This design comes from an exercise in tuning for small area on the open sky130 flow, not from production work.
RTL that was checked went through simulation tests only; none was proved equivalent to the original.
The series may have gaps, and a smaller design here may also do less where the tests do not look.
Only the layout flow was run in run 9; the RTL was not checked for function there. The flow treats the clock pin as an ideal source, which a real chip does not have.

==> flow/design.v <==
module apb_master(
                  addr,
                  data_valid,
                  data,
                  data_dir,
             read_out_data,
             transaction_done,
                  apb_clk,
                  apb_reset,
                  apb_write,
                  apb_selx,
                  apb_en,
                  apb_wdata,
                  apb_rdata,
                  apb_ready,
                  apb_addr,
  				  apb_tranerr
                 );
  input     [7:0]       addr;
  input                 data_valid;  
  input     [31:0]      data;
  input                 data_dir;
  output [31:0]      read_out_data;
  output            transaction_done;
  input                 apb_clk;
  input                 apb_reset;
  output                apb_write;
  output                apb_selx;
  output                apb_en;
  output   [31:0]       apb_wdata;
  input    [31:0]       apb_rdata;
  input                 apb_ready;
  output   [7:0]        apb_addr;
  output   				apb_tranerr;
  reg [31:0]      read_out_data;
  reg            transaction_done;
  reg                apb_write;
  reg                apb_selx;
  reg                apb_en;
  reg 				 apb_tranerr;
  reg   [31:0]       apb_wdata;
  reg   [7:0]        apb_addr;
  reg   [31:0]		 timeout_cnt;
  localparam [31:0]  timeout_limit = 20;
  parameter [1:0]IDLE=2'b00;
  parameter [1:0]SETUP=2'b01;
  parameter [1:0]ACCESS=2'b10;
  reg [2:0] present_state, next_state;
  always@(posedge apb_clk)
  begin
    if( (present_state == ACCESS) && (apb_ready != 1))
    begin
       timeout_cnt <= timeout_cnt+1;    
    end
    else
    begin
       timeout_cnt <= 0;    
    end
  end
  always@(*)
  begin
      next_state = IDLE;
      apb_selx = 0;
      apb_write = 0;
      apb_en = 0;
      apb_wdata = 0;
      apb_addr = 0;
      apb_tranerr = 0;
      case(present_state)
        IDLE:
        begin
       if(apb_reset)
            begin
                next_state=IDLE;
            end
            else if(data_valid == 1)
            begin
                next_state = SETUP;
            end
            else
            begin      
               next_state=IDLE;
            end        
        end
        SETUP:
        begin
            next_state = ACCESS;
            apb_selx = 1;
            apb_tranerr = 0;
            begin
            apb_addr = addr;
            if(data_dir == 1)
            begin
                apb_wdata = data;
                apb_write = 1;
            end
            else
            begin
               apb_wdata = 0;
               apb_write = 0;
            end
            end
        end
        ACCESS:
        begin
          if((apb_ready!=1) && (timeout_cnt>=timeout_limit))
             begin
               apb_tranerr = 1; 
               next_state = IDLE;
             end
            else if(apb_ready == 1)
             begin
                next_state = IDLE;
             end
             else
             begin
                next_state = ACCESS;
             end
             apb_selx = 1;
             apb_addr = addr;
             if(data_dir == 1)
             begin
                 apb_wdata = data;
                 apb_write = 1;
             end
             else
             begin
                apb_wdata = 0;
                apb_write = 0;
             end
             apb_en = 1;
        end
        default:
        begin
           next_state=IDLE;
        end
      endcase
  end  
  always @(posedge apb_clk)
  begin
    if(apb_reset == 1)
      present_state <= IDLE;
    else
      present_state <= next_state;    
  end  
  always @(posedge apb_clk)
  begin
    if( (present_state == ACCESS) && (apb_ready == 1) )
    begin
       transaction_done <=1;
      if(data_dir == 0)
      begin
        read_out_data <= apb_rdata;
      end
    end
    else
    begin
        transaction_done <= 0;
        read_out_data <= 0;
    end
  end
endmodule
module apb_slave(
                 apb_clk,
                 apb_reset,
                 apb_addr,
                 apb_write,
                 apb_en,
                 apb_wdata,
                 apb_rdata,
                 apb_selx,
                 apb_ready,
                 apb_slverr,
  				 wait_cycle
                );
  input apb_clk;
  input apb_reset;
  input [7:0]apb_addr;
  input [31:0]apb_wdata;
  input apb_en;
  output [31:0]apb_rdata;
  output apb_ready;
  output apb_slverr;
  input apb_selx;
  input apb_write;
  input [31:0]wait_cycle;
  reg [31:0]rdata_hold;
  reg [1:0]present_state;
  reg [1:0]next_state;
  reg [31:0]mem[31:0];
  reg apb_ready;
  reg apb_slverr;
  reg mem_rd;
  reg mem_wr;
  parameter [1:0]IDLE=2'b00;
  parameter [1:0]SETUP=2'b01;
  parameter [1:0]ACCESS=2'b10;
  reg  [31:0] l_cnt;
  always@(posedge apb_clk) begin
    if(apb_reset)
      present_state<=IDLE;
    else
      present_state<=next_state;
    if( (present_state == IDLE) && (apb_selx == 1))
    begin
       l_cnt <= l_cnt + 1;    
    end
    else
    begin
       l_cnt <= 0;    
    end
  end
  always@(*) begin
    next_state = IDLE;
    apb_ready  = 0;
    apb_slverr = 0;
    mem_rd = 0;
    mem_wr = 0;
    case(present_state)      
      IDLE:
      begin
          if( (apb_selx == 1) && (l_cnt >= wait_cycle))
          begin          
              next_state = SETUP;          
          end
          else
          begin
            next_state = IDLE;            
          end
          apb_ready  = 0;  
          apb_slverr = 0;    
      end
      SETUP:
      begin
         apb_ready = 0;
         apb_slverr = 0;    
         next_state = ACCESS;
         if(apb_selx == 0)
         begin
             next_state = IDLE;
         end        
      end      
      ACCESS:
      begin
          if( (apb_selx == 1) && (apb_en == 1))
          begin
              next_state = IDLE;
          end
          else if((apb_selx == 1) && (apb_en == 0))
          begin
            next_state = ACCESS;
          end
          else
          begin
            next_state = IDLE;
          end
          apb_ready = 1;          
          if( (apb_selx == 1) && (apb_en == 1))
          begin
             if(apb_addr > 31)
             begin
                apb_slverr = 1;
             end
             else if(apb_write == 0)
             begin
                 mem_rd = 1;
             end
             else
             begin
                 mem_wr = 1;
             end
          end
      end
      default :
      begin
        next_state=IDLE;
      end
    endcase
  end    
  assign apb_rdata = mem_rd ? mem[apb_addr[4:0]] : rdata_hold;
  always @(posedge apb_clk) begin
    if (mem_wr)
      mem[apb_addr[4:0]] <= apb_wdata;
    if (apb_reset)
      rdata_hold <= 0;
    else if (mem_rd)
      rdata_hold <= mem[apb_addr[4:0]];
  end
endmodule
module iiitb_apb (
  input         clk,
  input         reset,
  input  [7:0]  addr,
  input         data_valid,
  input  [31:0] data,
  input         data_dir,
  input  [31:0] wait_cycle,
  output [31:0] read_out_data,
  output        transaction_done,
  output        tranerr,
  output        slverr
);
  wire        apb_ready;
  wire        apb_selx;
  wire        apb_en;
  wire        apb_write;
  wire [7:0]  apb_addr;
  wire [31:0] apb_rdata;
  wire [31:0] apb_wdata;
  apb_master master (
    .addr(addr),
    .data_valid(data_valid),
    .data(data),
    .data_dir(data_dir),
    .transaction_done(transaction_done),
    .read_out_data(read_out_data),
    .apb_clk(clk),
    .apb_reset(reset),
    .apb_write(apb_write),
    .apb_selx(apb_selx),
    .apb_en(apb_en),
    .apb_wdata(apb_wdata),
    .apb_rdata(apb_rdata),
    .apb_ready(apb_ready),
    .apb_addr(apb_addr),
    .apb_tranerr(tranerr)
  );
  apb_slave slave (
    .apb_clk(clk),
    .apb_reset(reset),
    .apb_addr(apb_addr),
    .apb_write(apb_write),
    .apb_en(apb_en),
    .apb_wdata(apb_wdata),
    .apb_rdata(apb_rdata),
    .apb_selx(apb_selx),
    .apb_ready(apb_ready),
    .apb_slverr(slverr),
    .wait_cycle(wait_cycle)
  );
endmodule
==> flow/run.sh <==
#!/bin/bash
# synth_recipe.tcl (not shown) runs the flow's synth.tcl, then flattens the netlist and writes it again
# the make line also repeats each setting of config.mk as NAME=value (left out here)
make -C /OpenROAD-flow-scripts/flow DESIGN_CONFIG=/design/flow/config.mk WORK_HOME=/design/flow/orfs CLKGATE_MAP_FILE= SYNTH_SCRIPT=/design/flow/synth_recipe.tcl finish
==> flow/config.mk <==
export PLATFORM = sky130hd
export DESIGN_NAME = iiitb_apb
export DESIGN_NICKNAME = iiitb_apb
export VERILOG_FILES = /design/flow/design.v
export SDC_FILE = /design/flow/constraint.sdc
export NUM_CORES = 4
export LEC_CHECK = 0
export CAP_MARGIN = 20
export CORE_MARGIN = 2
export CORE_UTILIZATION = 40
export SLEW_MARGIN = 20
==> flow/constraint.sdc <==
create_clock -name core_clock -period 10.0 [get_ports {clk}]
set_input_delay 2.0000 -clock core_clock [delete_from_list [all_inputs] [get_ports {clk}]]
set_output_delay 2.0000 -clock core_clock [all_outputs]
set_load 0.01 [all_outputs]
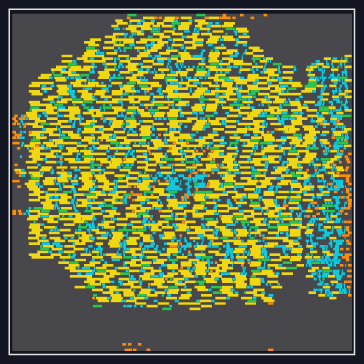
Run 1: cells coloured by class
(1 px per um) Fill, decap, tap and diode cells in grey.
Orange stands for other buffers and delay cells, cells 205. Green stands for clock drivers and dummy loads, cells 221. Yellow stands for flip-flops, cells 1,157. Cyan stands for all other logic, cells 1,671.
Final Cell Area: 53,100 um2
Seq/total area: 0.629

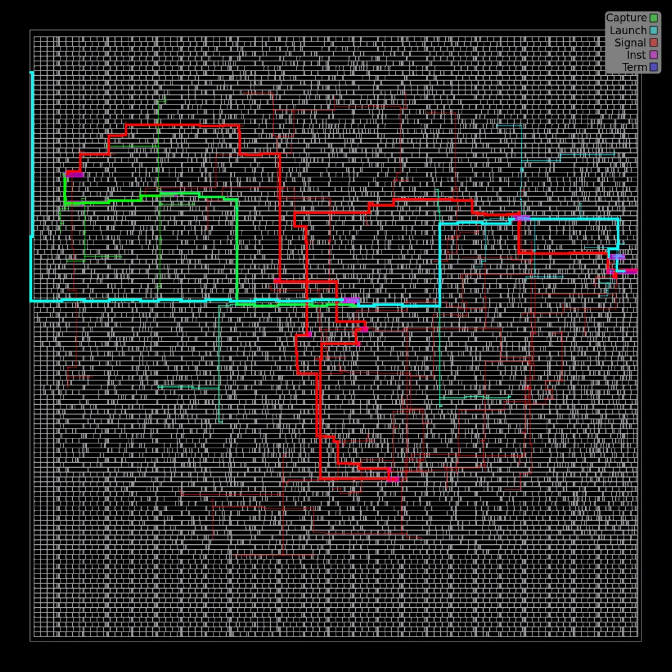
Run 1: the worst timing path
Final Core Density: 0.464
Tmin final: 5.56 ns

==> out/metrics.yaml, run 1 <==
cp.required_ns: 10.35
grt_pass1_wl_um: 206000
core.rowCount: 124
fmax_ghz: 0.180
worstPathMaxFanout: 37
clkSlewWorstSetupHoldPaths_ns: 0.06
area_growth_pct: 14.9
hold_path_class: "reg2reg"
placed_cell_area_um2: 49300
ctsHoldBuffers: 0
ys_types: 67
outcome: "no timing/DRC/antenna violations"
dpl.hpwl_um: 83200
crit_buf_inv: 5
clk_latency_ns: 0.72
syn-num-nets: 3144
num-fill-cells: 9799
max_stage_delay_ns: 0.96
rsz0062_at_grt: "false"
cts_tree: "yes"
synth_warnings: 2
holdPathStages: 1
syn_inst: 3029
routabilityCongestion: 0.834
cts_resized: 0
antenna_found_initial: 3
numCtsBuffers: 116
crit_path_end: "slave.mem[27][5]"
ys.flop_type: "edfxtp_1"
drt-initial-drc-count: 3918
crit_start: "master.present_state[0]"
netlist.area_leader.share: 0.666
finalCritPeriodShare: 0.556
arrival_ns: 5.91
nNetsFinal: 3266
synth_area_leaders: "edfxtp_1 67%, dfxtp_1 5.8%, mux2i_1 3.9%"
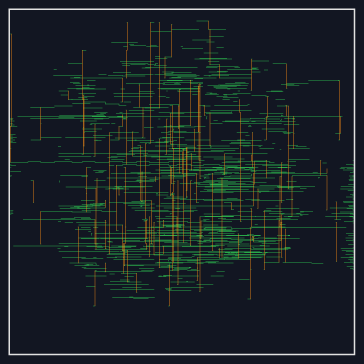
Run 1: wiring by layer
(1 px per um) Only two layers are drawn.
Green stands for met3, wire length 14,300 um. Orange stands for met4, wire length 4,800 um.
average wire per standard cell: 30.7 um
GRT Total Usage: 0.244
Final Routed Wirelength: 146,000 um

run 1: final cells by class:
class                      instances  area share
clock buffer                     163      0.0599
inverter                          50     0.00358
sequential                      1157       0.629
tap                             1512      0.0356
multi-input combinational       1621       0.226
timing repair buffer             205      0.0349
clock inverter                    58      0.0106
run 1: through the flow:
step | setup WS [ns] | hold WS (ns) | std cells
3_3_place_gp | 4.02 | 0.443 | 4543
6_report | 4.44 | 0.464 | 4766
3_5_place_dp | 4.03 | 0.453 | 4544
4_1_cts | 4.48 | 0.472 | 4765
2_1_floorplan | 4.91 | 0.430 | 3029
5_1_grt | 4.31 | 0.488 | 4766
run 1: layout by cell type, fill, tap and decap left out, types with 41 or more instances in the layout:
master / n
nor2_1: 131
o221ai_1: 54
dfxtp_1: 133
o21ai_1: 41
nand3_1: 51
mux2_1: 42
clkbuf_16: 116
edfxtp_1: 1024
nand2_1: 120
buf_4: 93
a21o_1: 41
mux2i_1: 182
a211oi_1: 53
o22ai_1: 50
mux2_2: 55
clkdlybuf4s50_1: 105
inv_1: 48
o21ai_0: 54
a21oi_1: 131
a221oi_1: 56
run 1: kinds of logic (layout without fill, tap and decap cells):
family	count (synthesis)	after routing	share of synthesized area
adder cells (fa/ha/maj)	39	39	0.0106
XOR/XNOR	46	46	0.00872
multiplexers	298	298	0.0723
AO/OA/AOI/OAI	671	671	0.101
AND/OR/NAND/NOR	567	567	0.0594
flip-flops	1157	1157	0.723
buffers and inverters	251	476	0.0247
run 1: registers in the layout, summed over array words and instances (netlist names):
name / flops
master.timeout_cnt: 32
slave.l_cnt: 32
master.transaction_done: 1
master.read_out_data: 32
slave.rdata_hold: 32
slave.mem: 1024
master.present_state: 2
slave.present_state: 2
run 1: layer usage:
layer  GRT usage  up-vias  routed length (um)
met3      0.0471      294               14300
met4      0.0783        2                4800
met2       0.383     1612               66700
met1       0.344    14900               60700
met5           0        -                  12
li1            -    12200                   -
Run 1, where the registers sit:
(1 px per um) Other sequential cells in the stronger grey, the rest of the logic in the fainter grey.
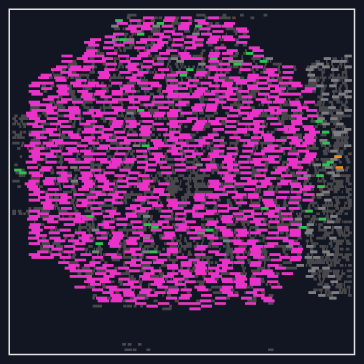

==> run 1 -> run 2 <==
==> flow/design.v (replaced) <==
module apb_ring3 (
  input             clk,
  input      [1:0]  ph,      
  input      [2:0]  wsel,    
  input      [2:0]  rsel,    
  input      [31:0] wdata,
  output            we,
  output            re,
  output     [31:0] port
);
  reg [31:0] s0, s1, s2;
  assign we = (wsel[0] & (ph == 2'd0)) | (wsel[1] & (ph == 2'd1)) | (wsel[2] & (ph == 2'd2));
  assign re = (rsel[0] & (ph == 2'd0)) | (rsel[1] & (ph == 2'd1)) | (rsel[2] & (ph == 2'd2));
  assign port = s2;
  always @(posedge clk) begin
    s0 <= we ? wdata : s2;
    s1 <= s0;
    s2 <= s1;
  end
endmodule
module apb_ring2 (
  input             clk,
  input             ph,
  input      [1:0]  wsel,
  input      [1:0]  rsel,
  input      [31:0] wdata,
  output            we,
  output            re,
  output     [31:0] port
);
  reg [31:0] s0, s1;
  assign we = (wsel[0] & ~ph) | (wsel[1] & ph);
  assign re = (rsel[0] & ~ph) | (rsel[1] & ph);
  assign port = s1;
  always @(posedge clk) begin
    s0 <= we ? wdata : s1;
    s1 <= s0;
  end
endmodule
module iiitb_apb (
  input         clk,
  input         reset,
  input  [7:0]  addr,
  input         data_valid,
  input  [31:0] data,
  input         data_dir,
  input  [31:0] wait_cycle,
  output [31:0] read_out_data,
  output        transaction_done,
  output        tranerr,
  output        slverr
);
  reg        busy;       
  reg  [4:0] cnt;        
  reg        done;
  reg        done_rd;
  reg  [1:0] ph3;        
  reg        ph2;        
  reg [31:0] rdata;      
  wire le19 = ~|wait_cycle[31:5] & (wait_cycle[4:0] <= 5'd19);
  wire inr  = ~|addr[7:5];
  wire last = busy & (le19 ? (cnt == wait_cycle[4:0]) : (cnt == 5'd19));
  assign tranerr          = last & ~le19;
  assign slverr           = last & le19 & ~inr;
  assign transaction_done = done;
  assign read_out_data    = {32{done_rd}} & rdata;
  wire act = busy & le19 & inr;
  wire wr  = act & data_dir;
  wire rd  = act & ~data_dir;
  wire [31:0] dec = 32'd1 << addr[4:0];
  wire [31:0] wsel = {32{wr}} & dec;
  wire [31:0] rsel = {32{rd}} & dec;
  wire [10:0] we, re;
  wire [31:0] port [0:10];
  genvar r;
  generate
    for (r = 0; r < 10; r = r + 1) begin : ring
      apb_ring3 u (
        .clk(clk), .ph(ph3), .wsel(wsel[3*r+2:3*r]), .rsel(rsel[3*r+2:3*r]),
        .wdata(data), .we(we[r]), .re(re[r]), .port(port[r]));
    end
  endgenerate
  apb_ring2 ring10 (
    .clk(clk), .ph(ph2), .wsel(wsel[31:30]), .rsel(rsel[31:30]),
    .wdata(data), .we(we[10]), .re(re[10]), .port(port[10]));
  reg [31:0] rmux;
  integer k;
  always @(*) begin
    rmux = 32'd0;
    for (k = 0; k < 11; k = k + 1)
      rmux = rmux | ({32{re[k]}} & port[k]);
  end
  always @(posedge clk) begin
    busy    <= ~reset & (busy ? ~last : data_valid);
    cnt     <= busy ? cnt + 5'd1 : 5'd30;
    done    <= last & le19;
    done_rd <= last & le19 & ~data_dir;
    ph3     <= ph3[1] ? 2'd0 : ph3 + 2'd1;
    ph2     <= ~ph2;
    if (reset)
      rdata <= 32'd0;
    else if (|re)
      rdata <= rmux;
  end
endmodule
--- a/flow/config.mk
+++ b/flow/config.mk
@@ -9,3 +9,4 @@
 export CORE_MARGIN = 2
-export CORE_UTILIZATION = 40
+export CORE_UTILIZATION = 60
+export CTS_BUF_LIST = sky130_fd_sc_hd__clkbuf_4
 export SLEW_MARGIN = 20
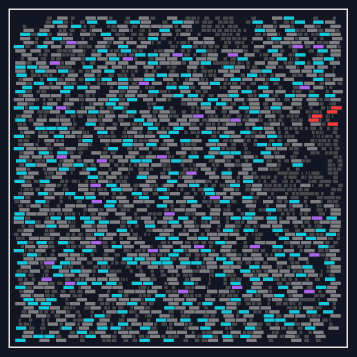
Run 2: where the registers sit
(1.5 px per um) Other sequential cells in the stronger grey, the rest of the logic in the fainter grey.
Cyan stands for ring.u.s0, placed flops 320, where widely spread. Red stands for cnt, placed flops 5. Purple stands for ring10.s1, placed flops 32, where widely spread.
Another 710 sequential cells are not coloured.
Seq/total area: 0.630
register area: 21,400 um2

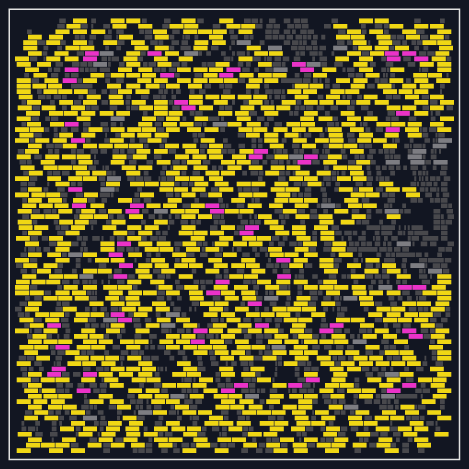
Run 2: flops by top-level scope
(2 px per um) Other sequential cells in the stronger grey, the rest of the logic in the fainter grey.
Yellow stands for ring, placed flops 960, where widely spread. Magenta stands for ring10, placed flops 64, where widely spread.
Another 43 sequential cells are not coloured.
Final Core Density: 0.709
DIE AREA: 50,300 um2
post-route insts no fill: 3,056

==> run 2 against run 1 <==
Effect of this change:
- still clean
- utilization rose by 25 points
- first-iteration DRC count decreased by 65%
- die area fell by 57%
- non-clock buffer count fell by 63
- clock skew rose by 0.0072 ns
- critical endpoint is now slverr
==> out/metrics.yaml, run 2 <==
rsz0062_at_grt: "false"
top_regs: "ring.u.s0: 320 flops, ring.u.s1: 320 flops, ring.u.s2: 320 flops"
core.rowCount: 80  # -35%
dpl.hpwl_um: 36100  # -57%
netlist.area_leader.share: 0.733  # +0.0674
start_util: 0.609
synth_largest_area_cell: "dfxtp_1"
numCtsBuffers: 238  # +110%
criticalPathCategory: "in2out"
min_period_ns: 6.99  # +1.43 ns
cts_resized: 0  # unchanged
grt_pass1_wl_um: 104000  # -50%
ys.flop_type: "dfxtp_1"
max_stage_delay_ns: 0.53  # -0.43 ns
die_h_um: 224
clkSlewWorstSetupHoldPaths_ns: 0.07  # about the same
avgSynthCellArea_um2: 14.7
area_growth_pct: 16.4
ys_seq_elements: 1067
layout_common_cells: "1,067 x dfxtp_1, 364 x clkbuf_4, 345 x mux2_2"
nNetsFinal: 2315  # -29%
clk_latency_ns: 1.09  # +0.37 ns
synth_warnings: 3  # +1
cts_tree: "yes"
syn_inst: 1985  # -34%
finalCritPeriodShare: 0.699  # +0.143
cp.required_ns: 8.00  # -2.35 ns
worstPathMaxFanout: 6  # -84%
ctsHoldBuffers: 0  # unchanged
final_area_um2: 33900  # -36%
outcome: "no timing/DRC/antenna violations"
dr.pass1.iters: 6
post_drt_wl_per_cell_um: 22.7  # -26%
layout_commonest_cell: "dfxtp_1"
worstMarginPinSlew_ns: 1.11
routabilityCongestion: 0.797  # -4.5%
hold_path_class: "reg2reg"
syn-num-nets: 2065  # -34%
arrival_ns: 4.99  # -0.92 ns
crit_buf_inv: 3  # -2
fmax_ghz: 0.143  # -20%
antenna_found_initial: 6  # +3
ys_types: 67  # unchanged
worstPathCellList: "clkdlybuf4s50_1 -> nor4_1 -> nand4_1 -> o31ai_1 -> nand3_1 -> nor4_1 -> buf_4 -> o31a_1 -> clkdlybuf4s50_1"
synth_area_leaders: "dfxtp_1 73%, mux2_2 13%, a222oi_1 2.0%"
drt-initial-drc-count: 1362  # -65%
placed_cell_area_um2: 30800  # -38%
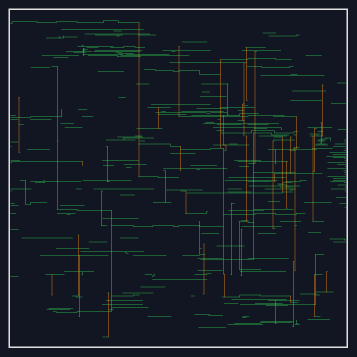
Run 2: wiring by layer
(1.5 px per um) Only two layers are drawn.
Green stands for met3, wire length 4,640 um. Orange stands for met4, wire length 1,840 um.
Final Routed Wirelength: 69,400 um
GRT Total Usage: 0.280
vias post-DR: 16,800

[run 2: cell count changes after synthesis, moves of 43 or more]
cell,change
edfxtp_1,-1024
a21oi_1,-101
dfxtp_1,+934
o22ai_1,-47
o21ai_0,-50
mux2_2,+290
nand2_1,-88
nor2_1,-160
mux2i_1,-181
o221ai_1,-52
a221oi_1,-43
[run 2: per-layer routing]
layer  up-vias  part of all wire  GRT usage
met4         4             0.026      0.123
met5         -           0.00035          0
met3       122             0.067     0.0788
met2       580              0.45      0.426
li1       7711                 -          -
met1      8359              0.46      0.374
[run 2: worst paths after layout]
| kind | endpoint | cells past startpoint | start | slack (ns) |
|---|---|---|---|---|
| hold reg to reg | ring10.s1[14] | 0 | ring10.s0[14] | 0.31 |
| setup reg to reg | rdata[9] | 8 | busy | 5.72 |
| setup / recovery | slverr | 9 | wait_cycle[31] | 3.01 |
| hold / removal | ring10.s1[14] | 0 | ring10.s0[14] | 0.31 |
[run 2: final cells by class]
class	count	area, um2
antenna	6	15.0
clock buffer	364	2730
clock inverter	76	387
fill	3460	13900
inverter	11	41.3
multi-input combinational	775	7270
sequential	1067	21400
tap	615	769
timing repair buffer	142	1340
[run 2: kinds of logic (layout without fill, tap and decap cells)]
logic type,count (synthesis),after routing,synth area share
AND/OR/NAND/NOR,173,173,0.0349
flip-flops,1067,1067,0.733
adder cells (fa/ha/maj),4,4,0.00172
buffers and inverters,143,593,0.0213
XOR/XNOR,5,5,0.00150
multiplexers,355,355,0.138
AO/OA/AOI/OAI,238,238,0.0696
other,0,6,0
[run 2: through the flow]
stage / hold slack [ns] / std cells / setup WS, ns / utilization
4_1_cts: 0.293 / 3050 / 3.05 / 0.708
2_1_floorplan: 0.310 / 1985 / 4.59 / -
3_5_place_dp: 0.312 / 2610 / 3.07 / 0.643
3_3_place_gp: 0.310 / 2610 / 3.24 / 0.643
6_report: 0.308 / 3056 / 3.01 / 0.709
5_1_grt: 0.294 / 3056 / 2.76 / 0.709
Run 2, the worst timing path:
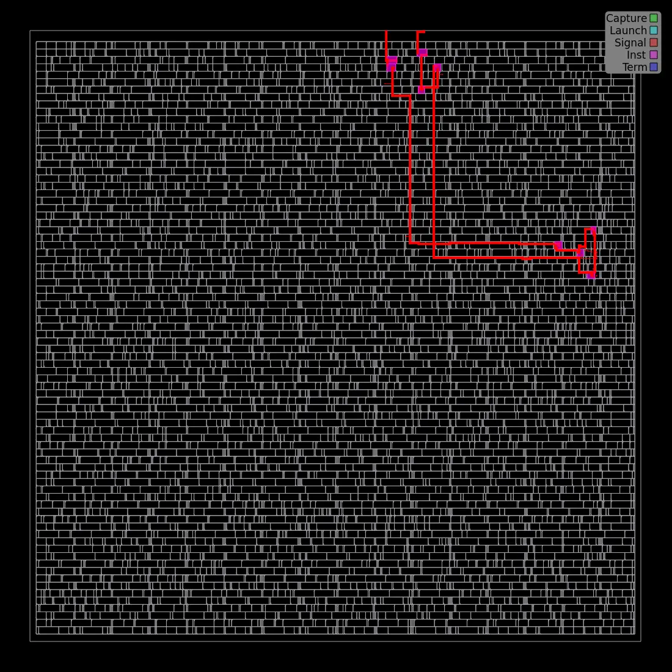

==> run 2 -> run 3 <==
--- a/flow/config.mk
+++ b/flow/config.mk
@@ -10,3 +10,4 @@
 export CORE_UTILIZATION = 60
-export CTS_BUF_LIST = sky130_fd_sc_hd__clkbuf_4
+export CTS_BUF_LIST = sky130_fd_sc_hd__clkbuf_8
+export CTS_CLUSTER_SIZE = 30
 export SLEW_MARGIN = 20
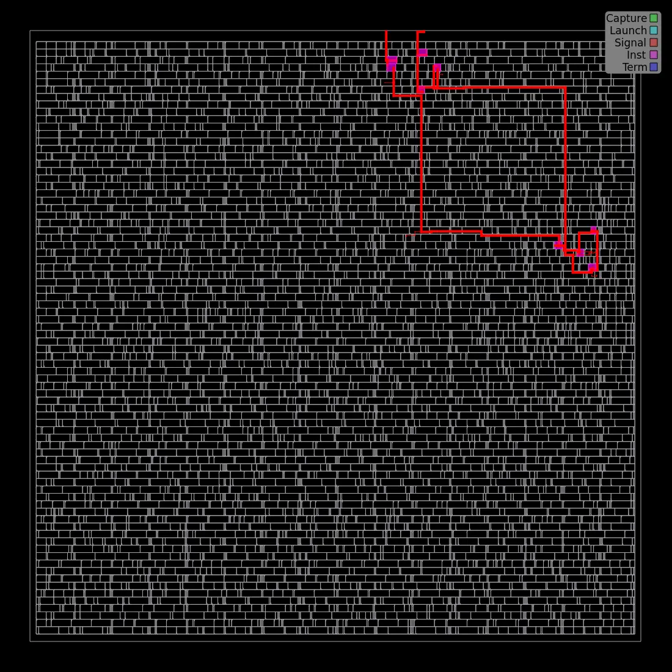
Run 3: the worst timing path
post-route insts no fill: 2,888
Post-Route Setup TNS: 0 ns
Final Core Density: 0.709
PnR worst setup slack: 2.94 ns

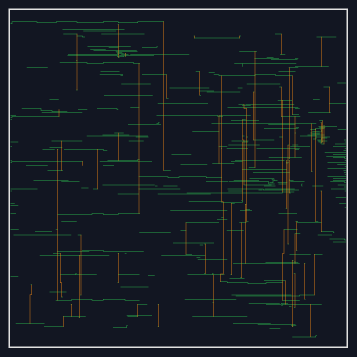
Run 3: wiring by layer
(1.5 px per um) Only two layers are drawn.
Green stands for met3, wire length 4,200 um. Orange stands for met4, wire length 2,070 um.
GRT Total Usage: 0.275
average wire per standard cell: 23.8 um
Final Routed Wirelength: 68,700 um
vias post-DR: 16,300

==> run 3 against run 2 <==
Effect of this change:
- still clean
- area after synthesis unchanged
- wire length fell by 0.98%
- via count decreased by 3.1%
- final cell count is 5.5% lower
- flip-flop and latch count stayed put
- utilization hardly changed
- cell area about the same
- die area is the same
- clock skew is 0.023 ns lower
- fmax down 0.94%
==> out/metrics.yaml, run 3 <==
min_period_ns: 7.06  # +0.0661 ns
layout_common_cells: "1,067 x dfxtp_1, 345 x mux2_2, 205 x clkbuf_8"
layout_commonest_cell: "dfxtp_1"
routabilityCongestion: 0.797  # unchanged
synth_warnings: 3  # unchanged
cp.required_ns: 8.00  # about the same
dr.pass1.iters: 5  # -1
syn-num-nets: 2065  # unchanged
outcome: "no timing/DRC/antenna violations"
worstMarginPinSlew_ns: 1.11  # -0.00816 ns
ys_types: 67  # unchanged
holdPathStages: 0  # unchanged
rsz0062_at_grt: "false"
syn_inst: 1985  # unchanged
avgSynthCellArea_um2: 14.7  # unchanged
drt-initial-drc-count: 1345  # -1.2%
crit_cells: 9  # unchanged
top_regs: "ring.u.s0: 320 flops, ring.u.s1: 320 flops, ring.u.s2: 320 flops"
synth_area_leaders: "dfxtp_1 73%, mux2_2 13%, a222oi_1 2.0%"
clkSlewWorstSetupHoldPaths_ns: 0.06  # about the same
worstPathMaxFanout: 6  # unchanged
nNetsFinal: 2233  # -3.5%
netlist.area_leader.share: 0.733  # unchanged
criticalPathCategory: "in2out"
grt_pass1_wl_um: 102000  # -1.2%
die_h_um: 224  # unchanged
ys.flop_type: "dfxtp_1"
max_stage_delay_ns: 0.53  # about the same
cts_tree: "yes"
reg2reg_depth: 8  # unchanged
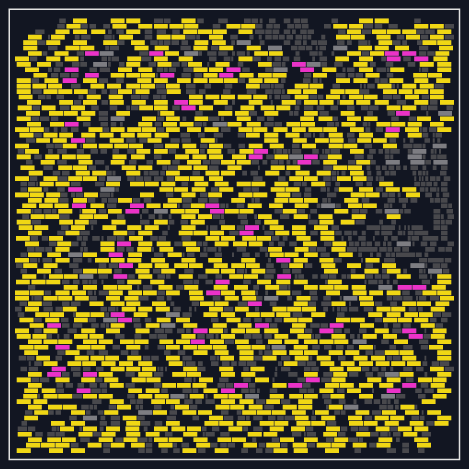
Run 3: flops by top-level scope
(2 px per um) Other sequential cells in the stronger grey, the rest of the logic in the fainter grey.
Yellow stands for ring, placed flops 960, where widely spread. Magenta stands for ring10, placed flops 64, where widely spread.
Another 43 sequential cells are not coloured.

==> run 3: cell count changes in the layout (fill, tap and decap cells not counted), sizes merged <==
cell      before  now
clkinv        65   10
clkbuf       364  205
inv           16   67
diode          6    2
bufinv         3    0
clkinvlp       3    5
==> run 3: cells by family after synthesis <==
kind of cell / after synthesis / synth area share
AOI/OAI and AO/OA: 238 / 0.0696
xor gates and xnor gates: 5 / 0.00150
adders and majority gates: 4 / 0.00172
buffers and inverters: 143 / 0.0213
DFF: 1067 / 0.733
muxes: 355 / 0.138
and+or+nand+nor: 173 / 0.0349
==> run 3: cell type report <==
type | count | area (um2)
Antenna cell | 2 | 5.00
Clock buffer | 205 | 2820
Clock inverter | 71 | 307
Fill cell | 3401 | 13900
Inverter | 11 | 41.3
Multi-Input combinational cell | 775 | 7270
Sequential cell | 1067 | 21400
Tap cell | 615 | 769
Timing Repair Buffer | 142 | 1340
==> run 3: path summary, 6_finish.rpt <==
check                                 startpoint          endpoint  slack, ns
worst max register to register              busy          rdata[9]       5.67
worst min-delay path            ring[1].u.s1[16]  ring[1].u.s2[16]       0.31
worst max-delay path              wait_cycle[31]            slverr       2.94
worst min register to register  ring[1].u.s1[16]  ring[1].u.s2[16]       0.31
==> run 3: layer usage <==
| metal | vias up | part of all wire | wire, um | track usage |
|---|---|---|---|---|
| met1 | 8131 | 0.46 | 31700 | 0.377 |
| met2 | 540 | 0.45 | 30600 | 0.422 |
| li1 | 7422 | - | - | - |
| met3 | 153 | 0.061 | 4200 | 0.0614 |
| met5 | - | 0.00038 | 26 | 0 |
| met4 | 4 | 0.030 | 2070 | 0.119 |
==> run 3: per-stage QoR <==
step / utilization / hold slack [ns]
4_1_cts: 0.709 / 0.313
2_1_floorplan: - / 0.310
3_3_place_gp: 0.643 / 0.310
3_5_place_dp: 0.643 / 0.312
6_report: 0.709 / 0.312
5_1_grt: 0.709 / 0.310
Run 3, where the registers sit:
(1.5 px per um) Other sequential cells in the stronger grey, the rest of the logic in the fainter grey.
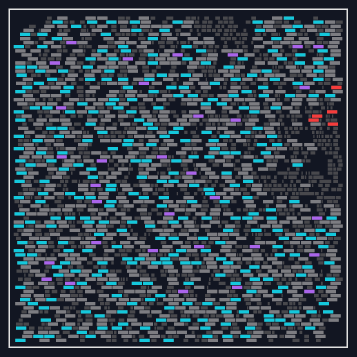

==> run 3 -> run 4 <==
--- a/flow/config.mk
+++ b/flow/config.mk
@@ -9,5 +9,3 @@
 export CORE_MARGIN = 2
-export CORE_UTILIZATION = 60
-export CTS_BUF_LIST = sky130_fd_sc_hd__clkbuf_8
-export CTS_CLUSTER_SIZE = 30
+export CORE_UTILIZATION = 40
 export SLEW_MARGIN = 20
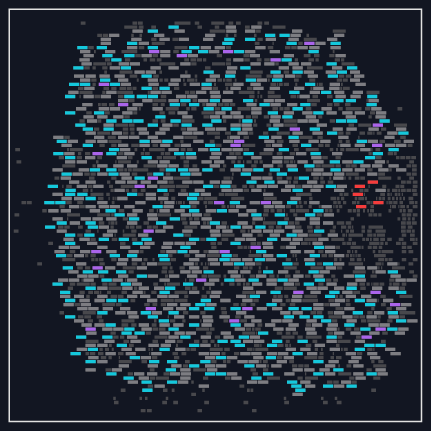
Run 4: where the registers sit
(1.5 px per um) Other sequential cells in the stronger grey, the rest of the logic in the fainter grey.
Red stands for cnt, placed flops 5, where middle right. Purple stands for ring10.s1, placed flops 32, where widely spread. Cyan stands for ring.u.s0, placed flops 320, where widely spread.
Final Core Density: 0.485
Seq/total area: 0.613

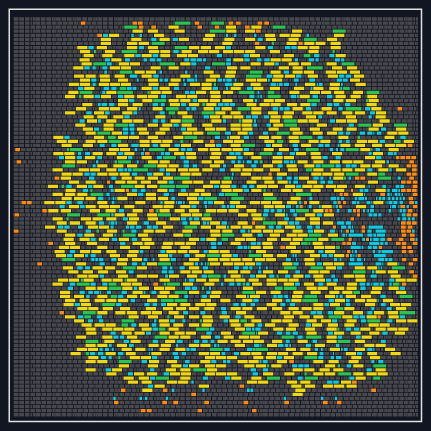
Run 4: cells coloured by class
(1.5 px per um) Fill, decap, tap and diode cells in grey.
Cyan stands for all other logic, cells 786. Orange stands for other buffers and delay cells, cells 139. Green stands for clock drivers and dummy loads, cells 188. Yellow stands for flip-flops, cells 1,067.
num rows: 98
Final Cell Area: 34,800 um2
core box area: 71,900 um2

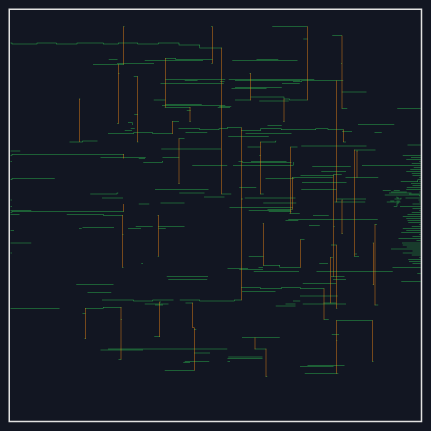
Run 4: wiring by layer
(1.5 px per um) Only two layers are drawn.
Orange stands for met4, wire length 1,450 um. Green stands for met3, wire length 3,960 um.
vias post-DR: 15,800
GRT Total Usage: 0.186

==> run 4 against run 3 <==
Effect of this change:
- clock-buffer cell count is 59 lower
- flip-flop and latch count stayed put
- hold slack got worse by 0.0028 ns
- wire length grew 2.3%
- critical path depth decreased by 1
- fmax increased by 3.4%
- clock skew up 0.0090 ns
- still clean on timing, DRC and antenna
- sequential share of layout area shrank 1.7 points
==> out/metrics.yaml, run 4 <==
synth_area_leaders: "dfxtp_1 73%, mux2_2 13%, a222oi_1 2.0%"
avgSynthCellArea_um2: 14.7  # unchanged
layout_commonest_cell: "dfxtp_1"
criticalPathCategory: "in2out"
drt-initial-drc-count: 1305  # -3.0%
diodes: 0  # -2
netlist.area_leader.share: 0.733  # unchanged
synth_warnings: 3  # unchanged
die_h_um: 274  # +22%
reg2reg_depth: 10  # +2
timing.rr.start: "ph3[1]"
worstMarginPinSlew_ns: 1.05  # -0.0571 ns
setup_tns_ns: 0  # unchanged
top_regs: "ring.u.s0: 320 flops, ring.u.s1: 320 flops, ring.u.s2: 320 flops"
syn-num-nets: 2065  # unchanged
r2r_slack_ns: 6.48  # +0.81 ns
cp.required_ns: 8.00  # about the same
layout_common_cells: "1,067 x dfxtp_1, 345 x mux2_2, 109 x clkdlybuf4s50_1"
holdPathStages: 0  # unchanged
routed_wl_um: 70200  # +2.3%
min_period_ns: 6.83  # -0.231 ns
grt_pass1_wl_um: 104000  # +1.7%
syn_inst: 1985  # unchanged
cts_tree: "yes"
worstPathMaxFanout: 6  # unchanged
min_to: "ring[7].u.s2[14]"
routabilityCongestion: 0.794  # -0.29%
rsz0062_at_grt: "false"
outcome: "no timing/DRC/antenna violations"
worst_r2r_endpoint: "rdata[26]"
nNetsFinal: 2175  # -2.6%
hold_start: "ring[7].u.s1[14]"
post_drt_wl_per_cell_um: 22.4  # -5.6%
[run 4: cell count changes in the layout (fill, tap and decap cells not counted), moves of 2 or more]
cell / delta
inv_1: -55
clkbuf_8: -183
clkbuf_1: +21
bufinv_16: +16
diode_2: -2
clkinv_8: +4
and2_2: -2
clkinv_2: +7
clkbuf_16: +103
buf_4: -3
and2_4: +2
[run 4: critical path, cell delays in order]
cell and delay [ns]:
clkdlybuf4s50_1 0.42, nor4_1 0.38, nand4_1 0.31, o31ai_1 0.35, nand3_1 0.16, nor4_1 0.44, o31a_1 0.24, clkdlybuf4s50_1 0.53
[run 4: cell type report]
cell class | instances | area (um2)
clock buffer | 146 | 2960
fill | 6226 | 37000
multi-input combinational | 775 | 7280
sequential | 1067 | 21400
clock inverter | 42 | 694
timing repair buffer | 139 | 1310
tap | 950 | 1190
inverter | 11 | 41.3
[run 4: metal layers]
layer	vias up	GRT usage	routed length, um
li1	7276	-	-
met1	7968	0.260	33200
met2	416	0.292	31600
met3	111	0.0363	3960
met4	4	0.0525	1450
met5	-	0	20
[run 4: worst max path at each step]
stage	startpoint	to	slack, ns
global placement	wait_cycle[5]	slverr	3.40
CTS	wait_cycle[5]	slverr	3.25
floorplan	wait_cycle[6]	slverr	4.59
global route	wait_cycle[28]	slverr	3.02
finish	wait_cycle[5]	slverr	3.17
detailed placement	wait_cycle[5]	slverr	3.28
[run 4: through the flow]
step                      worst slack (ns)   util  cells  hold WS [ns]
after floorplan                       4.59      -   1985         0.310
after global placement                3.40  0.434   2942         0.310
after detailed placement              3.28  0.434   2942         0.312
after CTS                             3.25  0.485   3130         0.307
after global routing                  3.02  0.485   3130         0.303
final                                 3.17  0.485   3130         0.309
[run 4: logic make-up (layout without fill, tap and decap cells)]
kind of cell,after synthesis,after routing,synth area share
adder cells (fa/ha/maj),4,4,0.00172
AND/OR/NAND/NOR,173,173,0.0349
XOR/XNOR,5,5,0.00150
AO/OA/AOI/OAI,238,238,0.0696
multiplexers,355,355,0.138
flip-flops,1067,1067,0.733
buffers and inverters,143,338,0.0213
Run 4, the worst timing path:
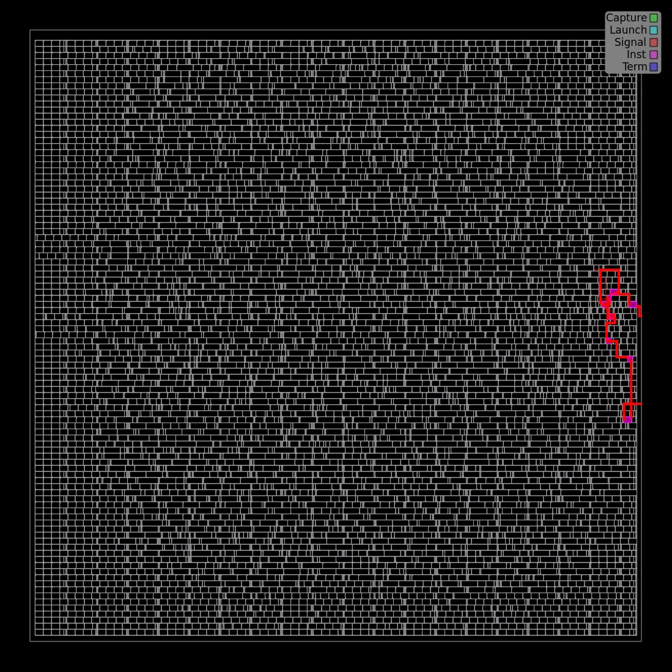

==> run 4 -> run 5 <==
==> flow/flow/run.sh (new file) <==
#!/bin/bash
# Layout: the standard ORFS flow (standard.sh), with two changes:
#  - port buffers are the smallest buffer cell (buffer_ports -buffer_cell),
#  - clock tree synthesis without dummy loads and with its own buffer list
#    and sink clustering (CTS_ARGS, read by ORFS's cts.tcl).
# Each tool's output goes to a log file in the work folder.
set -euo pipefail
here=$(cd "$(dirname "$0")" && pwd)
export BUFFER_PORTS_ARGS="$(cat "$here/buffer_ports.args")"
export CTS_ARGS="$(cat "$here/cts.args")"
bash standard.sh finish > flow_standard.log 2>&1
==> flow/flow/buffer_ports.args (new file) <==
-buffer_cell sky130_fd_sc_hd__buf_1
==> flow/flow/cts.args (new file) <==
-sink_clustering_enable -repair_clock_nets -dont_use_dummy_load -buf_list {sky130_fd_sc_hd__clkbuf_4 sky130_fd_sc_hd__clkbuf_8} -sink_clustering_size 20 -sink_clustering_max_diameter 60
==> flow/standard.sh (new file) <==
#!/bin/bash
# synth_recipe.tcl (not shown) runs the flow's synth.tcl, then flattens the netlist and writes it again
# the make line also repeats each setting of config.mk as NAME=value (left out here)
make -C /OpenROAD-flow-scripts/flow DESIGN_CONFIG=/design/flow/config.mk WORK_HOME=/design/flow/orfs CLKGATE_MAP_FILE= SYNTH_SCRIPT=/design/flow/synth_recipe.tcl "${@:-finish}"
--- a/flow/config.mk
+++ b/flow/config.mk
@@ -9,3 +9,3 @@
 export CORE_MARGIN = 2
-export CORE_UTILIZATION = 40
+export CORE_UTILIZATION = 60
 export SLEW_MARGIN = 20
removed: flow/run.sh
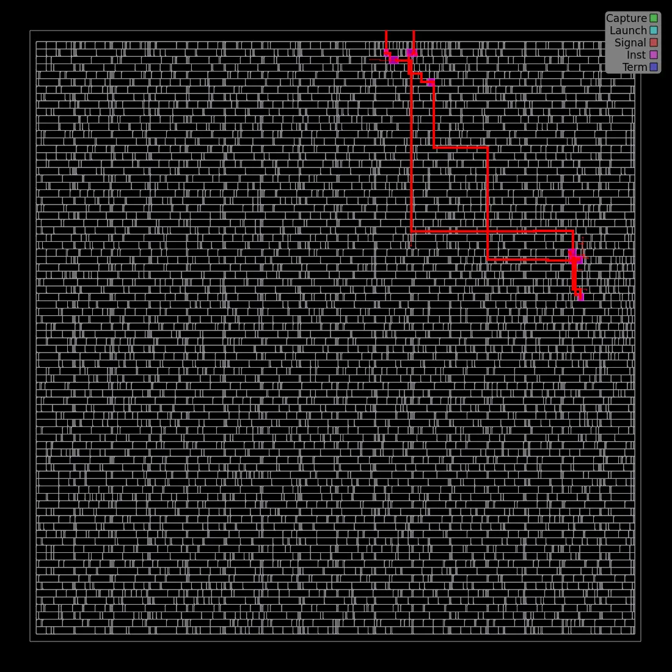
Run 5: the worst timing path
PnR worst setup slack: 3.86 ns
Final Core Density: 0.646
post-route insts no fill: 2,668
Tmin final: 6.14 ns

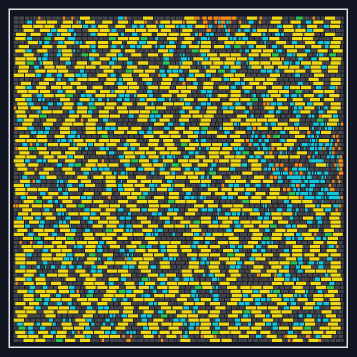
Run 5: cells coloured by class
(1.5 px per um) Fill, decap, tap and diode cells in grey.
Green stands for cells driving clock nets, cells 60. Cyan stands for all other logic, cells 786. Yellow stands for flip-flops, cells 1,067. Orange stands for other buffers and delay cells, cells 140.
Final Cell Area: 30,900 um2
Seq/total area: 0.691

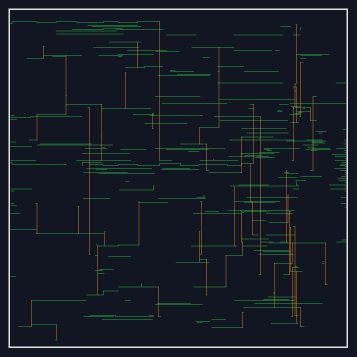
Run 5: wiring by layer
(1.5 px per um) Only two layers are drawn.
Orange stands for met4, wire length 1,530 um. Green stands for met3, wire length 3,980 um.
vias post-DR: 15,300
average wire per standard cell: 25.1 um
GRT Total Usage: 0.265
Final Routed Wirelength: 66,900 um

==> run 5 against run 4 <==
Effect of this change:
- still clean
- first-iteration DRC count fell by 6.9%
- via count fell by 2.8%
- final cell count fell by 15%
- register-to-register slack got worse by 0.30 ns
- die area fell by 33%
- fmax rose by 11%
- wire length fell by 4.7%
- cell area fell by 11%
- largest cell class unchanged
==> out/metrics.yaml, run 5 <==
outcome: "no timing/DRC/antenna violations"
crit_slowest_cell: "nand4_1"
die_h_um: 224  # -18%
netlist.area_leader.share: 0.733  # unchanged
worst_r2r_endpoint: "ring[1].u.s0[27]"
layout_commonest_cell: "dfxtp_1"
holdWs_ns: 0.263  # -0.0465 ns
multiInputGateArea_um2: 7270  # -0.14%
timing.rr.start: "busy"
cts_tree: "yes"
top_regs: "ring.u.s0: 320 flops, ring.u.s1: 320 flops, ring.u.s2: 320 flops"
worstPathMaxFanout: 6  # unchanged
nNetsFinal: 2135  # -1.8%
setup_tns_ns: 0  # unchanged
routabilityCongestion: 0.762  # -4.1%
criticalPathCategory: "in2out"
grt_pass1_wl_um: 98800  # -5.1%
core_area_um2: 47800  # -33%
dp.cells: 2608  # -11%
synth_area_leaders: "dfxtp_1 73%, mux2_2 13%, a222oi_1 2.0%"
diodes: 0  # unchanged
worstPathCellList: "buf_1 -> nor4_1 -> nand4_1 -> nor3_1 -> o22ai_1 -> nor4_1 -> buf_4 -> o31a_1 -> buf_1"
worstMarginPinSlew_ns: 1.16  # +0.108 ns
hold_start: "ring[4].u.s0[21]"
rsz0062_at_grt: "false"
layout_common_cells: "1,066 x dfxtp_1, 345 x mux2_2, 109 x buf_1"
num-fill-cells: 3645  # -41%
holdPathStages: 0  # unchanged
crit_start: "wait_cycle[28]"
crit_path_end: "slverr"
r2r_slack_ns: 6.18  # -0.30 ns
max_stage_delay_ns: 0.46  # -0.07 ns
core.rowCount: 80  # -18%
avgSynthCellArea_um2: 14.7  # unchanged
drt-initial-drc-count: 1215  # -6.9%
regArea_um2: 21400  # about the same
syn_inst: 1985  # unchanged
reg2reg_depth: 5  # -5
run 5: how the worst min path moves through the flow:
stage	to
floorplan	ring10.s1[0]
detailed placement	ring[5].u.s2[15]
CTS	ring[3].u.s2[21]
global placement	ring10.s1[24]
finish	ring[4].u.s1[21]
global route	ring[4].u.s1[21]
run 5: through the flow:
step            util  setup slack [ns]
6_report       0.646              3.86
5_1_grt        0.646              3.64
4_1_cts        0.646              3.82
3_5_place_dp   0.629              3.84
3_3_place_gp   0.629              3.96
2_1_floorplan      -              4.59
run 5: critical path, delay by kind of cell:
family | cells | cell delay [ns]
simple gates | 4 | 1.43
buf+inv | 3 | 0.42
compound gates | 2 | 0.28
run 5: cell families (layout without fill, tap and decap cells):
family,Yosys count,in the layout,synth area share
flip-flops,1067,1067,0.733
multiplexers,355,355,0.138
AO/OA/AOI/OAI,238,238,0.0696
AND/OR/NAND/NOR,173,173,0.0349
buffers and inverters,143,211,0.0213
XOR/XNOR,5,5,0.00150
adder cells (fa/ha/maj),4,4,0.00172
run 5: layer usage:
| metal | vias to the layer above | part of all wire | global-route usage |
|---|---|---|---|
| li1 | 7096 | - | - |
| met1 | 7669 | 0.47 | 0.382 |
| met2 | 452 | 0.45 | 0.418 |
| met3 | 118 | 0.059 | 0.0401 |
| met4 | 2 | 0.023 | 0.0709 |
| met5 | - | 0.00016 | 0 |
run 5: area by class of cell:
class,instances,share of cell area
clock buffer,60,0.0267
inverter,11,0.00134
timing repair buffer,140,0.0207
multi-input combinational,775,0.235
sequential,1067,0.691
tap,615,0.0249
Run 5, where the registers sit:
(1.5 px per um) Other sequential cells in the stronger grey, the rest of the logic in the fainter grey.
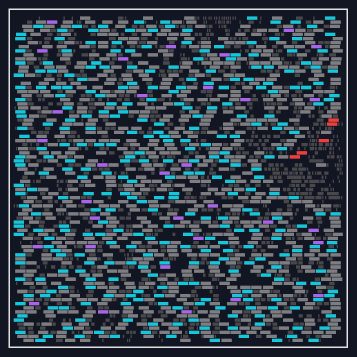

==> run 5 -> run 6 <==
==> flow/flow/cts.args (replaced) <==
-sink_clustering_enable -repair_clock_nets -dont_use_dummy_load -buf_list {sky130_fd_sc_hd__clkbuf_8} -sink_clustering_size 16 -sink_clustering_max_diameter 50
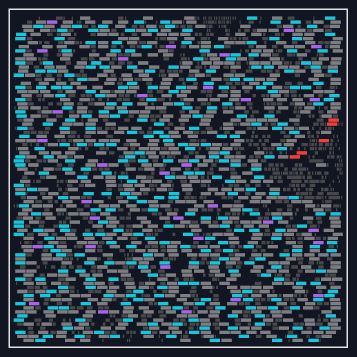
Run 6: where the registers sit
(1.5 px per um) Other sequential cells in the stronger grey, the rest of the logic in the fainter grey.
Red stands for cnt, placed flops 5, where middle right. Purple stands for ring10.s1, placed flops 32, where widely spread. Cyan stands for ring.u.s0, placed flops 320, where widely spread.
Another 710 sequential cells are not coloured.
Seq/total area: 0.686
Final Core Density: 0.651

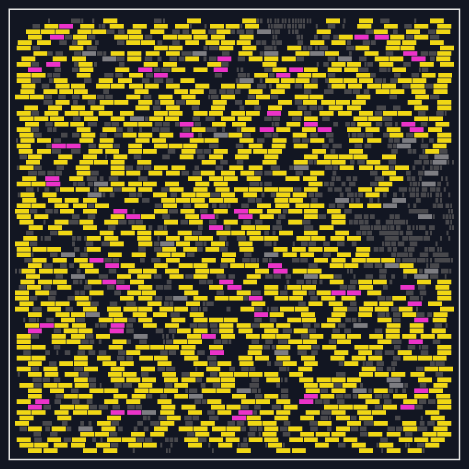
Run 6: flops by top-level scope
(2 px per um) Other sequential cells in the stronger grey, the rest of the logic in the fainter grey.
Magenta stands for ring10, placed flops 64, where widely spread. Yellow stands for ring, placed flops 960, where widely spread.
post-route insts no fill: 2,686

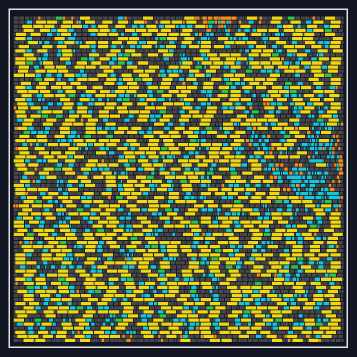
Run 6: cells coloured by class
(1.5 px per um) Fill, decap, tap and diode cells in grey.
Cyan stands for all other logic, cells 786. Orange stands for other buffers and delay cells, cells 140. Yellow stands for flip-flops, cells 1,067. Green stands for cells driving clock nets, cells 77.
core box area: 47,800 um2
Final Cell Area: 31,100 um2

==> run 6 against run 5 <==
Effect of this change:
- utilization rose by 0.49 points
- largest cell class unchanged
- via count grew 0.65%
- flip-flop and latch count is the same
- first-iteration DRC count is 0.82% higher
- die area is the same
==> out/metrics.yaml, run 6 <==
outcome: "no timing/DRC/antenna violations"
setup_ws_ns: 3.84  # -0.0198 ns
setup_tns_ns: 0  # unchanged
rsz0062_at_grt: "false"
path_delay_family: "simple AND/OR/NAND/NOR gates"
worstMarginPinSlew_ns: 1.14  # -0.0156 ns
grt_use_total: 0.267  # +0.00275
core.rowCount: 80  # unchanged
r2r_slack_ns: 6.18  # about the same
routed_wl_um: 67000  # about the same
cts_tree: "yes"
post_drt_wl_per_cell_um: 24.9  # -0.58%
top_regs: "ring.u.s0: 320 flops, ring.u.s1: 320 flops, ring.u.s2: 320 flops"
syn_inst: 1985  # unchanged
place_ws_ns: 3.84  # unchanged
netlist.area_leader.share: 0.733  # unchanged
crit_path_end: "slverr"
reg2reg_depth: 5  # unchanged
grt_pass1_wl_um: 99300  # +0.49%
multiInputGateArea_um2: 7270  # unchanged
routabilityCongestion: 0.762  # unchanged
crit_slowest_cell: "nand4_1"
worstPathCellList: "buf_1 -> nor4_1 -> nand4_1 -> nor3_1 -> o22ai_1 -> nor4_1 -> buf_4 -> o31a_1 -> buf_1"
crit_buf_inv: 3  # unchanged
timing.rr.start: "busy"
criticalPathCategory: "in2out"
worstPathMaxFanout: 6  # unchanged
worst_r2r_endpoint: "ring[1].u.s0[20]"
nNetsFinal: 2152  # +0.80%
num-fill-cells: 3634  # -0.30%
crit_cells: 9  # unchanged
holdPathStages: 0  # unchanged
crit_start: "wait_cycle[28]"
layout_common_cells: "1,066 x dfxtp_1, 345 x mux2_2, 109 x buf_1"
via_count: 15400  # +0.65%
[run 6: cell counts after synthesis]
Identical to the previous run, type by type.
[run 6: kinds of logic after synthesis]
kind of cell	Yosys count	synth area share
and+or+nand+nor	173	0.0349
muxes	355	0.138
AOI/OAI and AO/OA	238	0.0696
adders and majority gates	4	0.00172
buffers and inverters	143	0.0213
xor gates and xnor gates	5	0.00150
DFF	1067	0.733
[run 6: worst min path at each step]
stage / from / endpoint / slack (ns)
after floorplan: ring10.s0[0] / ring10.s1[0] / 0.31
after global placement: ring10.s0[24] / ring10.s1[24] / 0.31
after detailed placement: ring[5].u.s1[15] / ring[5].u.s2[15] / 0.31
after CTS: ring[1].u.s1[23] / ring[1].u.s2[23] / 0.30
after global routing: ring[4].u.s1[0] / ring[4].u.s2[0] / 0.31
final: ring[4].u.s1[0] / ring[4].u.s2[0] / 0.30
[run 6: final cells by class]
type	count	share of cell area
flip-flops and latches	1067	0.686
multi-input cells	775	0.233
clock buffers	77	0.0340
well taps	615	0.0247
repair buffers	140	0.0205
inverters	11	0.00133
diodes	1	0.0000803
[run 6: per-layer routing]
metal | vias to the layer above | share of wire | track usage
met2 | 439 | 0.45 | 0.419
met4 | 2 | 0.022 | 0.0754
li1 | 7149 | - | -
met1 | 7735 | 0.47 | 0.384
met3 | 112 | 0.055 | 0.0451
met5 | - | 0.00016 | 0
[run 6: metrics by stage]
stage,hold WS (ns),instance area (um2),utilization,cells
after floorplan,0.310,29100,-,1985
after global placement,0.310,30100,0.629,2608
after detailed placement,0.312,30100,0.629,2608
after CTS,0.302,31100,0.651,2685
after global routing,0.309,31100,0.651,2686
final,0.302,31100,0.651,2686
Run 6, wiring by layer:
(1.5 px per um) Only two layers are drawn.
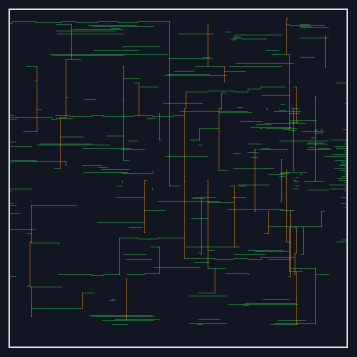

==> run 6 -> run 7 <==
==> flow/flow/cts.args (replaced) <==
-sink_clustering_enable -repair_clock_nets -dont_use_dummy_load -buf_list {sky130_fd_sc_hd__clkbuf_4 sky130_fd_sc_hd__clkbuf_8} -sink_clustering_size 12 -sink_clustering_max_diameter 40
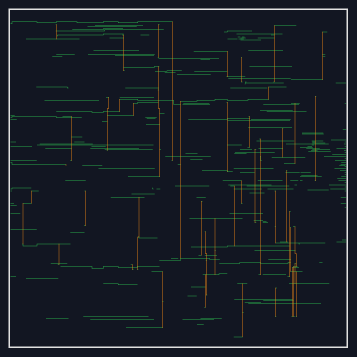
Run 7: wiring by layer
(1.5 px per um) Only two layers are drawn.
Orange stands for met4, wire length 1,540 um. Green stands for met3, wire length 3,690 um.
Final Routed Wirelength: 67,700 um
GRT Total Usage: 0.269
average wire per standard cell: 24.8 um

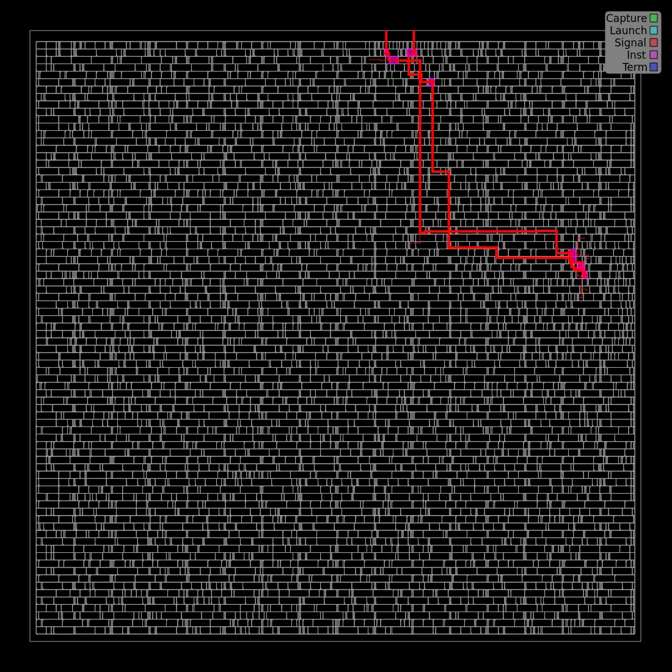
Run 7: the worst timing path
Tmin final: 6.19 ns
PnR worst setup slack: 3.81 ns
Final Core Density: 0.662

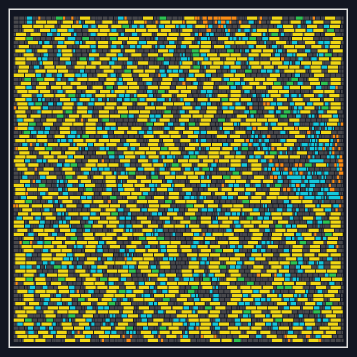
Run 7: cells coloured by class
(1.5 px per um) Fill, decap, tap and diode cells in grey.
Cyan stands for all other logic, cells 786. Green stands for cells driving clock nets, cells 116. Orange stands for other buffers and delay cells, cells 140. Yellow stands for flip-flops, cells 1,067.
Seq/total area: 0.674
num rows: 80
Final Cell Area: 31,700 um2

==> run 7 against run 6 <==
Effect of this change:
- clock skew up 0.021 ns
- highest routed layer unchanged
- largest cell class unchanged
- critical path depth unchanged
- still clean
- fmax down 0.51%
- hold slack worse by 0.016 ns
- sequential share of layout area down 1.2 points
==> out/metrics.yaml, run 7 <==
outcome: "no timing/DRC/antenna violations"
worstMarginPinSlew_ns: 1.15  # +0.00829 ns
grt_start_max_net_pins: 48
ys_seq_elements: 1067
grt-ovfl-total: 0
synth_top_family_by_area: "multiplexers"
ys_types: 67
antenna_found_initial: 1
vias_per_cell: 5.75
nNetsFinal: 2191  # +1.8%
first_global_vias: 15800
criticalPathCategory: "in2out"
synth_edf_count: 0
holdWs_ns: 0.287  # -0.0159 ns
synth_compound_area_frac: 0.0696  # unchanged
setup_tns_ns: 0  # unchanged
syn_inst: 1985  # unchanged
yosys.area_share.simple: 0.0349  # unchanged
layout_common_cells: "1,066 x dfxtp_1, 345 x mux2_2, 116 x clkbuf_8"
core_area_um2: 47800  # unchanged
netlist.area_leader.share: 0.733  # unchanged
crit_start: "wait_cycle[28]"
synth_mux_area_frac: 0.138  # unchanged
top_regs: "ring.u.s0: 320 flops, ring.u.s1: 320 flops, ring.u.s2: 320 flops"
ys.flop_type: "dfxtp_1"
worstPathMaxFanout: 6  # unchanged
cts_tree: "yes"
hold_start: "ring[0].u.s1[27]"
routabilityCongestion: 0.762  # unchanged
synthesis.area_um2: 29100
rsz0062_at_grt: "false"
diodes: 0  # -1
grt_pass1_wl_um: 100000  # +1.1%
timing.rr.start: "busy"
synth-adder-area-share: 0.00172  # unchanged
clk_latency_ns: 0.72
via_count: 15700  # +1.4%
synth-xor-area-share: 0.00150  # unchanged
-- run 7: routing by layer --
metal / share of wire / track usage / vias to the layer above
met5: 0.00016 / 0 / -
met4: 0.023 / 0.0808 / 2
met3: 0.055 / 0.0483 / 121
met2: 0.45 / 0.422 / 452
met1: 0.47 / 0.384 / 7872
li1: - / - / 7207
-- run 7: cell type report --
cell class	instances	area (um2)
fill	3595	16200
multi-input combinational	775	7270
sequential	1067	21400
inverter	11	41.3
timing repair buffer	140	639
tap	615	769
clock buffer	116	1600
-- run 7: cells by family after synthesis --
family | Yosys count
simple gates | 173
xor+xnor | 5
compound gates | 238
mux | 355
buf+inv | 143
fa+ha+maj | 4
flops | 1067
-- run 7: stage by stage --
step,setup WS (ns),std cells,util,instance area [um2]
floorplan,4.59,1985,-,29100
CTS,3.82,2724,0.662,31700
global route,3.64,2724,0.662,31700
detailed placement,3.84,2608,0.629,30100
finish,3.81,2724,0.662,31700
global placement,3.96,2608,0.629,30100
-- run 7: final timing paths --
path / end / slack [ns] / cells past startpoint
setup reg to reg: ring[1].u.s0[16] / 6.15 / 5
hold reg to reg: ring[0].u.s2[27] / 0.29 / 0
hold / removal: ring[0].u.s2[27] / 0.29 / 0
setup / recovery: slverr / 3.81 / 9
-- run 7: critical path, cell delays in order --
cell     delay (ns)
buf_1          0.07
nor4_1         0.37
nand4_1        0.48
o31ai_1        0.39
nand3_1        0.18
nor4_1         0.21
buf_4          0.21
o31a_1         0.13
buf_1          0.15
Run 7, flops by top-level scope:
(2 px per um) Other sequential cells in the stronger grey, the rest of the logic in the fainter grey.
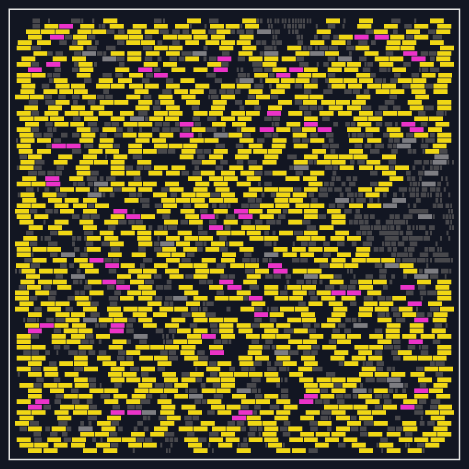

==> run 7 -> run 8 <==
==> flow/flow/cts.args (replaced) <==
-sink_clustering_enable -repair_clock_nets -dont_use_dummy_load -buf_list {sky130_fd_sc_hd__clkbuf_8 sky130_fd_sc_hd__clkbuf_16} -sink_clustering_size 30 -sink_clustering_max_diameter 80
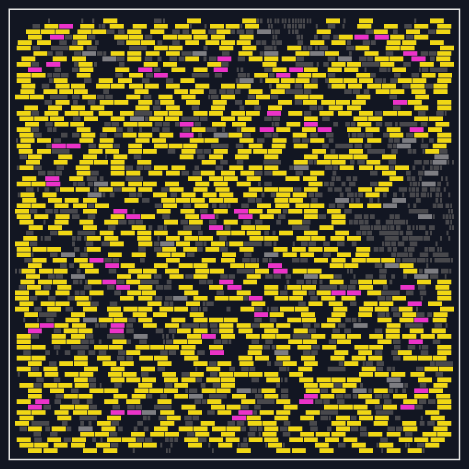
Run 8: flops by top-level scope
(2 px per um) Other sequential cells in the stronger grey, the rest of the logic in the fainter grey.
Magenta stands for ring10, placed flops 64, where widely spread. Yellow stands for ring, placed flops 960, where widely spread.
Final Core Density: 0.650
post-route insts no fill: 2,649

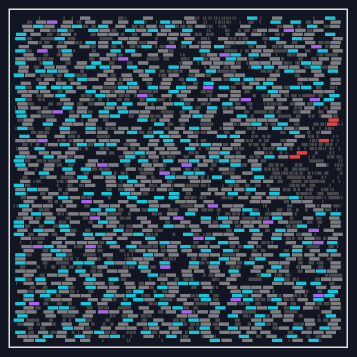
Run 8: where the registers sit
(1.5 px per um) Other sequential cells in the stronger grey, the rest of the logic in the fainter grey.
Red stands for cnt, placed flops 5, where middle right. Cyan stands for ring.u.s0, placed flops 320, where widely spread. Purple stands for ring10.s1, placed flops 32, where widely spread.
Another 710 sequential cells are not coloured.
register area: 21,400 um2
Seq/total area: 0.687

==> run 8 against run 7 <==
Effect of this change:
- still clean
- wire length is 1.4% lower
- register-to-register slack better by 0.02 ns
- via count is 2.3% lower
- setup slack better by 0.016 ns
- sequential share of layout area is 1.2 points higher
==> out/metrics.yaml, run 8 <==
max_stage_delay_ns: 0.46  # -0.02 ns
ys.flop_type: "dfxtp_1"
placed_cell_area_um2: 30100  # unchanged
crit_start: "wait_cycle[21]"
nNetsFinal: 2116  # -3.4%
worstMarginPinSlew_ns: 1.13  # -0.0165 ns
outcome: "no timing/DRC/antenna violations"
synthesis.area_um2: 29100  # unchanged
grt_pass1_wl_um: 98300  # -2.0%
cts_tree: "yes"
vias_per_cell: 5.78  # +0.50%
final_area_um2: 31100  # -1.8%
first_global_vias: 15100  # -4.6%
via_count: 15300  # -2.3%
top_regs: "ring.u.s0: 320 flops, ring.u.s1: 320 flops, ring.u.s2: 320 flops"
setup_tns_ns: 0  # unchanged
ys_seq_elements: 1067  # unchanged
timing.rr.start: "busy"
routed_wl_um: 66700  # -1.4%
grt-ovfl-total: 0  # unchanged
holdWs_ns: 0.301  # +0.0147 ns
criticalPathCategory: "in2out"
num-fill-cells: 3629  # +0.95%
routabilityCongestion: 0.762  # unchanged
netlist.area_leader.share: 0.733  # unchanged
worstPathMaxFanout: 6  # unchanged
synth_edf_count: 0  # unchanged
met2_usage: 0.418  # -0.00370
hold_start: "ring[9].u.s1[21]"
place_ws_ns: 3.84  # unchanged
syn_inst: 1985  # unchanged
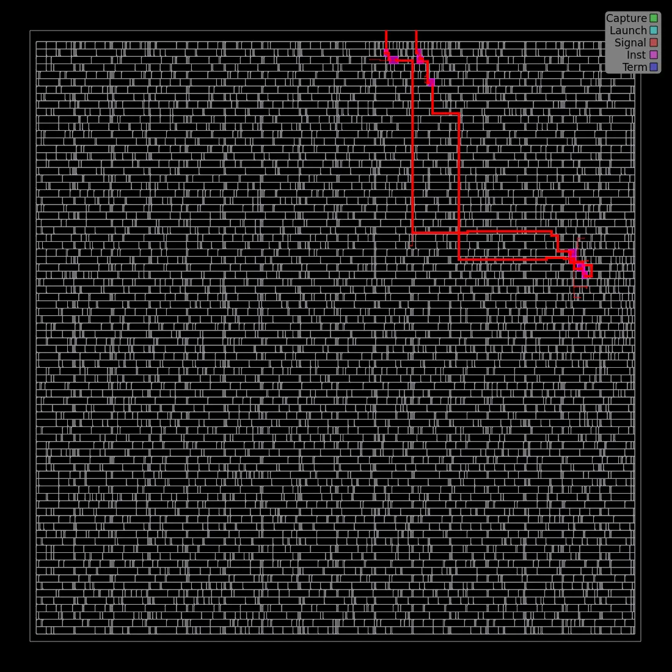
Run 8: the worst timing path
Tmin final: 6.18 ns
PnR worst setup slack: 3.82 ns

-- run 8: cell types whose count changed in the layout (fill, tap and decap cells not counted) --
cell / change
clkbuf_8: -116
clkbuf_16: +41
-- run 8: final timing paths --
kind	slack (ns)	end	depth (start not counted)
worst max-delay path	3.82	slverr	9
worst min-delay path	0.30	ring[9].u.s2[21]	0
worst max register to register	6.17	ring[1].u.s0[3]	5
worst min register to register	0.30	ring[9].u.s2[21]	0
-- run 8: kinds of logic (layout without fill, tap and decap cells) --
logic type / Yosys count / count (layout) / synth area share
compound gates: 238 / 238 / 0.0696
xor+xnor: 5 / 5 / 0.00150
fa+ha+maj: 4 / 4 / 0.00172
buf+inv: 143 / 192 / 0.0213
flops: 1067 / 1067 / 0.733
mux: 355 / 355 / 0.138
simple gates: 173 / 173 / 0.0349
-- run 8: critical path: cells and delay by family --
family | cells | cell delay (ns)
AO/OA/AOI/OAI | 2 | 0.52
buffers and inverters | 3 | 0.43
AND/OR/NAND/NOR | 4 | 1.22
-- run 8: cell type report --
cell class,count,area (um2),area share
multi-input cells,775,7270,0.234
inverters,11,41.3,0.00133
well taps,615,769,0.0247
repair buffers,140,639,0.0206
flip-flops and latches,1067,21400,0.687
clock buffers,41,1030,0.0330
-- run 8: metal layers --
metal  routed length (um)  vias up
met2                30300      435
li1                     -     7073
met5                   11        -
met3                 3700       84
met4                 1430        2
met1                31300     7705
Run 8, wiring by layer:
(1.5 px per um) Only two layers are drawn.
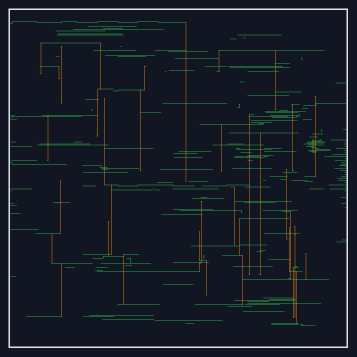

==> run 8 -> run 9 <==
==> flow/design.v (replaced) <==
module apb_ring6 (
  input             clk,
  input             wea,
  input             web,
  input      [31:0] wdata,      
  input      [31:0] wdata_n,    
  output     [31:0] porta,      
  output     [31:0] portb       
);
  reg [31:0] s0, s1, s2, s3, s4, s5;
  wire [31:0] s3_d = ~(web ? wdata_n : s2);
  assign porta = s5;
  assign portb = s3_d;
  always @(posedge clk) begin
    s0 <= ~(wea ? wdata : s5);
    s1 <= s0;
    s2 <= s1;
    s3 <= s3_d;
    s4 <= s3;
    s5 <= s4;
  end
endmodule
module apb_ring2 (
  input             clk,
  input             we,
  input      [31:0] wdata,
  output     [31:0] port
);
  reg [31:0] s0, s1;
  assign port = s1;
  always @(posedge clk) begin
    s0 <= we ? wdata : s1;
    s1 <= s0;
  end
endmodule
module iiitb_apb (
  input         clk,
  input         reset,
  input  [7:0]  addr,
  input         data_valid,
  input  [31:0] data,
  input         data_dir,
  input  [31:0] wait_cycle,
  output [31:0] read_out_data,
  output        transaction_done,
  output        tranerr,
  output        slverr
);
  reg        busy;       
  reg  [4:0] cnt;        
  reg        done;
  reg        done_rd;
  reg  [1:0] ph3;        
  reg        lap;        
  reg        ph2;        
  reg [31:0] rdata;      
  wire le19 = ~|wait_cycle[31:5] & (wait_cycle[4:0] <= 5'd19);
  wire inr  = ~|addr[7:5];
  wire last = busy & (le19 ? (cnt == wait_cycle[4:0]) : (cnt == 5'd19));
  assign tranerr          = last & ~le19;
  assign slverr           = last & le19 & ~inr;
  assign transaction_done = done;
  assign read_out_data    = {32{done_rd}} & rdata;
  wire act = busy & le19 & inr;
  wire wr  = act & data_dir;
  wire rd  = act & ~data_dir;
  wire [31:0] dec = 32'd1 << addr[4:0];
  wire [2:0]  phs = {ph3 == 2'd2, ph3 == 2'd1, ph3 == 2'd0};
  wire [5:0]  at_a = {{3{lap}} & phs, {3{~lap}} & phs};
  wire [5:0]  at_b = {{3{~lap}} & phs, {3{lap}} & phs};
  wire [4:0]  hit_a, hit_b;
  wire [31:0] porta   [0:4];
  wire [31:0] portb   [0:4];
  wire [31:0] data_n = ~data;
  genvar r;
  generate
    for (r = 0; r < 5; r = r + 1) begin : ring
      assign hit_a[r] = |(dec[6*r+5:6*r] & at_a);
      assign hit_b[r] = |(dec[6*r+5:6*r] & at_b);
      apb_ring6 u (
        .clk(clk), .wea(wr & hit_a[r]), .web(wr & hit_b[r]),
        .wdata(data), .wdata_n(data_n),
        .porta(porta[r]), .portb(portb[r]));
    end
  endgenerate
  wire hit2 = (dec[30] & ~ph2) | (dec[31] & ph2);
  wire [31:0] port2;
  apb_ring2 ring2 (.clk(clk), .we(wr & hit2), .wdata(data), .port(port2));
  reg [31:0] rword;
  integer k;
  always @(*) begin
    rword = {32{hit2}} & port2;
    for (k = 0; k < 5; k = k + 1)
      rword = rword | ({32{hit_a[k]}} & porta[k]) | ({32{hit_b[k]}} & portb[k]);
  end
  always @(posedge clk) begin
    busy    <= ~reset & (busy ? ~last : data_valid);
    cnt     <= busy ? cnt + 5'd1 : 5'd30;
    done    <= last & le19;
    done_rd <= last & le19 & ~data_dir;
    ph3     <= ph3[1] ? 2'd0 : ph3 + 2'd1;
    lap     <= lap ^ ph3[1];
    ph2     <= ~ph2;
    if (reset)
      rdata <= 32'd0;
    else if (rd & (|hit_a | |hit_b | hit2))
      rdata <= rword;
  end
endmodule
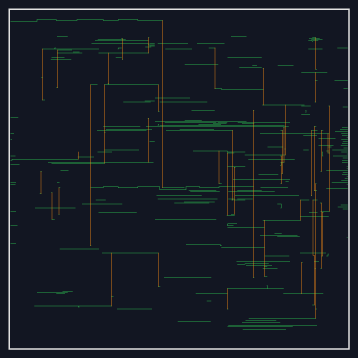
Run 9: wiring by layer
(1.5 px per um) Only two layers are drawn.
Green stands for met3, wire length 3,360 um. Orange stands for met4, wire length 1,500 um.
average wire per standard cell: 21.9 um
Final Routed Wirelength: 66,200 um
GRT Total Usage: 0.261
vias post-DR: 17,200

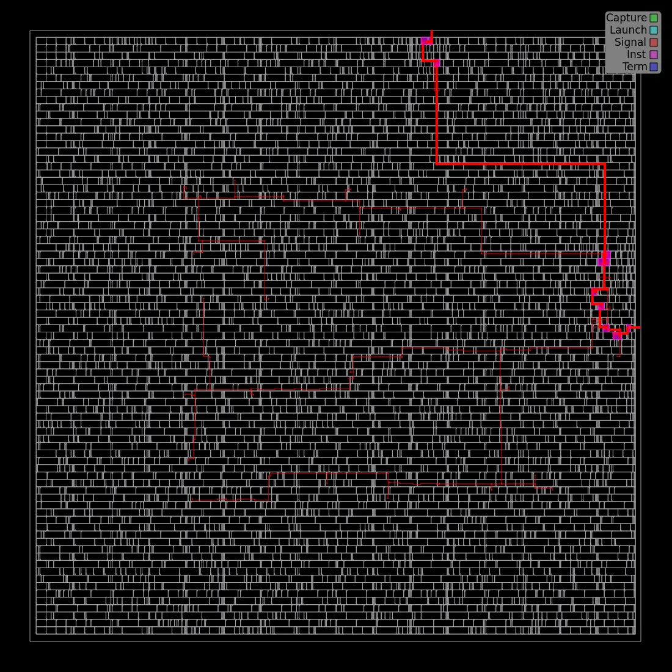
Run 9: the worst timing path
Final Core Density: 0.646
Tmin final: 6.86 ns

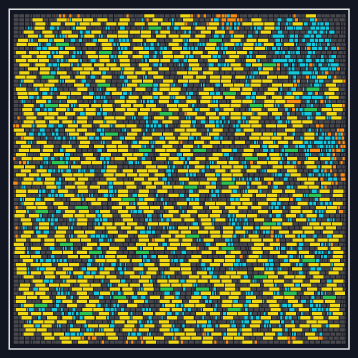
Run 9: cells coloured by class
(1.5 px per um) Fill, decap, tap and diode cells in grey.
Orange stands for other buffers and delay cells, cells 141. Green stands for cells driving clock nets, cells 42. Yellow stands for flip-flops, cells 1,068. Cyan stands for all other logic, cells 1,115.
Seq/total area: 0.679
num rows: 81
core box area: 48,700 um2
Final Cell Area: 31,500 um2

==> run 9 against run 8 <==
Effect of this change:
- via count increased by 12%
- flip-flop and latch count increased by 1
- first-iteration DRC count increased by 13%
- utilization decreased by 0.47 points
- final cell count increased by 14%
- clock-buffer cell count increased by 1
- die area increased by 1.1%
==> out/metrics.yaml, run 9 <==
outcome: "no timing/DRC/antenna violations"
final_cells: 3030  # +14%
grt_pass1_wl_um: 100000  # +1.8%
r2r_slack_ns: 5.82  # -0.35 ns
vias_per_cell: 5.66  # -2.0%
crit_buf_inv: 3  # unchanged
cts_tree: "yes"
ys.flop_type: "dfxtp_1"
syn_inst: 2348  # +18%
first_global_vias: 16600  # +10%
met2_usage: 0.398  # -0.0200
holdWs_ns: 0.302  # +0.000967 ns
max_stage_delay_ns: 0.53  # +0.07 ns
routabilityCongestion: 0.827  # +8.6%
hold_start: "ring[4].u.s3[30]"
holdPathStages: 0  # unchanged
synthesis.area_um2: 29500  # +1.1%
criticalPathCategory: "in2out"
timing.rr.start: "busy"
ys_seq_elements: 1068  # +0.094%
netlist.area_leader.share: 0.726  # -0.00711
[run 9: changes by cell type after synthesis, moves of 30 or more]
cell      change
o21bai_1     +32
nor3_1       +34
a31oi_1      +31
a221oi_1     +49
mux2i_1     +159
mux2_2      -312
nand2b_1     +33
o22ai_1      +30
a21oi_1     +136
o21ai_0      +60
clkbuf_1     +52
nor2_1      +172
a222oi_1     -58
[run 9: worst register-to-register path: stages, from the launching register on]
cell and delay [ns]:
dfxtp_1 0.49, or4b_2 0.62, buf_4 0.33, nor2_1 0.28, and3_1 0.79, and2_2 0.65, buf_4 0.50, mux2_2 0.40
[run 9: cell type report]
type / count / area (um2)
sequential: 1068 / 21400
fill: 3809 / 17300
multi-input combinational: 1101 / 7470
clock buffer: 42 / 1050
tap: 664 / 831
timing repair buffer: 141 / 679
inverter: 14 / 52.6
[run 9: layer usage]
metal | up-vias | routed length [um]
li1 | 8129 | -
met1 | 8508 | 32100
met2 | 418 | 29300
met3 | 97 | 3360
met4 | 2 | 1500
met5 | - | 12
[run 9: worst max path at each step]
stage	from	endpoint	slack, ns	cells past startpoint
2_1_floorplan	wait_cycle[27]	slverr	4.37	7
3_3_place_gp	wait_cycle[23]	slverr	3.35	10
3_5_place_dp	wait_cycle[23]	slverr	3.21	10
4_1_cts	wait_cycle[23]	slverr	3.19	10
5_1_grt	wait_cycle[14]	slverr	3.00	10
6_report	wait_cycle[23]	slverr	3.14	10
[run 9: cells by family (layout without fill, tap and decap cells)]
family	after synthesis	count (layout)	share of synthesized area
fa+ha+maj	4	4	0.00170
mux	196	196	0.0685
compound gates	486	486	0.106
simple gates	410	410	0.0716
flops	1068	1068	0.726
xor+xnor	5	5	0.00149
buf+inv	179	197	0.0249
[run 9: stage by stage]
step	area, um2	setup slack, ns	utilization
global placement	30400	3.35	0.623
floorplan	29500	4.37	-
finish	31500	3.14	0.646
detailed placement	30400	3.21	0.623
CTS	31400	3.19	0.644
global route	31500	3.00	0.646
Run 9, flops by top-level scope:
(2 px per um) Other sequential cells in the stronger grey, the rest of the logic in the fainter grey.
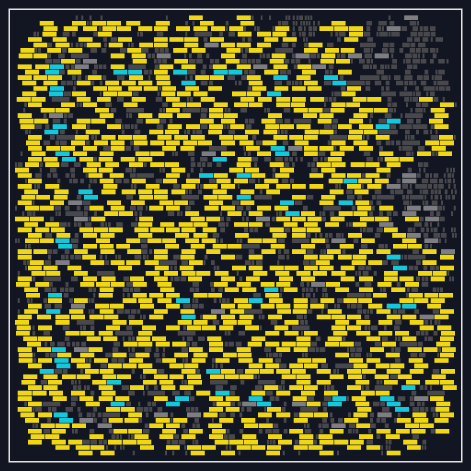

==> run 9 -> run 10 <==
--- a/flow/design.v
+++ b/flow/design.v
@@ -10,10 +10,10 @@
   reg [31:0] s0, s1, s2, s3, s4, s5;
-  wire [31:0] s3_d = ~(web ? wdata_n : s2);
-  assign porta = s5;
-  assign portb = s3_d;
+  wire [31:0] s0_d = wea ? wdata : ~s5;
+  assign porta = s0_d;
+  assign portb = s2;
   always @(posedge clk) begin
-    s0 <= ~(wea ? wdata : s5);
+    s0 <= s0_d;
     s1 <= s0;
     s2 <= s1;
-    s3 <= s3_d;
+    s3 <= web ? wdata_n : ~s2;
     s4 <= s3;
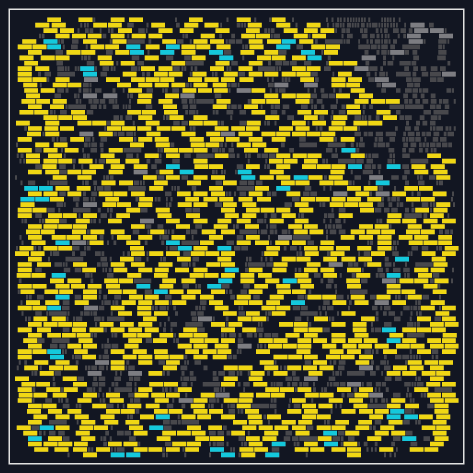
Run 10: flops by top-level scope
(2 px per um) Other sequential cells in the stronger grey, the rest of the logic in the fainter grey.
Yellow stands for ring, placed flops 960, where widely spread. Cyan stands for ring2, placed flops 64, where widely spread.
Another 44 sequential cells are not coloured.
post-route insts no fill: 3,106
Final Core Density: 0.646
DIE AREA: 51,300 um2

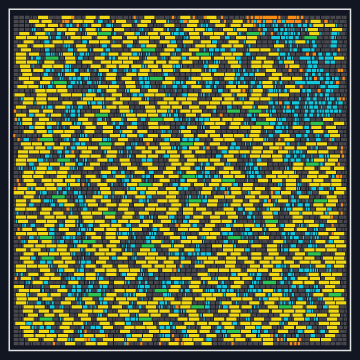
Run 10: cells coloured by class
(1.5 px per um) Fill, decap, tap and diode cells in grey.
Green stands for cells driving clock nets, cells 42. Yellow stands for flip-flops, cells 1,068. Cyan stands for all other logic, cells 1,198. Orange stands for other buffers and delay cells, cells 133.
Final Cell Area: 31,600 um2
core box area: 49,000 um2
Seq/total area: 0.676

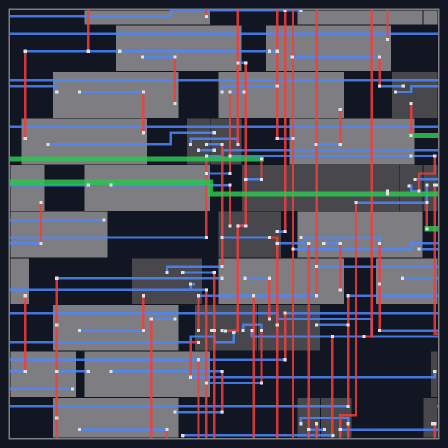
Run 10: close-up of the layout
Window x 101 to 126, y 101 to 126 um. Cells in grey, sequential cells in the stronger grey; small squares are vias.
Red stands for met2. Blue stands for met1. Green stands for met3.
Sequential cells in the window: 14. Netlist names of flops here include ring.u.s3 (3), ring.u.s5 (3), ring.u.s1 (2). Most frequent: dfxtp_1 (14), mux2i_1 (3). 26 logic cells have their middle in the window.

==> run 10 against run 9 <==
Effect of this change:
- sequential share of layout area decreased by 0.36 points
- largest cell class unchanged
- critical path depth decreased by 1
- cell area increased by 0.54%
==> out/metrics.yaml, run 10 <==
outcome: "no timing/DRC/antenna violations"
ys.flop_type: "dfxtp_1"
criticalPathCategory: "in2out"
ctsHoldBuffers: 0
grt_start_max_net_pins: 65
vias_per_cell: 5.55  # -1.9%
max_stage_delay_ns: 0.74  # +0.21 ns
ys_top_cells_by_count: "1,068 x dfxtp_1, 196 x a21oi_1, 168 x nor2_1, 163 x mux2i_1, 135 x inv_1"
crit_buf_inv: 2  # -1
met2_usage: 0.406  # +0.00745
dpl.hpwl_um: 35400
critPathCaptureType: "primary output"
via_count: 17200  # +0.51%
post_drt_wl_per_cell_um: 21.6  # -1.3%
setup_tns_ns: 0
synth_largest_area_cell: "dfxtp_1"
start_kind: "input port"
syn_inst: 2426  # +3.3%
grt_use_total: 0.260  # -0.000540
netlist.area_leader.share: 0.719  # -0.00642
worstMarginPinSlew_ns: 1.20
first_global_vias: 16400  # -1.4%
antenna_found_initial: 2
ys_seq_elements: 1068  # unchanged
routabilityCongestion: 0.769  # -7.0%
grt_pass1_wl_um: 99500  # -0.61%
core.rowCount: 81  # unchanged
finalSetupViolations: 0
min_period_ns: 6.33  # -0.532 ns
fmax_ghz: 0.158
synthesis.area_um2: 29700  # +0.89%
routed_wl_um: 67000  # +1.2%
cts_tree: "yes"
-- run 10: changes by cell type after synthesis, sizes merged, moves of 31 or more --
cell,delta
o22ai,-33
a32o,+32
o21bai,-31
a2111oi,+31
a31oi,-34
nand2,+88
a222oi,+62
inv,+121
a22oi,-63
-- run 10: per-layer routing --
layer | vias to the layer above | routed length, um
li1 | 8234 | -
met1 | 8423 | 32100
met2 | 479 | 29800
met3 | 102 | 3620
met4 | 4 | 1590
met5 | - | 27
-- run 10: cell type report --
cell class	instances	area, um2
repair buffers	133	588
diodes	1	2.50
well taps	664	831
fillers	3905	17300
clock buffers	42	1050
multi-input cells	1063	7280
flip-flops and latches	1068	21400
inverters	135	507
-- run 10: kinds of logic (layout without fill, tap and decap cells) --
kind of cell,after synthesis,in the layout,synth area share
xor+xnor,6,6,0.00177
mux,195,195,0.0670
flops,1068,1068,0.719
buf+inv,295,310,0.0395
other cells,0,1,0
compound gates,423,423,0.100
simple gates,435,435,0.0703
fa+ha+maj,4,4,0.00168
-- run 10: worst paths after layout --
path                     from          endpoint  slack [ns]  depth (start not counted)
max            wait_cycle[22]            slverr        3.67                          9
min          ring[2].u.s4[21]  ring[2].u.s5[21]        0.28                          0
max reg2reg               lap          rdata[6]        5.36                          8
min reg2reg  ring[2].u.s4[21]  ring[2].u.s5[21]        0.28                          0
-- run 10: stage by stage --
step,worst slack (ns),instance area [um2],hold slack [ns]
finish,3.67,31600,0.282
CTS,3.69,31600,0.286
floorplan,4.38,29700,0.310
global placement,3.59,30600,0.310
detailed placement,3.51,30600,0.312
global route,3.46,31600,0.297
Run 10, the worst timing path:
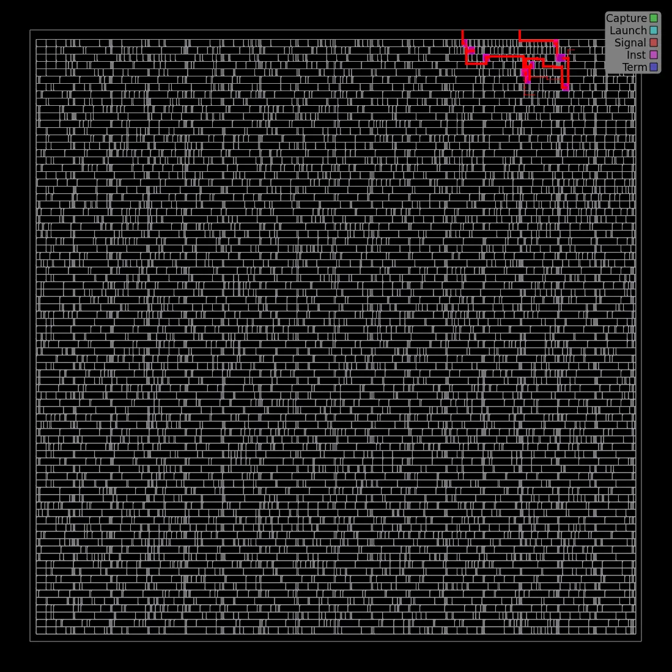

==> run 10 -> run 11 <==
==> flow/flow/run.sh (replaced) <==
#!/bin/bash
# Layout: the standard ORFS flow (standard.sh), with these changes:
#  - synthesis maps logic with ABC's area mapper (abc_override.tcl, area.abc)
#    around the standard flow's own synthesis script, synth_recipe.tcl;
#  - port buffers are the smallest buffer cell (buffer_ports -buffer_cell);
#  - clock tree synthesis without dummy loads and with its own buffer list
#    and sink clustering (CTS_ARGS, read by ORFS's cts.tcl).
# Each tool's output goes to a log file in the work folder.
set -euo pipefail
work=$(pwd)
here=$(cd "$(dirname "$0")" && pwd)
export FLOW_ABC_SCRIPT="$here/area.abc"
export FLOW_SYNTH_TCL="$work/synth_recipe.tcl"
export BUFFER_PORTS_ARGS="$(cat "$here/buffer_ports.args")"
export CTS_ARGS="$(cat "$here/cts.args")"
# standard.sh with its synthesis script swapped for abc_override.tcl
sed "s#SYNTH_SCRIPT=[^ ]*#SYNTH_SCRIPT=$here/abc_override.tcl#" standard.sh > standard_area.sh
grep -q "SYNTH_SCRIPT=$here/abc_override.tcl" standard_area.sh
bash standard_area.sh finish > flow_standard.log 2>&1
==> flow/flow/abc_override.tcl (new file) <==
# Synthesis: the standard flow's own synthesis script (synth_recipe.tcl, sourced last),
# with one change: ORFS's technology mapping call, abc, runs the area-oriented
# mapper of the ABC script in area.abc in place of ORFS's speed script.
# Flip-flops are mapped before abc, so the registers, their names and their
# cells are those of the standard synthesis.
proc abc {args} {
  set keep {}
  set skip 0
  foreach a $args {
    if {$skip} { set skip 0; continue }
    if {$a eq "-script"} { set skip 1; continue }
    lappend keep $a
  }
  yosys abc -script $::env(FLOW_ABC_SCRIPT) {*}$keep
}
source $::env(FLOW_SYNTH_TCL)
==> flow/flow/area.abc (new file) <==
strash; dch; amap -m; topo
==> flow/flow/cts.args (replaced) <==
-sink_clustering_enable -repair_clock_nets -dont_use_dummy_load -buf_list {sky130_fd_sc_hd__clkbuf_4 sky130_fd_sc_hd__clkbuf_8 sky130_fd_sc_hd__clkbuf_16}
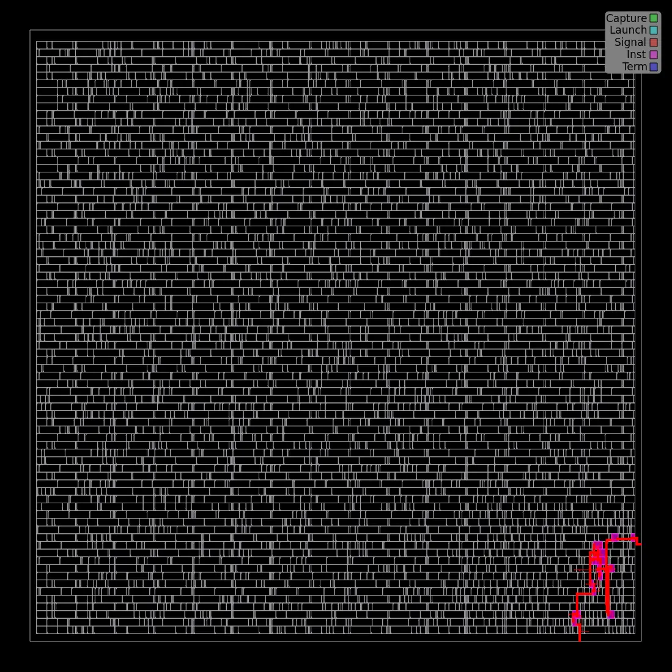
Run 11: the worst timing path
Final Core Density: 0.696
post-route insts no fill: 2,842
Tmin final: 7.23 ns
PnR worst setup slack: 2.77 ns

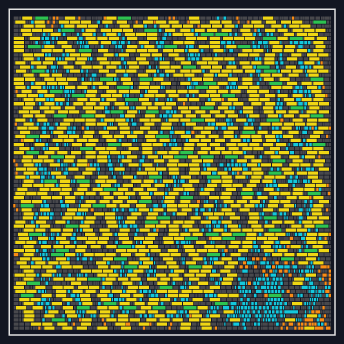
Run 11: cells coloured by class
(1.5 px per um) Fill, decap, tap and diode cells in grey.
Green stands for cells driving clock nets, cells 94. Orange stands for other buffers and delay cells, cells 138. Cyan stands for all other logic, cells 947. Yellow stands for flip-flops, cells 1,068.
core box area: 44,300 um2
num rows: 77
Seq/total area: 0.693
Final Cell Area: 30,800 um2

==> run 11 against run 10 <==
Effect of this change:
- register-to-register slack improved by 0.10 ns
- final cell count fell by 8.5%
- area after synthesis fell by 9.1%
- wire length rose by 9.4%
- setup slack got worse by 0.90 ns
- sequential share of layout area rose by 1.7 points
- global-route usage rose by 5.0 points
- critical path type unchanged
- critical endpoint unchanged
==> out/metrics.yaml, run 11 <==
critPathCaptureType: "primary output"
reg2reg_depth: 13  # +5
fmax_ghz: 0.138  # -12%
first_global_vias: 17100  # +4.2%
antenna_found_initial: 2  # unchanged
grt_start_max_net_pins: 65  # unchanged
ys.flop_type: "dfxtp_1"
criticalPathCategory: "in2out"
timing.rr.start: "ph3[1]"
ys_seq_elements: 1068  # unchanged
setup_tns_ns: 0  # unchanged
cts_tree: "yes"
ys_top_cells_by_count: "1,068 x dfxtp_1, 351 x o22ai_1, 106 x nand2_1, 81 x clkinv_1, 56 x nor2_1"
netlist.area_leader.share: 0.792  # +0.0721
finalCritPeriodShare: 0.723
synthesis.area_um2: 27000  # -9.1%
dpl.hpwl_um: 35200  # -0.62%
die_area_um2: 46700  # -8.9%
vias_per_cell: 6.17  # +11%
routabilityCongestion: 0.824  # +7.1%
finalSetupViolations: 0  # unchanged
outcome: "no timing/DRC/antenna violations"
post_drt_wl_per_cell_um: 25.8  # +20%
synth_largest_area_cell: "dfxtp_1"
crit_path_end: "slverr"
avgSynthCellArea_um2: 13.4
drv_cap: 0
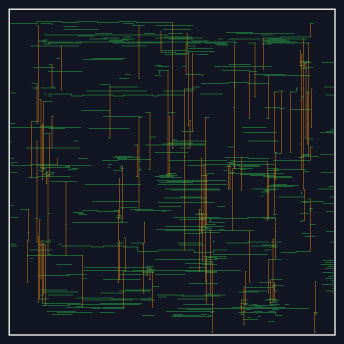
Run 11: wiring by layer
(1.5 px per um) Only two layers are drawn.
Green stands for met3, wire length 5,930 um. Orange stands for met4, wire length 3,420 um.
GRT Total Usage: 0.310
Final Routed Wirelength: 73,400 um
vias post-DR: 17,500

==> run 11: changes by cell type after synthesis, sizes merged, moves of 81 or more <==
| cell | before | now |
|---|---|---|
| o22ai | 0 | 351 |
| mux2i | 163 | 0 |
| a21oi | 196 | 36 |
| inv | 135 | 0 |
| clkbuf | 126 | 0 |
| nor2 | 168 | 56 |
| clkinv | 0 | 81 |
==> run 11: cells by family after synthesis <==
family	after synthesis	synth area share
compound gates	575	0.145
fa+ha+maj	4	0.00185
buf+inv	81	0.0113
flops	1068	0.792
simple gates	287	0.0502
==> run 11: layout make-up <==
| class | count | area, um2 |
|---|---|---|
| clock buffers | 94 | 2350 |
| well taps | 592 | 741 |
| inverters | 81 | 305 |
| repair buffers | 138 | 623 |
| flip-flops and latches | 1068 | 21400 |
| multi-input cells | 866 | 5430 |
| diodes | 3 | 7.51 |
| fillers | 3188 | 13500 |
==> run 11: worst min path at each step <==
stage,end,from,depth (start not counted)
after floorplan,ring2.s1[0],ring2.s0[0],0
after global placement,ring[3].u.s5[1],ring[3].u.s4[1],0
after detailed placement,ring[1].u.s2[20],ring[1].u.s1[20],0
after CTS,ring[3].u.s2[31],ring[3].u.s1[31],0
after global routing,ring[3].u.s5[30],ring[3].u.s4[30],0
final,ring[3].u.s2[31],ring[3].u.s1[31],0
==> run 11: worst max-delay path: stages <==
cell       delay [ns]
buf_1            0.07
nor4_1           0.39
nand4_1          0.16
nor3_1           0.50
clkinv_1         0.25
nor2_1           0.19
nor2_1           0.06
a221oi_1         0.21
o2111ai_1        0.13
a2111oi_0        0.55
clkinv_1         0.18
nor2_1           0.19
clkinv_1         0.10
nor2_1           0.09
buf_1            0.15
==> run 11: through the flow <==
stage,cell area (um2)
2_1_floorplan,27000
3_3_place_gp,28500
3_5_place_dp,28500
4_1_cts,30800
5_1_grt,30800
6_report,30800
==> run 11: routing by layer <==
layer	track usage	wire length (um)
met1	0.424	31300
met2	0.481	32700
met3	0.0588	5930
met4	0.141	3420
met5	0	13
Run 11, flops by top-level scope:
(3 px per um) Other sequential cells in the stronger grey, the rest of the logic in the fainter grey.
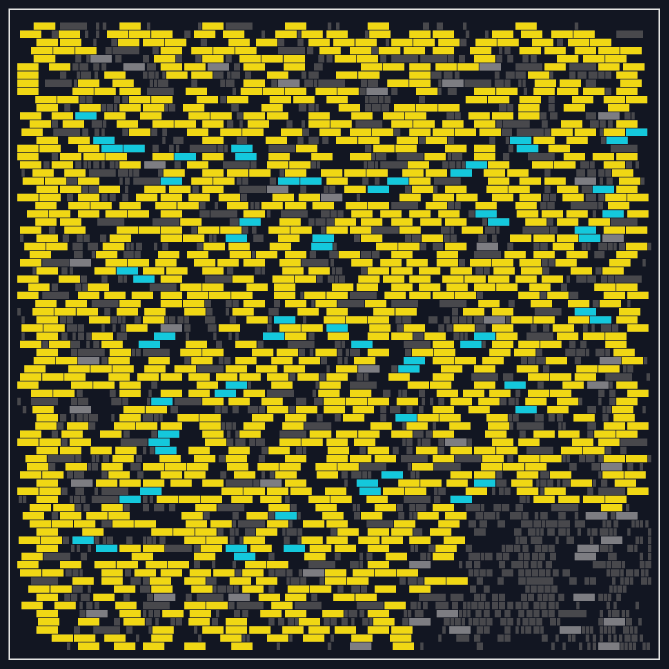

==> run 11 -> run 12 <==
==> flow/flow/cts.args (replaced) <==
-sink_clustering_enable -repair_clock_nets -dont_use_dummy_load -buf_list {sky130_fd_sc_hd__clkbuf_16} -sink_clustering_size 34 -sink_clustering_max_diameter 90
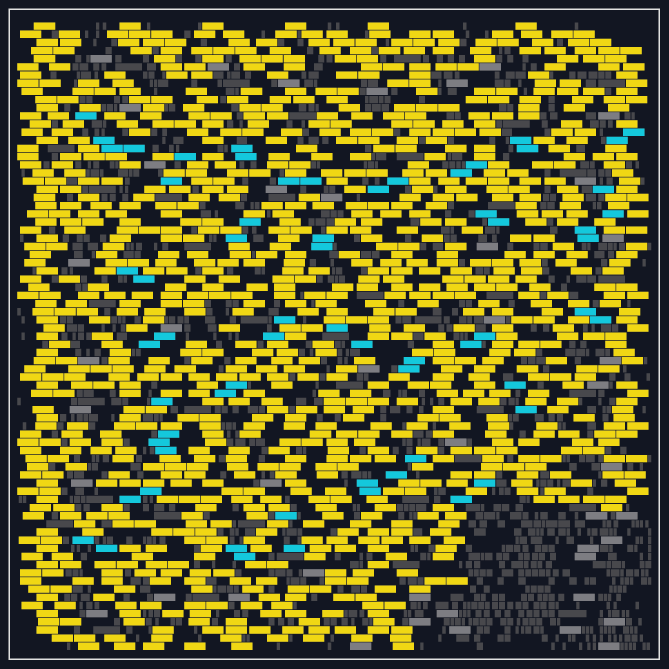
Run 12: flops by top-level scope
(3 px per um) Other sequential cells in the stronger grey, the rest of the logic in the fainter grey.
Cyan stands for ring2, placed flops 64. Yellow stands for ring, placed flops 960, where widely spread.
Final Core Density: 0.664
post-route insts no fill: 2,784
DIE AREA: 46,700 um2

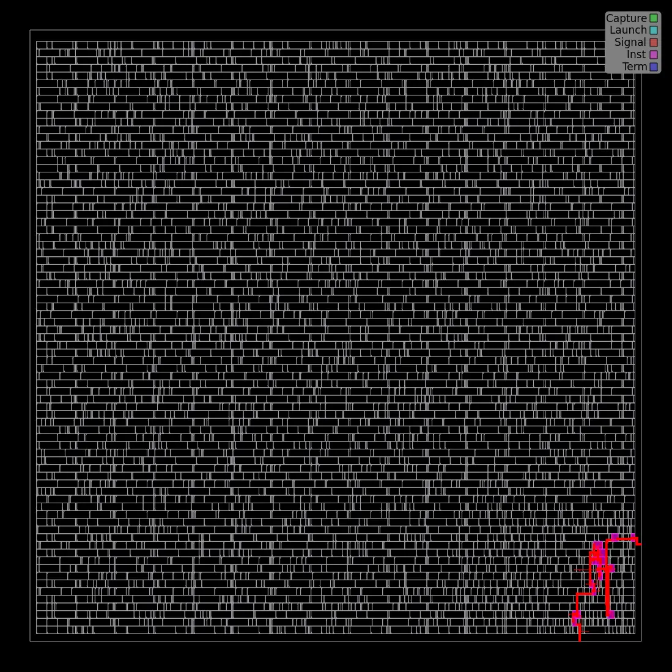
Run 12: the worst timing path
Tmin final: 7.23 ns
PnR worst setup slack: 2.77 ns

==> run 12 against run 11 <==
Effect of this change:
- synthesized cell count stayed put
- die area stayed put
- highest routed layer unchanged
- clock-buffer cell count is 57 lower
- critical path depth is the same
- first-iteration DRC count rose by 3.6%
- still clean
- critical endpoint unchanged
- flip-flop and latch count is the same
- clock skew up 0.020 ns
- register-to-register slack about the same
- cell area down 4.6%
==> out/metrics.yaml, run 12 <==
outcome: "no timing/DRC/antenna violations"
ys.flop_type: "dfxtp_1"
core_area_um2: 44300  # unchanged
avgSynthCellArea_um2: 13.4  # unchanged
first_global_vias: 16400  # -4.3%
fmax_ghz: 0.138  # about the same
synthesis.area_um2: 27000  # unchanged
path_delay_family: "simple AND/OR/NAND/NOR gates"
hold_start: "ring[2].u.s4[14]"
ys_top_cells_by_count: "1,068 x dfxtp_1, 351 x o22ai_1, 106 x nand2_1, 81 x clkinv_1, 56 x nor2_1"
critPathCaptureType: "primary output"
cpMostUsedCell: "nor2_1"
timing.rr.start: "ph3[1]"
vias_per_cell: 6.17  # about the same
core.rowCount: 77  # unchanged
crit_buf_inv: 5  # unchanged
grt_use_total: 0.300  # -0.00948
grt_start_max_net_pins: 65  # unchanged
post_drt_wl_per_cell_um: 25.8  # -0.23%
crit_cells: 15  # unchanged
drv_cap: 0  # unchanged
cts_tree: "yes"
finalSetupViolations: 0  # unchanged
criticalPathCategory: "in2out"
reg2reg_depth: 13  # unchanged
max_stage_delay_ns: 0.55  # about the same
dpl.hpwl_um: 35200  # unchanged
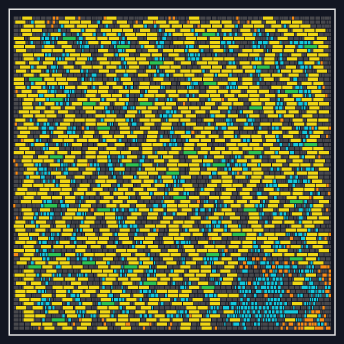
Run 12: cells coloured by class
(1.5 px per um) Fill, decap, tap and diode cells in grey.
Green stands for cells driving clock nets, cells 37. Yellow stands for flip-flops, cells 1,068. Orange stands for other buffers and delay cells, cells 138. Cyan stands for all other logic, cells 947.
Final Cell Area: 29,400 um2
Seq/total area: 0.727

-- run 12: cell families (layout without fill, tap and decap cells) --
| logic type | after synthesis | in the layout | share of synthesized area |
|---|---|---|---|
| flip-flops | 1068 | 1068 | 0.792 |
| AND/OR/NAND/NOR | 287 | 287 | 0.0502 |
| buffers and inverters | 81 | 256 | 0.0113 |
| adder cells (fa/ha/maj) | 4 | 4 | 0.00185 |
| other | 0 | 2 | 0 |
| AO/OA/AOI/OAI | 575 | 575 | 0.145 |
-- run 12: worst max path at each step --
| stage | from | to |
|---|---|---|
| floorplan | addr[0] | rdata[13] |
| global placement | wait_cycle[8] | slverr |
| detailed placement | wait_cycle[8] | slverr |
| CTS | wait_cycle[8] | slverr |
| global route | wait_cycle[8] | slverr |
| finish | wait_cycle[8] | slverr |
-- run 12: per-layer routing --
metal	up-vias	wire, um	GRT usage
met1	8423	30700	0.418
met3	209	5770	0.0448
met4	2	3150	0.129
met5	-	12	0
met2	812	32100	0.472
li1	7735	-	-
-- run 12: final cells by class --
cell class,count,area (um2)
Multi-Input combinational cell,866,5430
Timing Repair Buffer,138,623
Fill cell,3345,14900
Inverter,81,305
Sequential cell,1068,21400
Clock buffer,37,926
Tap cell,592,741
Antenna cell,2,5.00
-- run 12: through the flow --
step | util | hold WS (ns) | instance area [um2] | setup slack, ns
global placement | 0.643 | 0.310 | 28500 | 2.96
global route | 0.664 | 0.279 | 29400 | 2.26
floorplan | - | 0.310 | 27000 | 2.16
detailed placement | 0.643 | 0.312 | 28500 | 2.77
finish | 0.664 | 0.276 | 29400 | 2.77
CTS | 0.664 | 0.277 | 29400 | 2.75
Run 12, close-up of the layout:
Window x 96 to 121, y 96 to 121 um. Cells in grey, sequential cells in the stronger grey; small squares are vias.
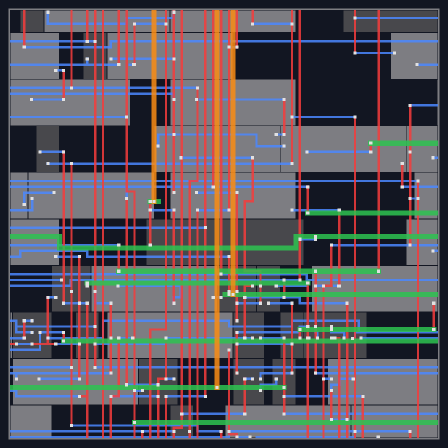

==> run 12 -> run 13 <==
==> flow/flow/cts.args (replaced) <==
-sink_clustering_enable -repair_clock_nets -dont_use_dummy_load -buf_list {sky130_fd_sc_hd__clkbuf_16} -sink_clustering_size 30 -sink_clustering_max_diameter 60
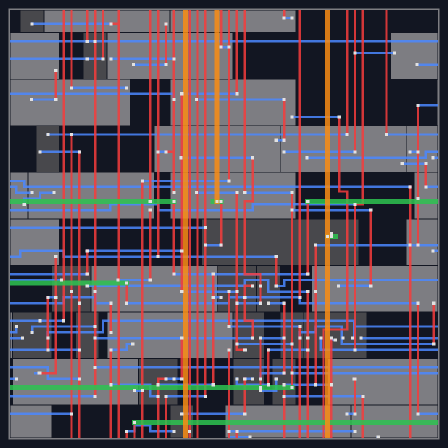
Run 13: close-up of the layout
Window x 96 to 121, y 96 to 121 um. Cells in grey, sequential cells in the stronger grey; small squares are vias.
Red stands for met2. Orange stands for met4. Green stands for met3. Blue stands for met1.
29 logic cells have their middle in the window. Most frequent: dfxtp_1 (14), o22ai_1 (4). Netlist names of flops here include ring.u.s0 (3), ring.u.s2 (2), ring.u.s1 (2). Sequential cells in the window: 14.

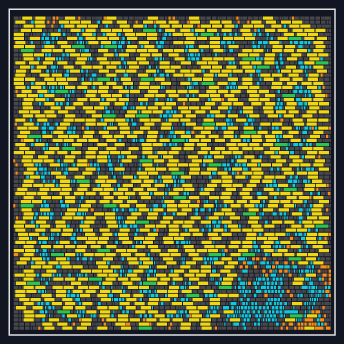
Run 13: cells coloured by class
(1.5 px per um) Fill, decap, tap and diode cells in grey.
Green stands for cells driving clock nets, cells 47. Orange stands for other buffers and delay cells, cells 138. Cyan stands for all other logic, cells 947. Yellow stands for flip-flops, cells 1,068.
Seq/total area: 0.721
Final Cell Area: 29,700 um2
Final Core Density: 0.669

==> run 13 against run 12 <==
Effect of this change:
- critical endpoint unchanged
- via count up 0.53%
- setup slack worse by 0.00098 ns
- register-to-register slack better by 0.05 ns
- wire length up 0.11%
- first-iteration DRC count up 1.5%
- still clean on timing, DRC and antenna
- highest routed layer unchanged
- synthesized cell count unchanged
- hold slack better by 0.015 ns
==> out/metrics.yaml, run 13 <==
layout_common_cells: "1,068 x dfxtp_1, 351 x o22ai_1, 110 x buf_1"
netlist.area_leader.share: 0.792
reg2reg_depth: 13  # unchanged
via_count: 17300
grt_start_max_net_pins: 65  # unchanged
avgSynthCellArea_um2: 13.4  # unchanged
synth-adder-area-share: 0.00185  # unchanged
diodes: 0  # -2
drv_cap: 0  # unchanged
critPathCaptureType: "primary output"
cts_tree: "yes"
core.rowCount: 77  # unchanged
dpl.hpwl_um: 35200  # unchanged
die_area_um2: 46700  # unchanged
vias_per_cell: 6.19  # +0.24%
core_area_um2: 44300  # unchanged
synth_area_leaders: "dfxtp_1 79%, o22ai_1 8.1%, a222oi_1 1.7%"
setup_ws_ns: 2.77  # -0.000980 ns
ys_top_cells_by_count: "1,068 x dfxtp_1, 351 x o22ai_1, 106 x nand2_1, 81 x clkinv_1, 56 x nor2_1"
synth-xor-area-share: 0  # unchanged
synth_top_family_by_area: "compound AO/OA/AOI/OAI gates"
timing.rr.start: "ph3[1]"
holdWs_ns: 0.290  # +0.0145 ns
first_global_vias: 16600  # +1.1%
syn-num-nets: 2095
yosys.area_share.simple: 0.0502  # unchanged
num-fill-cells: 3321  # -0.72%
path_delay_family: "simple AND/OR/NAND/NOR gates"
max_stage_delay_ns: 0.55  # about the same
ys.flop_type: "dfxtp_1"
num_io_pins: 111
fmax_ghz: 0.138  # about the same
finalSetupViolations: 0  # unchanged
outcome: "no timing/DRC/antenna violations"
drt-initial-drc-count: 1910
crit_buf_inv: 5  # unchanged
cpMostUsedCell: "nor2_1"
criticalPathCategory: "in2out"
post_drt_wl_per_cell_um: 25.7  # -0.18%
grt_use_total: 0.302  # +0.00131
worstMarginPinSlew_ns: 1.20
place_ws_ns: 2.77  # unchanged
clk_latency_ns: 0.63
synth_compound_area_frac: 0.145  # unchanged
hold_start: "ring[1].u.s0[12]"
min_period_ns: 7.23  # +0.000980 ns
ys_async_sr_fraction: 0
synth_mux_area_frac: 0  # unchanged
synthesis.area_um2: 27000  # unchanged
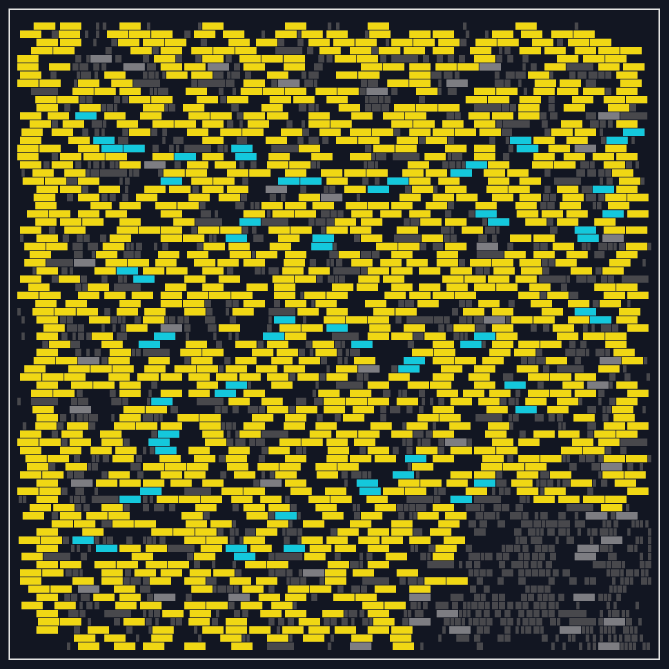
Run 13: flops by top-level scope
(3 px per um) Other sequential cells in the stronger grey, the rest of the logic in the fainter grey.
Cyan stands for ring2, placed flops 64. Yellow stands for ring, placed flops 960, where widely spread.
Another 44 sequential cells are not coloured.
post-route insts no fill: 2,792

[run 13: cell types whose count changed in the layout (fill, tap and decap cells not counted), sizes merged]
cell / before / now
diode: 2 / 0
clkbuf: 37 / 47
[run 13: layout make-up]
class,instances,area (um2),area share
inverters,81,305,0.0103
clock buffers,47,1180,0.0397
repair buffers,138,623,0.0210
flip-flops and latches,1068,21400,0.721
well taps,592,741,0.0250
multi-input cells,866,5430,0.183
[run 13: cells by family after synthesis]
kind of cell	after synthesis
adders and majority gates	4
AOI/OAI and AO/OA	575
DFF	1068
and+or+nand+nor	287
buffers and inverters	81
[run 13: worst reg2reg max path, stage by stage (launching register included)]
cell      delay (ns)
dfxtp_1         0.40
clkinv_1        0.14
ha_1            0.21
nand2_1         0.33
o22ai_1         0.16
nor3_1          0.56
nor2_4          0.02
buf_4           0.37
inv_2           0.97
o22ai_1         0.22
a221o_1         0.37
a221o_1         0.26
a221oi_1        0.24
a31oi_1         0.13
[run 13: metal layers]
metal	wire, um	GRT usage
met5	12	0
met4	3200	0.132
met3	5790	0.0474
met2	32000	0.471
met1	30800	0.419
[run 13: worst max path at each step]
| stage | startpoint | slack (ns) | depth (start not counted) | endpoint |
|---|---|---|---|---|
| final | wait_cycle[8] | 2.77 | 15 | slverr |
| after global routing | wait_cycle[8] | 2.26 | 15 | slverr |
| after CTS | wait_cycle[8] | 2.75 | 15 | slverr |
| after detailed placement | wait_cycle[8] | 2.77 | 15 | slverr |
| after global placement | wait_cycle[8] | 2.96 | 15 | slverr |
| after floorplan | addr[0] | 2.16 | 8 | rdata[13] |
[run 13: stage by stage]
stage	cell area (um2)	util
CTS	29700	0.669
finish	29700	0.669
floorplan	27000	-
detailed placement	28500	0.643
global route	29700	0.669
global placement	28500	0.643
Run 13, the worst timing path:
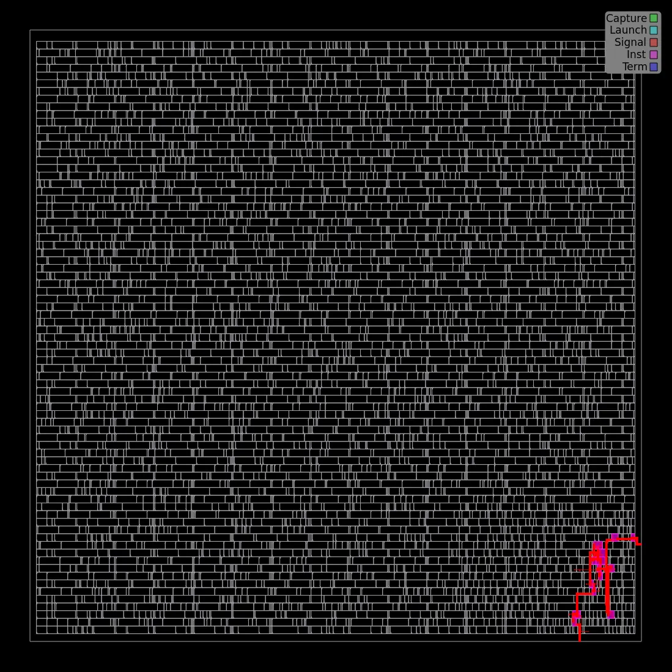

==> run 13 -> run 14 <==
==> flow/flow/cts.args (replaced) <==
-sink_clustering_enable -repair_clock_nets -dont_use_dummy_load -buf_list {sky130_fd_sc_hd__clkbuf_8 sky130_fd_sc_hd__clkbuf_16} -sink_clustering_size 30 -sink_clustering_max_diameter 80
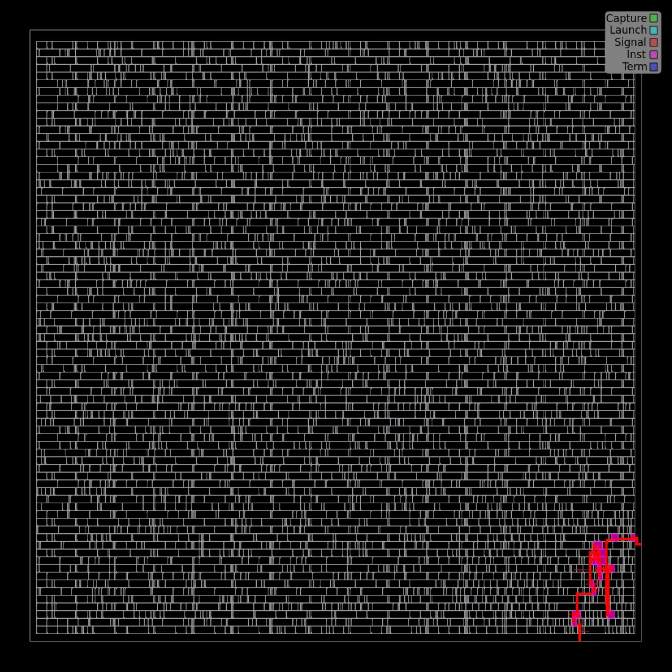
Run 14: the worst timing path
post-route insts no fill: 2,788
Tmin final: 7.23 ns

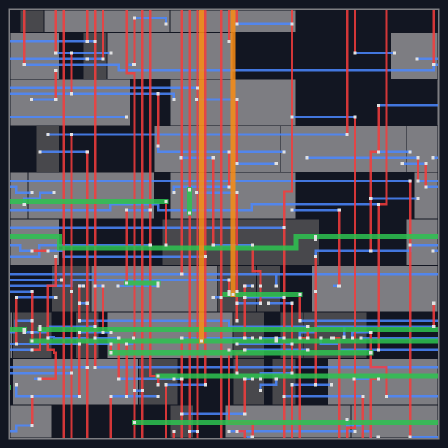
Run 14: close-up of the layout
Window x 96 to 121, y 96 to 121 um. Cells in grey, sequential cells in the stronger grey; small squares are vias.
Orange stands for met4. Blue stands for met1. Green stands for met3. Red stands for met2.
Netlist names of flops here include ring.u.s0 (3), ring.u.s2 (2), ring.u.s1 (2). Most frequent: dfxtp_1 (14), o22ai_1 (4). 29 logic cells have their middle in the window. Sequential cells in the window: 14.

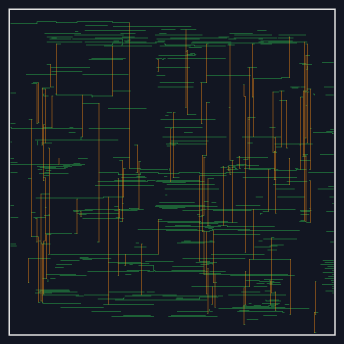
Run 14: wiring by layer
(1.5 px per um) Only two layers are drawn.
Green stands for met3, wire length 5,650 um. Orange stands for met4, wire length 3,290 um.
vias post-DR: 17,200
Final Routed Wirelength: 71,800 um
average wire per standard cell: 25.8 um
GRT Total Usage: 0.301

==> run 14 against run 13 <==
Effect of this change:
- first-iteration DRC count grew 7.7%
- cell area down 0.36%
- hold slack improved by 0.020 ns
- flip-flop and latch count did not move
- area after synthesis unchanged
- register-to-register slack worse by 0.02 ns
- sequential share of layout area grew 0.26 points
- setup slack better by 0.0042 ns
- largest cell class unchanged
- highest routed layer unchanged
==> out/metrics.yaml, run 14 <==
ys_top_cells_by_count: "1,068 x dfxtp_1, 351 x o22ai_1, 106 x nand2_1, 81 x clkinv_1, 56 x nor2_1"
hold_start: "ring[0].u.s0[3]"
avgSynthCellArea_um2: 13.4  # unchanged
post-route-util: 0.667  # -0.00240
dpl.hpwl_um: 35200  # unchanged
finalSetupViolations: 0  # unchanged
placed_cell_area_um2: 28500  # unchanged
crit_start: "wait_cycle[8]"
outcome: "no timing/DRC/antenna violations"
die_area_um2: 46700  # unchanged
timing.rr.start: "ph3[1]"
num_io_pins: 111  # unchanged
core.rowCount: 77  # unchanged
syn-num-nets: 2095  # unchanged
holdWs_ns: 0.310  # +0.0198 ns
ys.flop_type: "dfxtp_1"
critPathCaptureType: "primary output"
final_area_um2: 29600  # -0.36%
cpMostUsedCell: "nor2_1"
vias_per_cell: 6.17  # -0.19%
worstMarginPinSlew_ns: 1.24  # +0.0389 ns
synthesis.area_um2: 27000  # unchanged
drv_cap: 0  # unchanged
synth_area_leaders: "dfxtp_1 79%, o22ai_1 8.1%, a222oi_1 1.7%"
## run 14: per-layer routing
layer  up-vias  wire length (um)
met3       217              5650
met1      8428             30800
met2       825             32000
met4         2              3290
met5         -                12
li1       7743                 -
## run 14: final cells by class
class	instances	area (um2)
Sequential cell	1068	21400
Inverter	81	304
Fill cell	3326	14800
Tap cell	592	741
Clock buffer	42	1050
Multi-Input combinational cell	866	5430
Timing Repair Buffer	139	643
## run 14: path summary, 6_finish.rpt
path	slack (ns)	cells past startpoint	end
worst min-delay path	0.31	0	ring[0].u.s1[3]
worst max-delay path	2.77	15	slverr
worst max register to register	5.50	13	rdata[0]
worst min register to register	0.31	0	ring[0].u.s1[3]
## run 14: cells by family after synthesis
logic type	share of synthesized area
DFF	0.792
buffers and inverters	0.0113
adders and majority gates	0.00185
AOI/OAI and AO/OA	0.145
and+or+nand+nor	0.0502
## run 14: worst max-delay path: cells and delay by family
family          cells  cell delay, ns
simple gates        7            1.58
compound gates      3            0.89
buf+inv             5            0.75
## run 14: stage by stage
step | worst slack, ns | instances
after floorplan | 2.16 | 2015
after CTS | 2.75 | 2787
final | 2.77 | 2788
after global routing | 2.26 | 2788
after detailed placement | 2.77 | 2745
after global placement | 2.96 | 2745

## Gallery

Wiring by layer.
(1.5 px per um) Only two layers are drawn.
picture 1
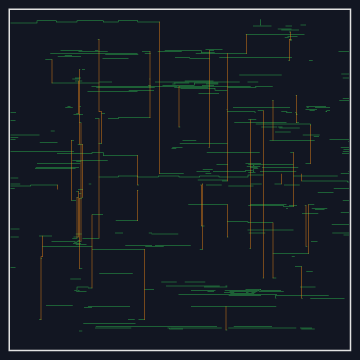
picture 2
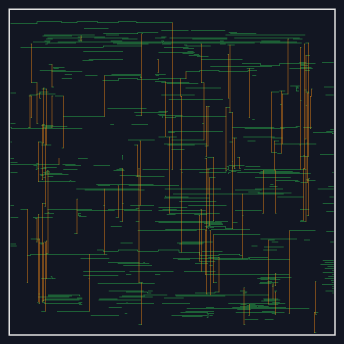
For run 13, see picture 2.
For run 10, see picture 1.

Key to picture 2:
Orange stands for met4, wire length 3,200 um. Green stands for met3, wire length 5,790 um.


==> gallery <==
Flops by top-level scope.
Plate I
(2 px per um) Other sequential cells in the stronger grey, the rest of the logic in the fainter grey.
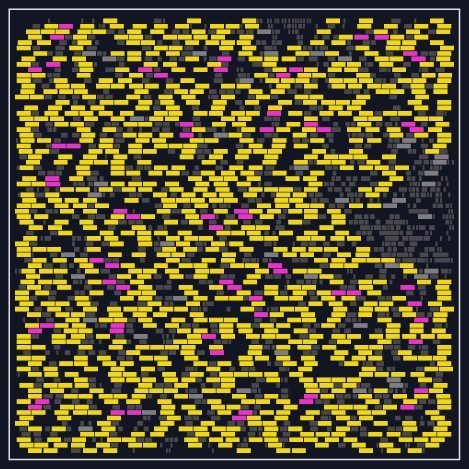
Plate II
(3 px per um) Other sequential cells in the stronger grey, the rest of the logic in the fainter grey.
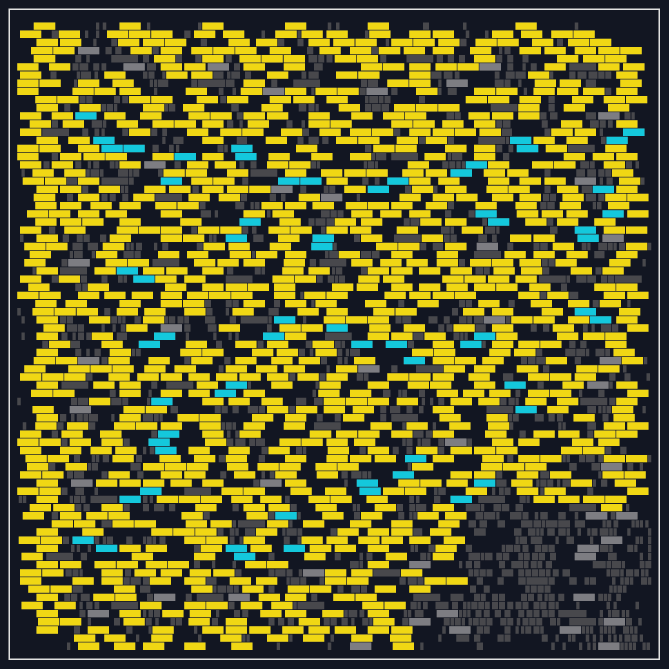
Plate III
(2 px per um) Other sequential cells in the stronger grey, the rest of the logic in the fainter grey.
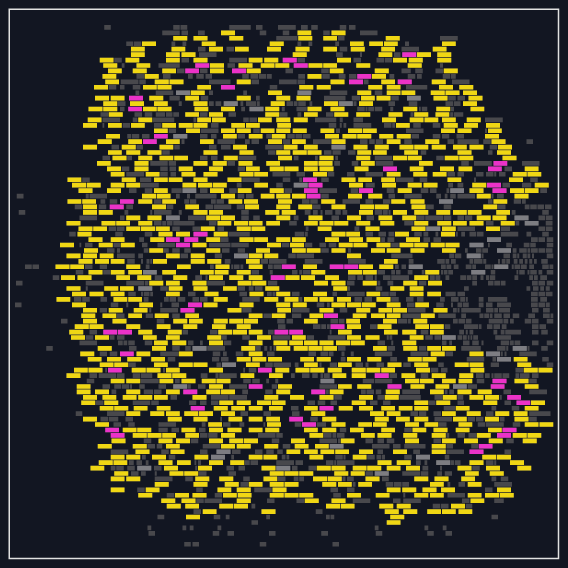
Plate IV
(1.5 px per um) Other cells in grey.
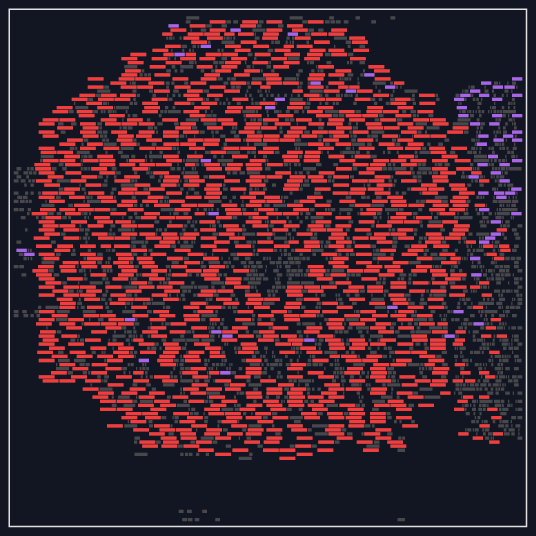
Plate II comes from run 14.
Plate III comes from run 4.
Plate IV comes from run 1.
Plate I comes from run 5.
- largest die: Plate IV

==> port drivers added, routing unchanged <==
No port has a modelled driver above. Below, the same layouts with a new extraction and two added sets of constraints. Step 1 assumes that a clkbuf_16 drives the clock port and a buf_2 every other input. Step 2 also shifts input and output timing later by t, the mid clock arrival at the registers, as if the neighbouring blocks saw the same clock. Three values: ideal ports, drivers, drivers and shift; two values: the first two.
run	t (ns)	slack for setup (ns)	worst register clock-pin slew, ns	cell pins on the clock port's net
run 1	0.768	4.439 / 4.418 / 3.780	0.07 / 0.07	1
run 2	1.122	3.006 / 2.980 / 2.980	0.07 / 0.07	1
run 3	0.827	2.940 / 2.914 / 2.914	0.07 / 0.07	1
run 4	0.707	3.171 / 3.145 / 3.145	0.06 / 0.06	1
run 5	0.736	3.857 / 3.835 / 3.835	0.12 / 0.12	1
run 6	0.720	3.838 / 3.815 / 3.815	0.10 / 0.10	1
run 7	0.740	3.806 / 3.783 / 3.783	0.08 / 0.08	1
run 8	0.651	3.822 / 3.800 / 3.800	0.11 / 0.11	1
run 9	0.643	3.139 / 3.118 / 3.118	0.11 / 0.11	1
run 10	0.646	3.671 / 3.651 / 3.651	0.11 / 0.11	1
run 11	0.671	2.770 / 2.749 / 2.749	0.07 / 0.07	1
run 12	0.641	2.770 / 2.749 / 2.749	0.12 / 0.12	1
run 13	0.652	2.769 / 2.748 / 2.748	0.11 / 0.11	1
run 14	0.630	2.773 / 2.752 / 2.752	0.11 / 0.11	1
After both steps every run listed still meets setup and hold. The setup slack of run 1, which loses most, moves by -0.021 ns with the drivers and by -0.659 ns with both steps.
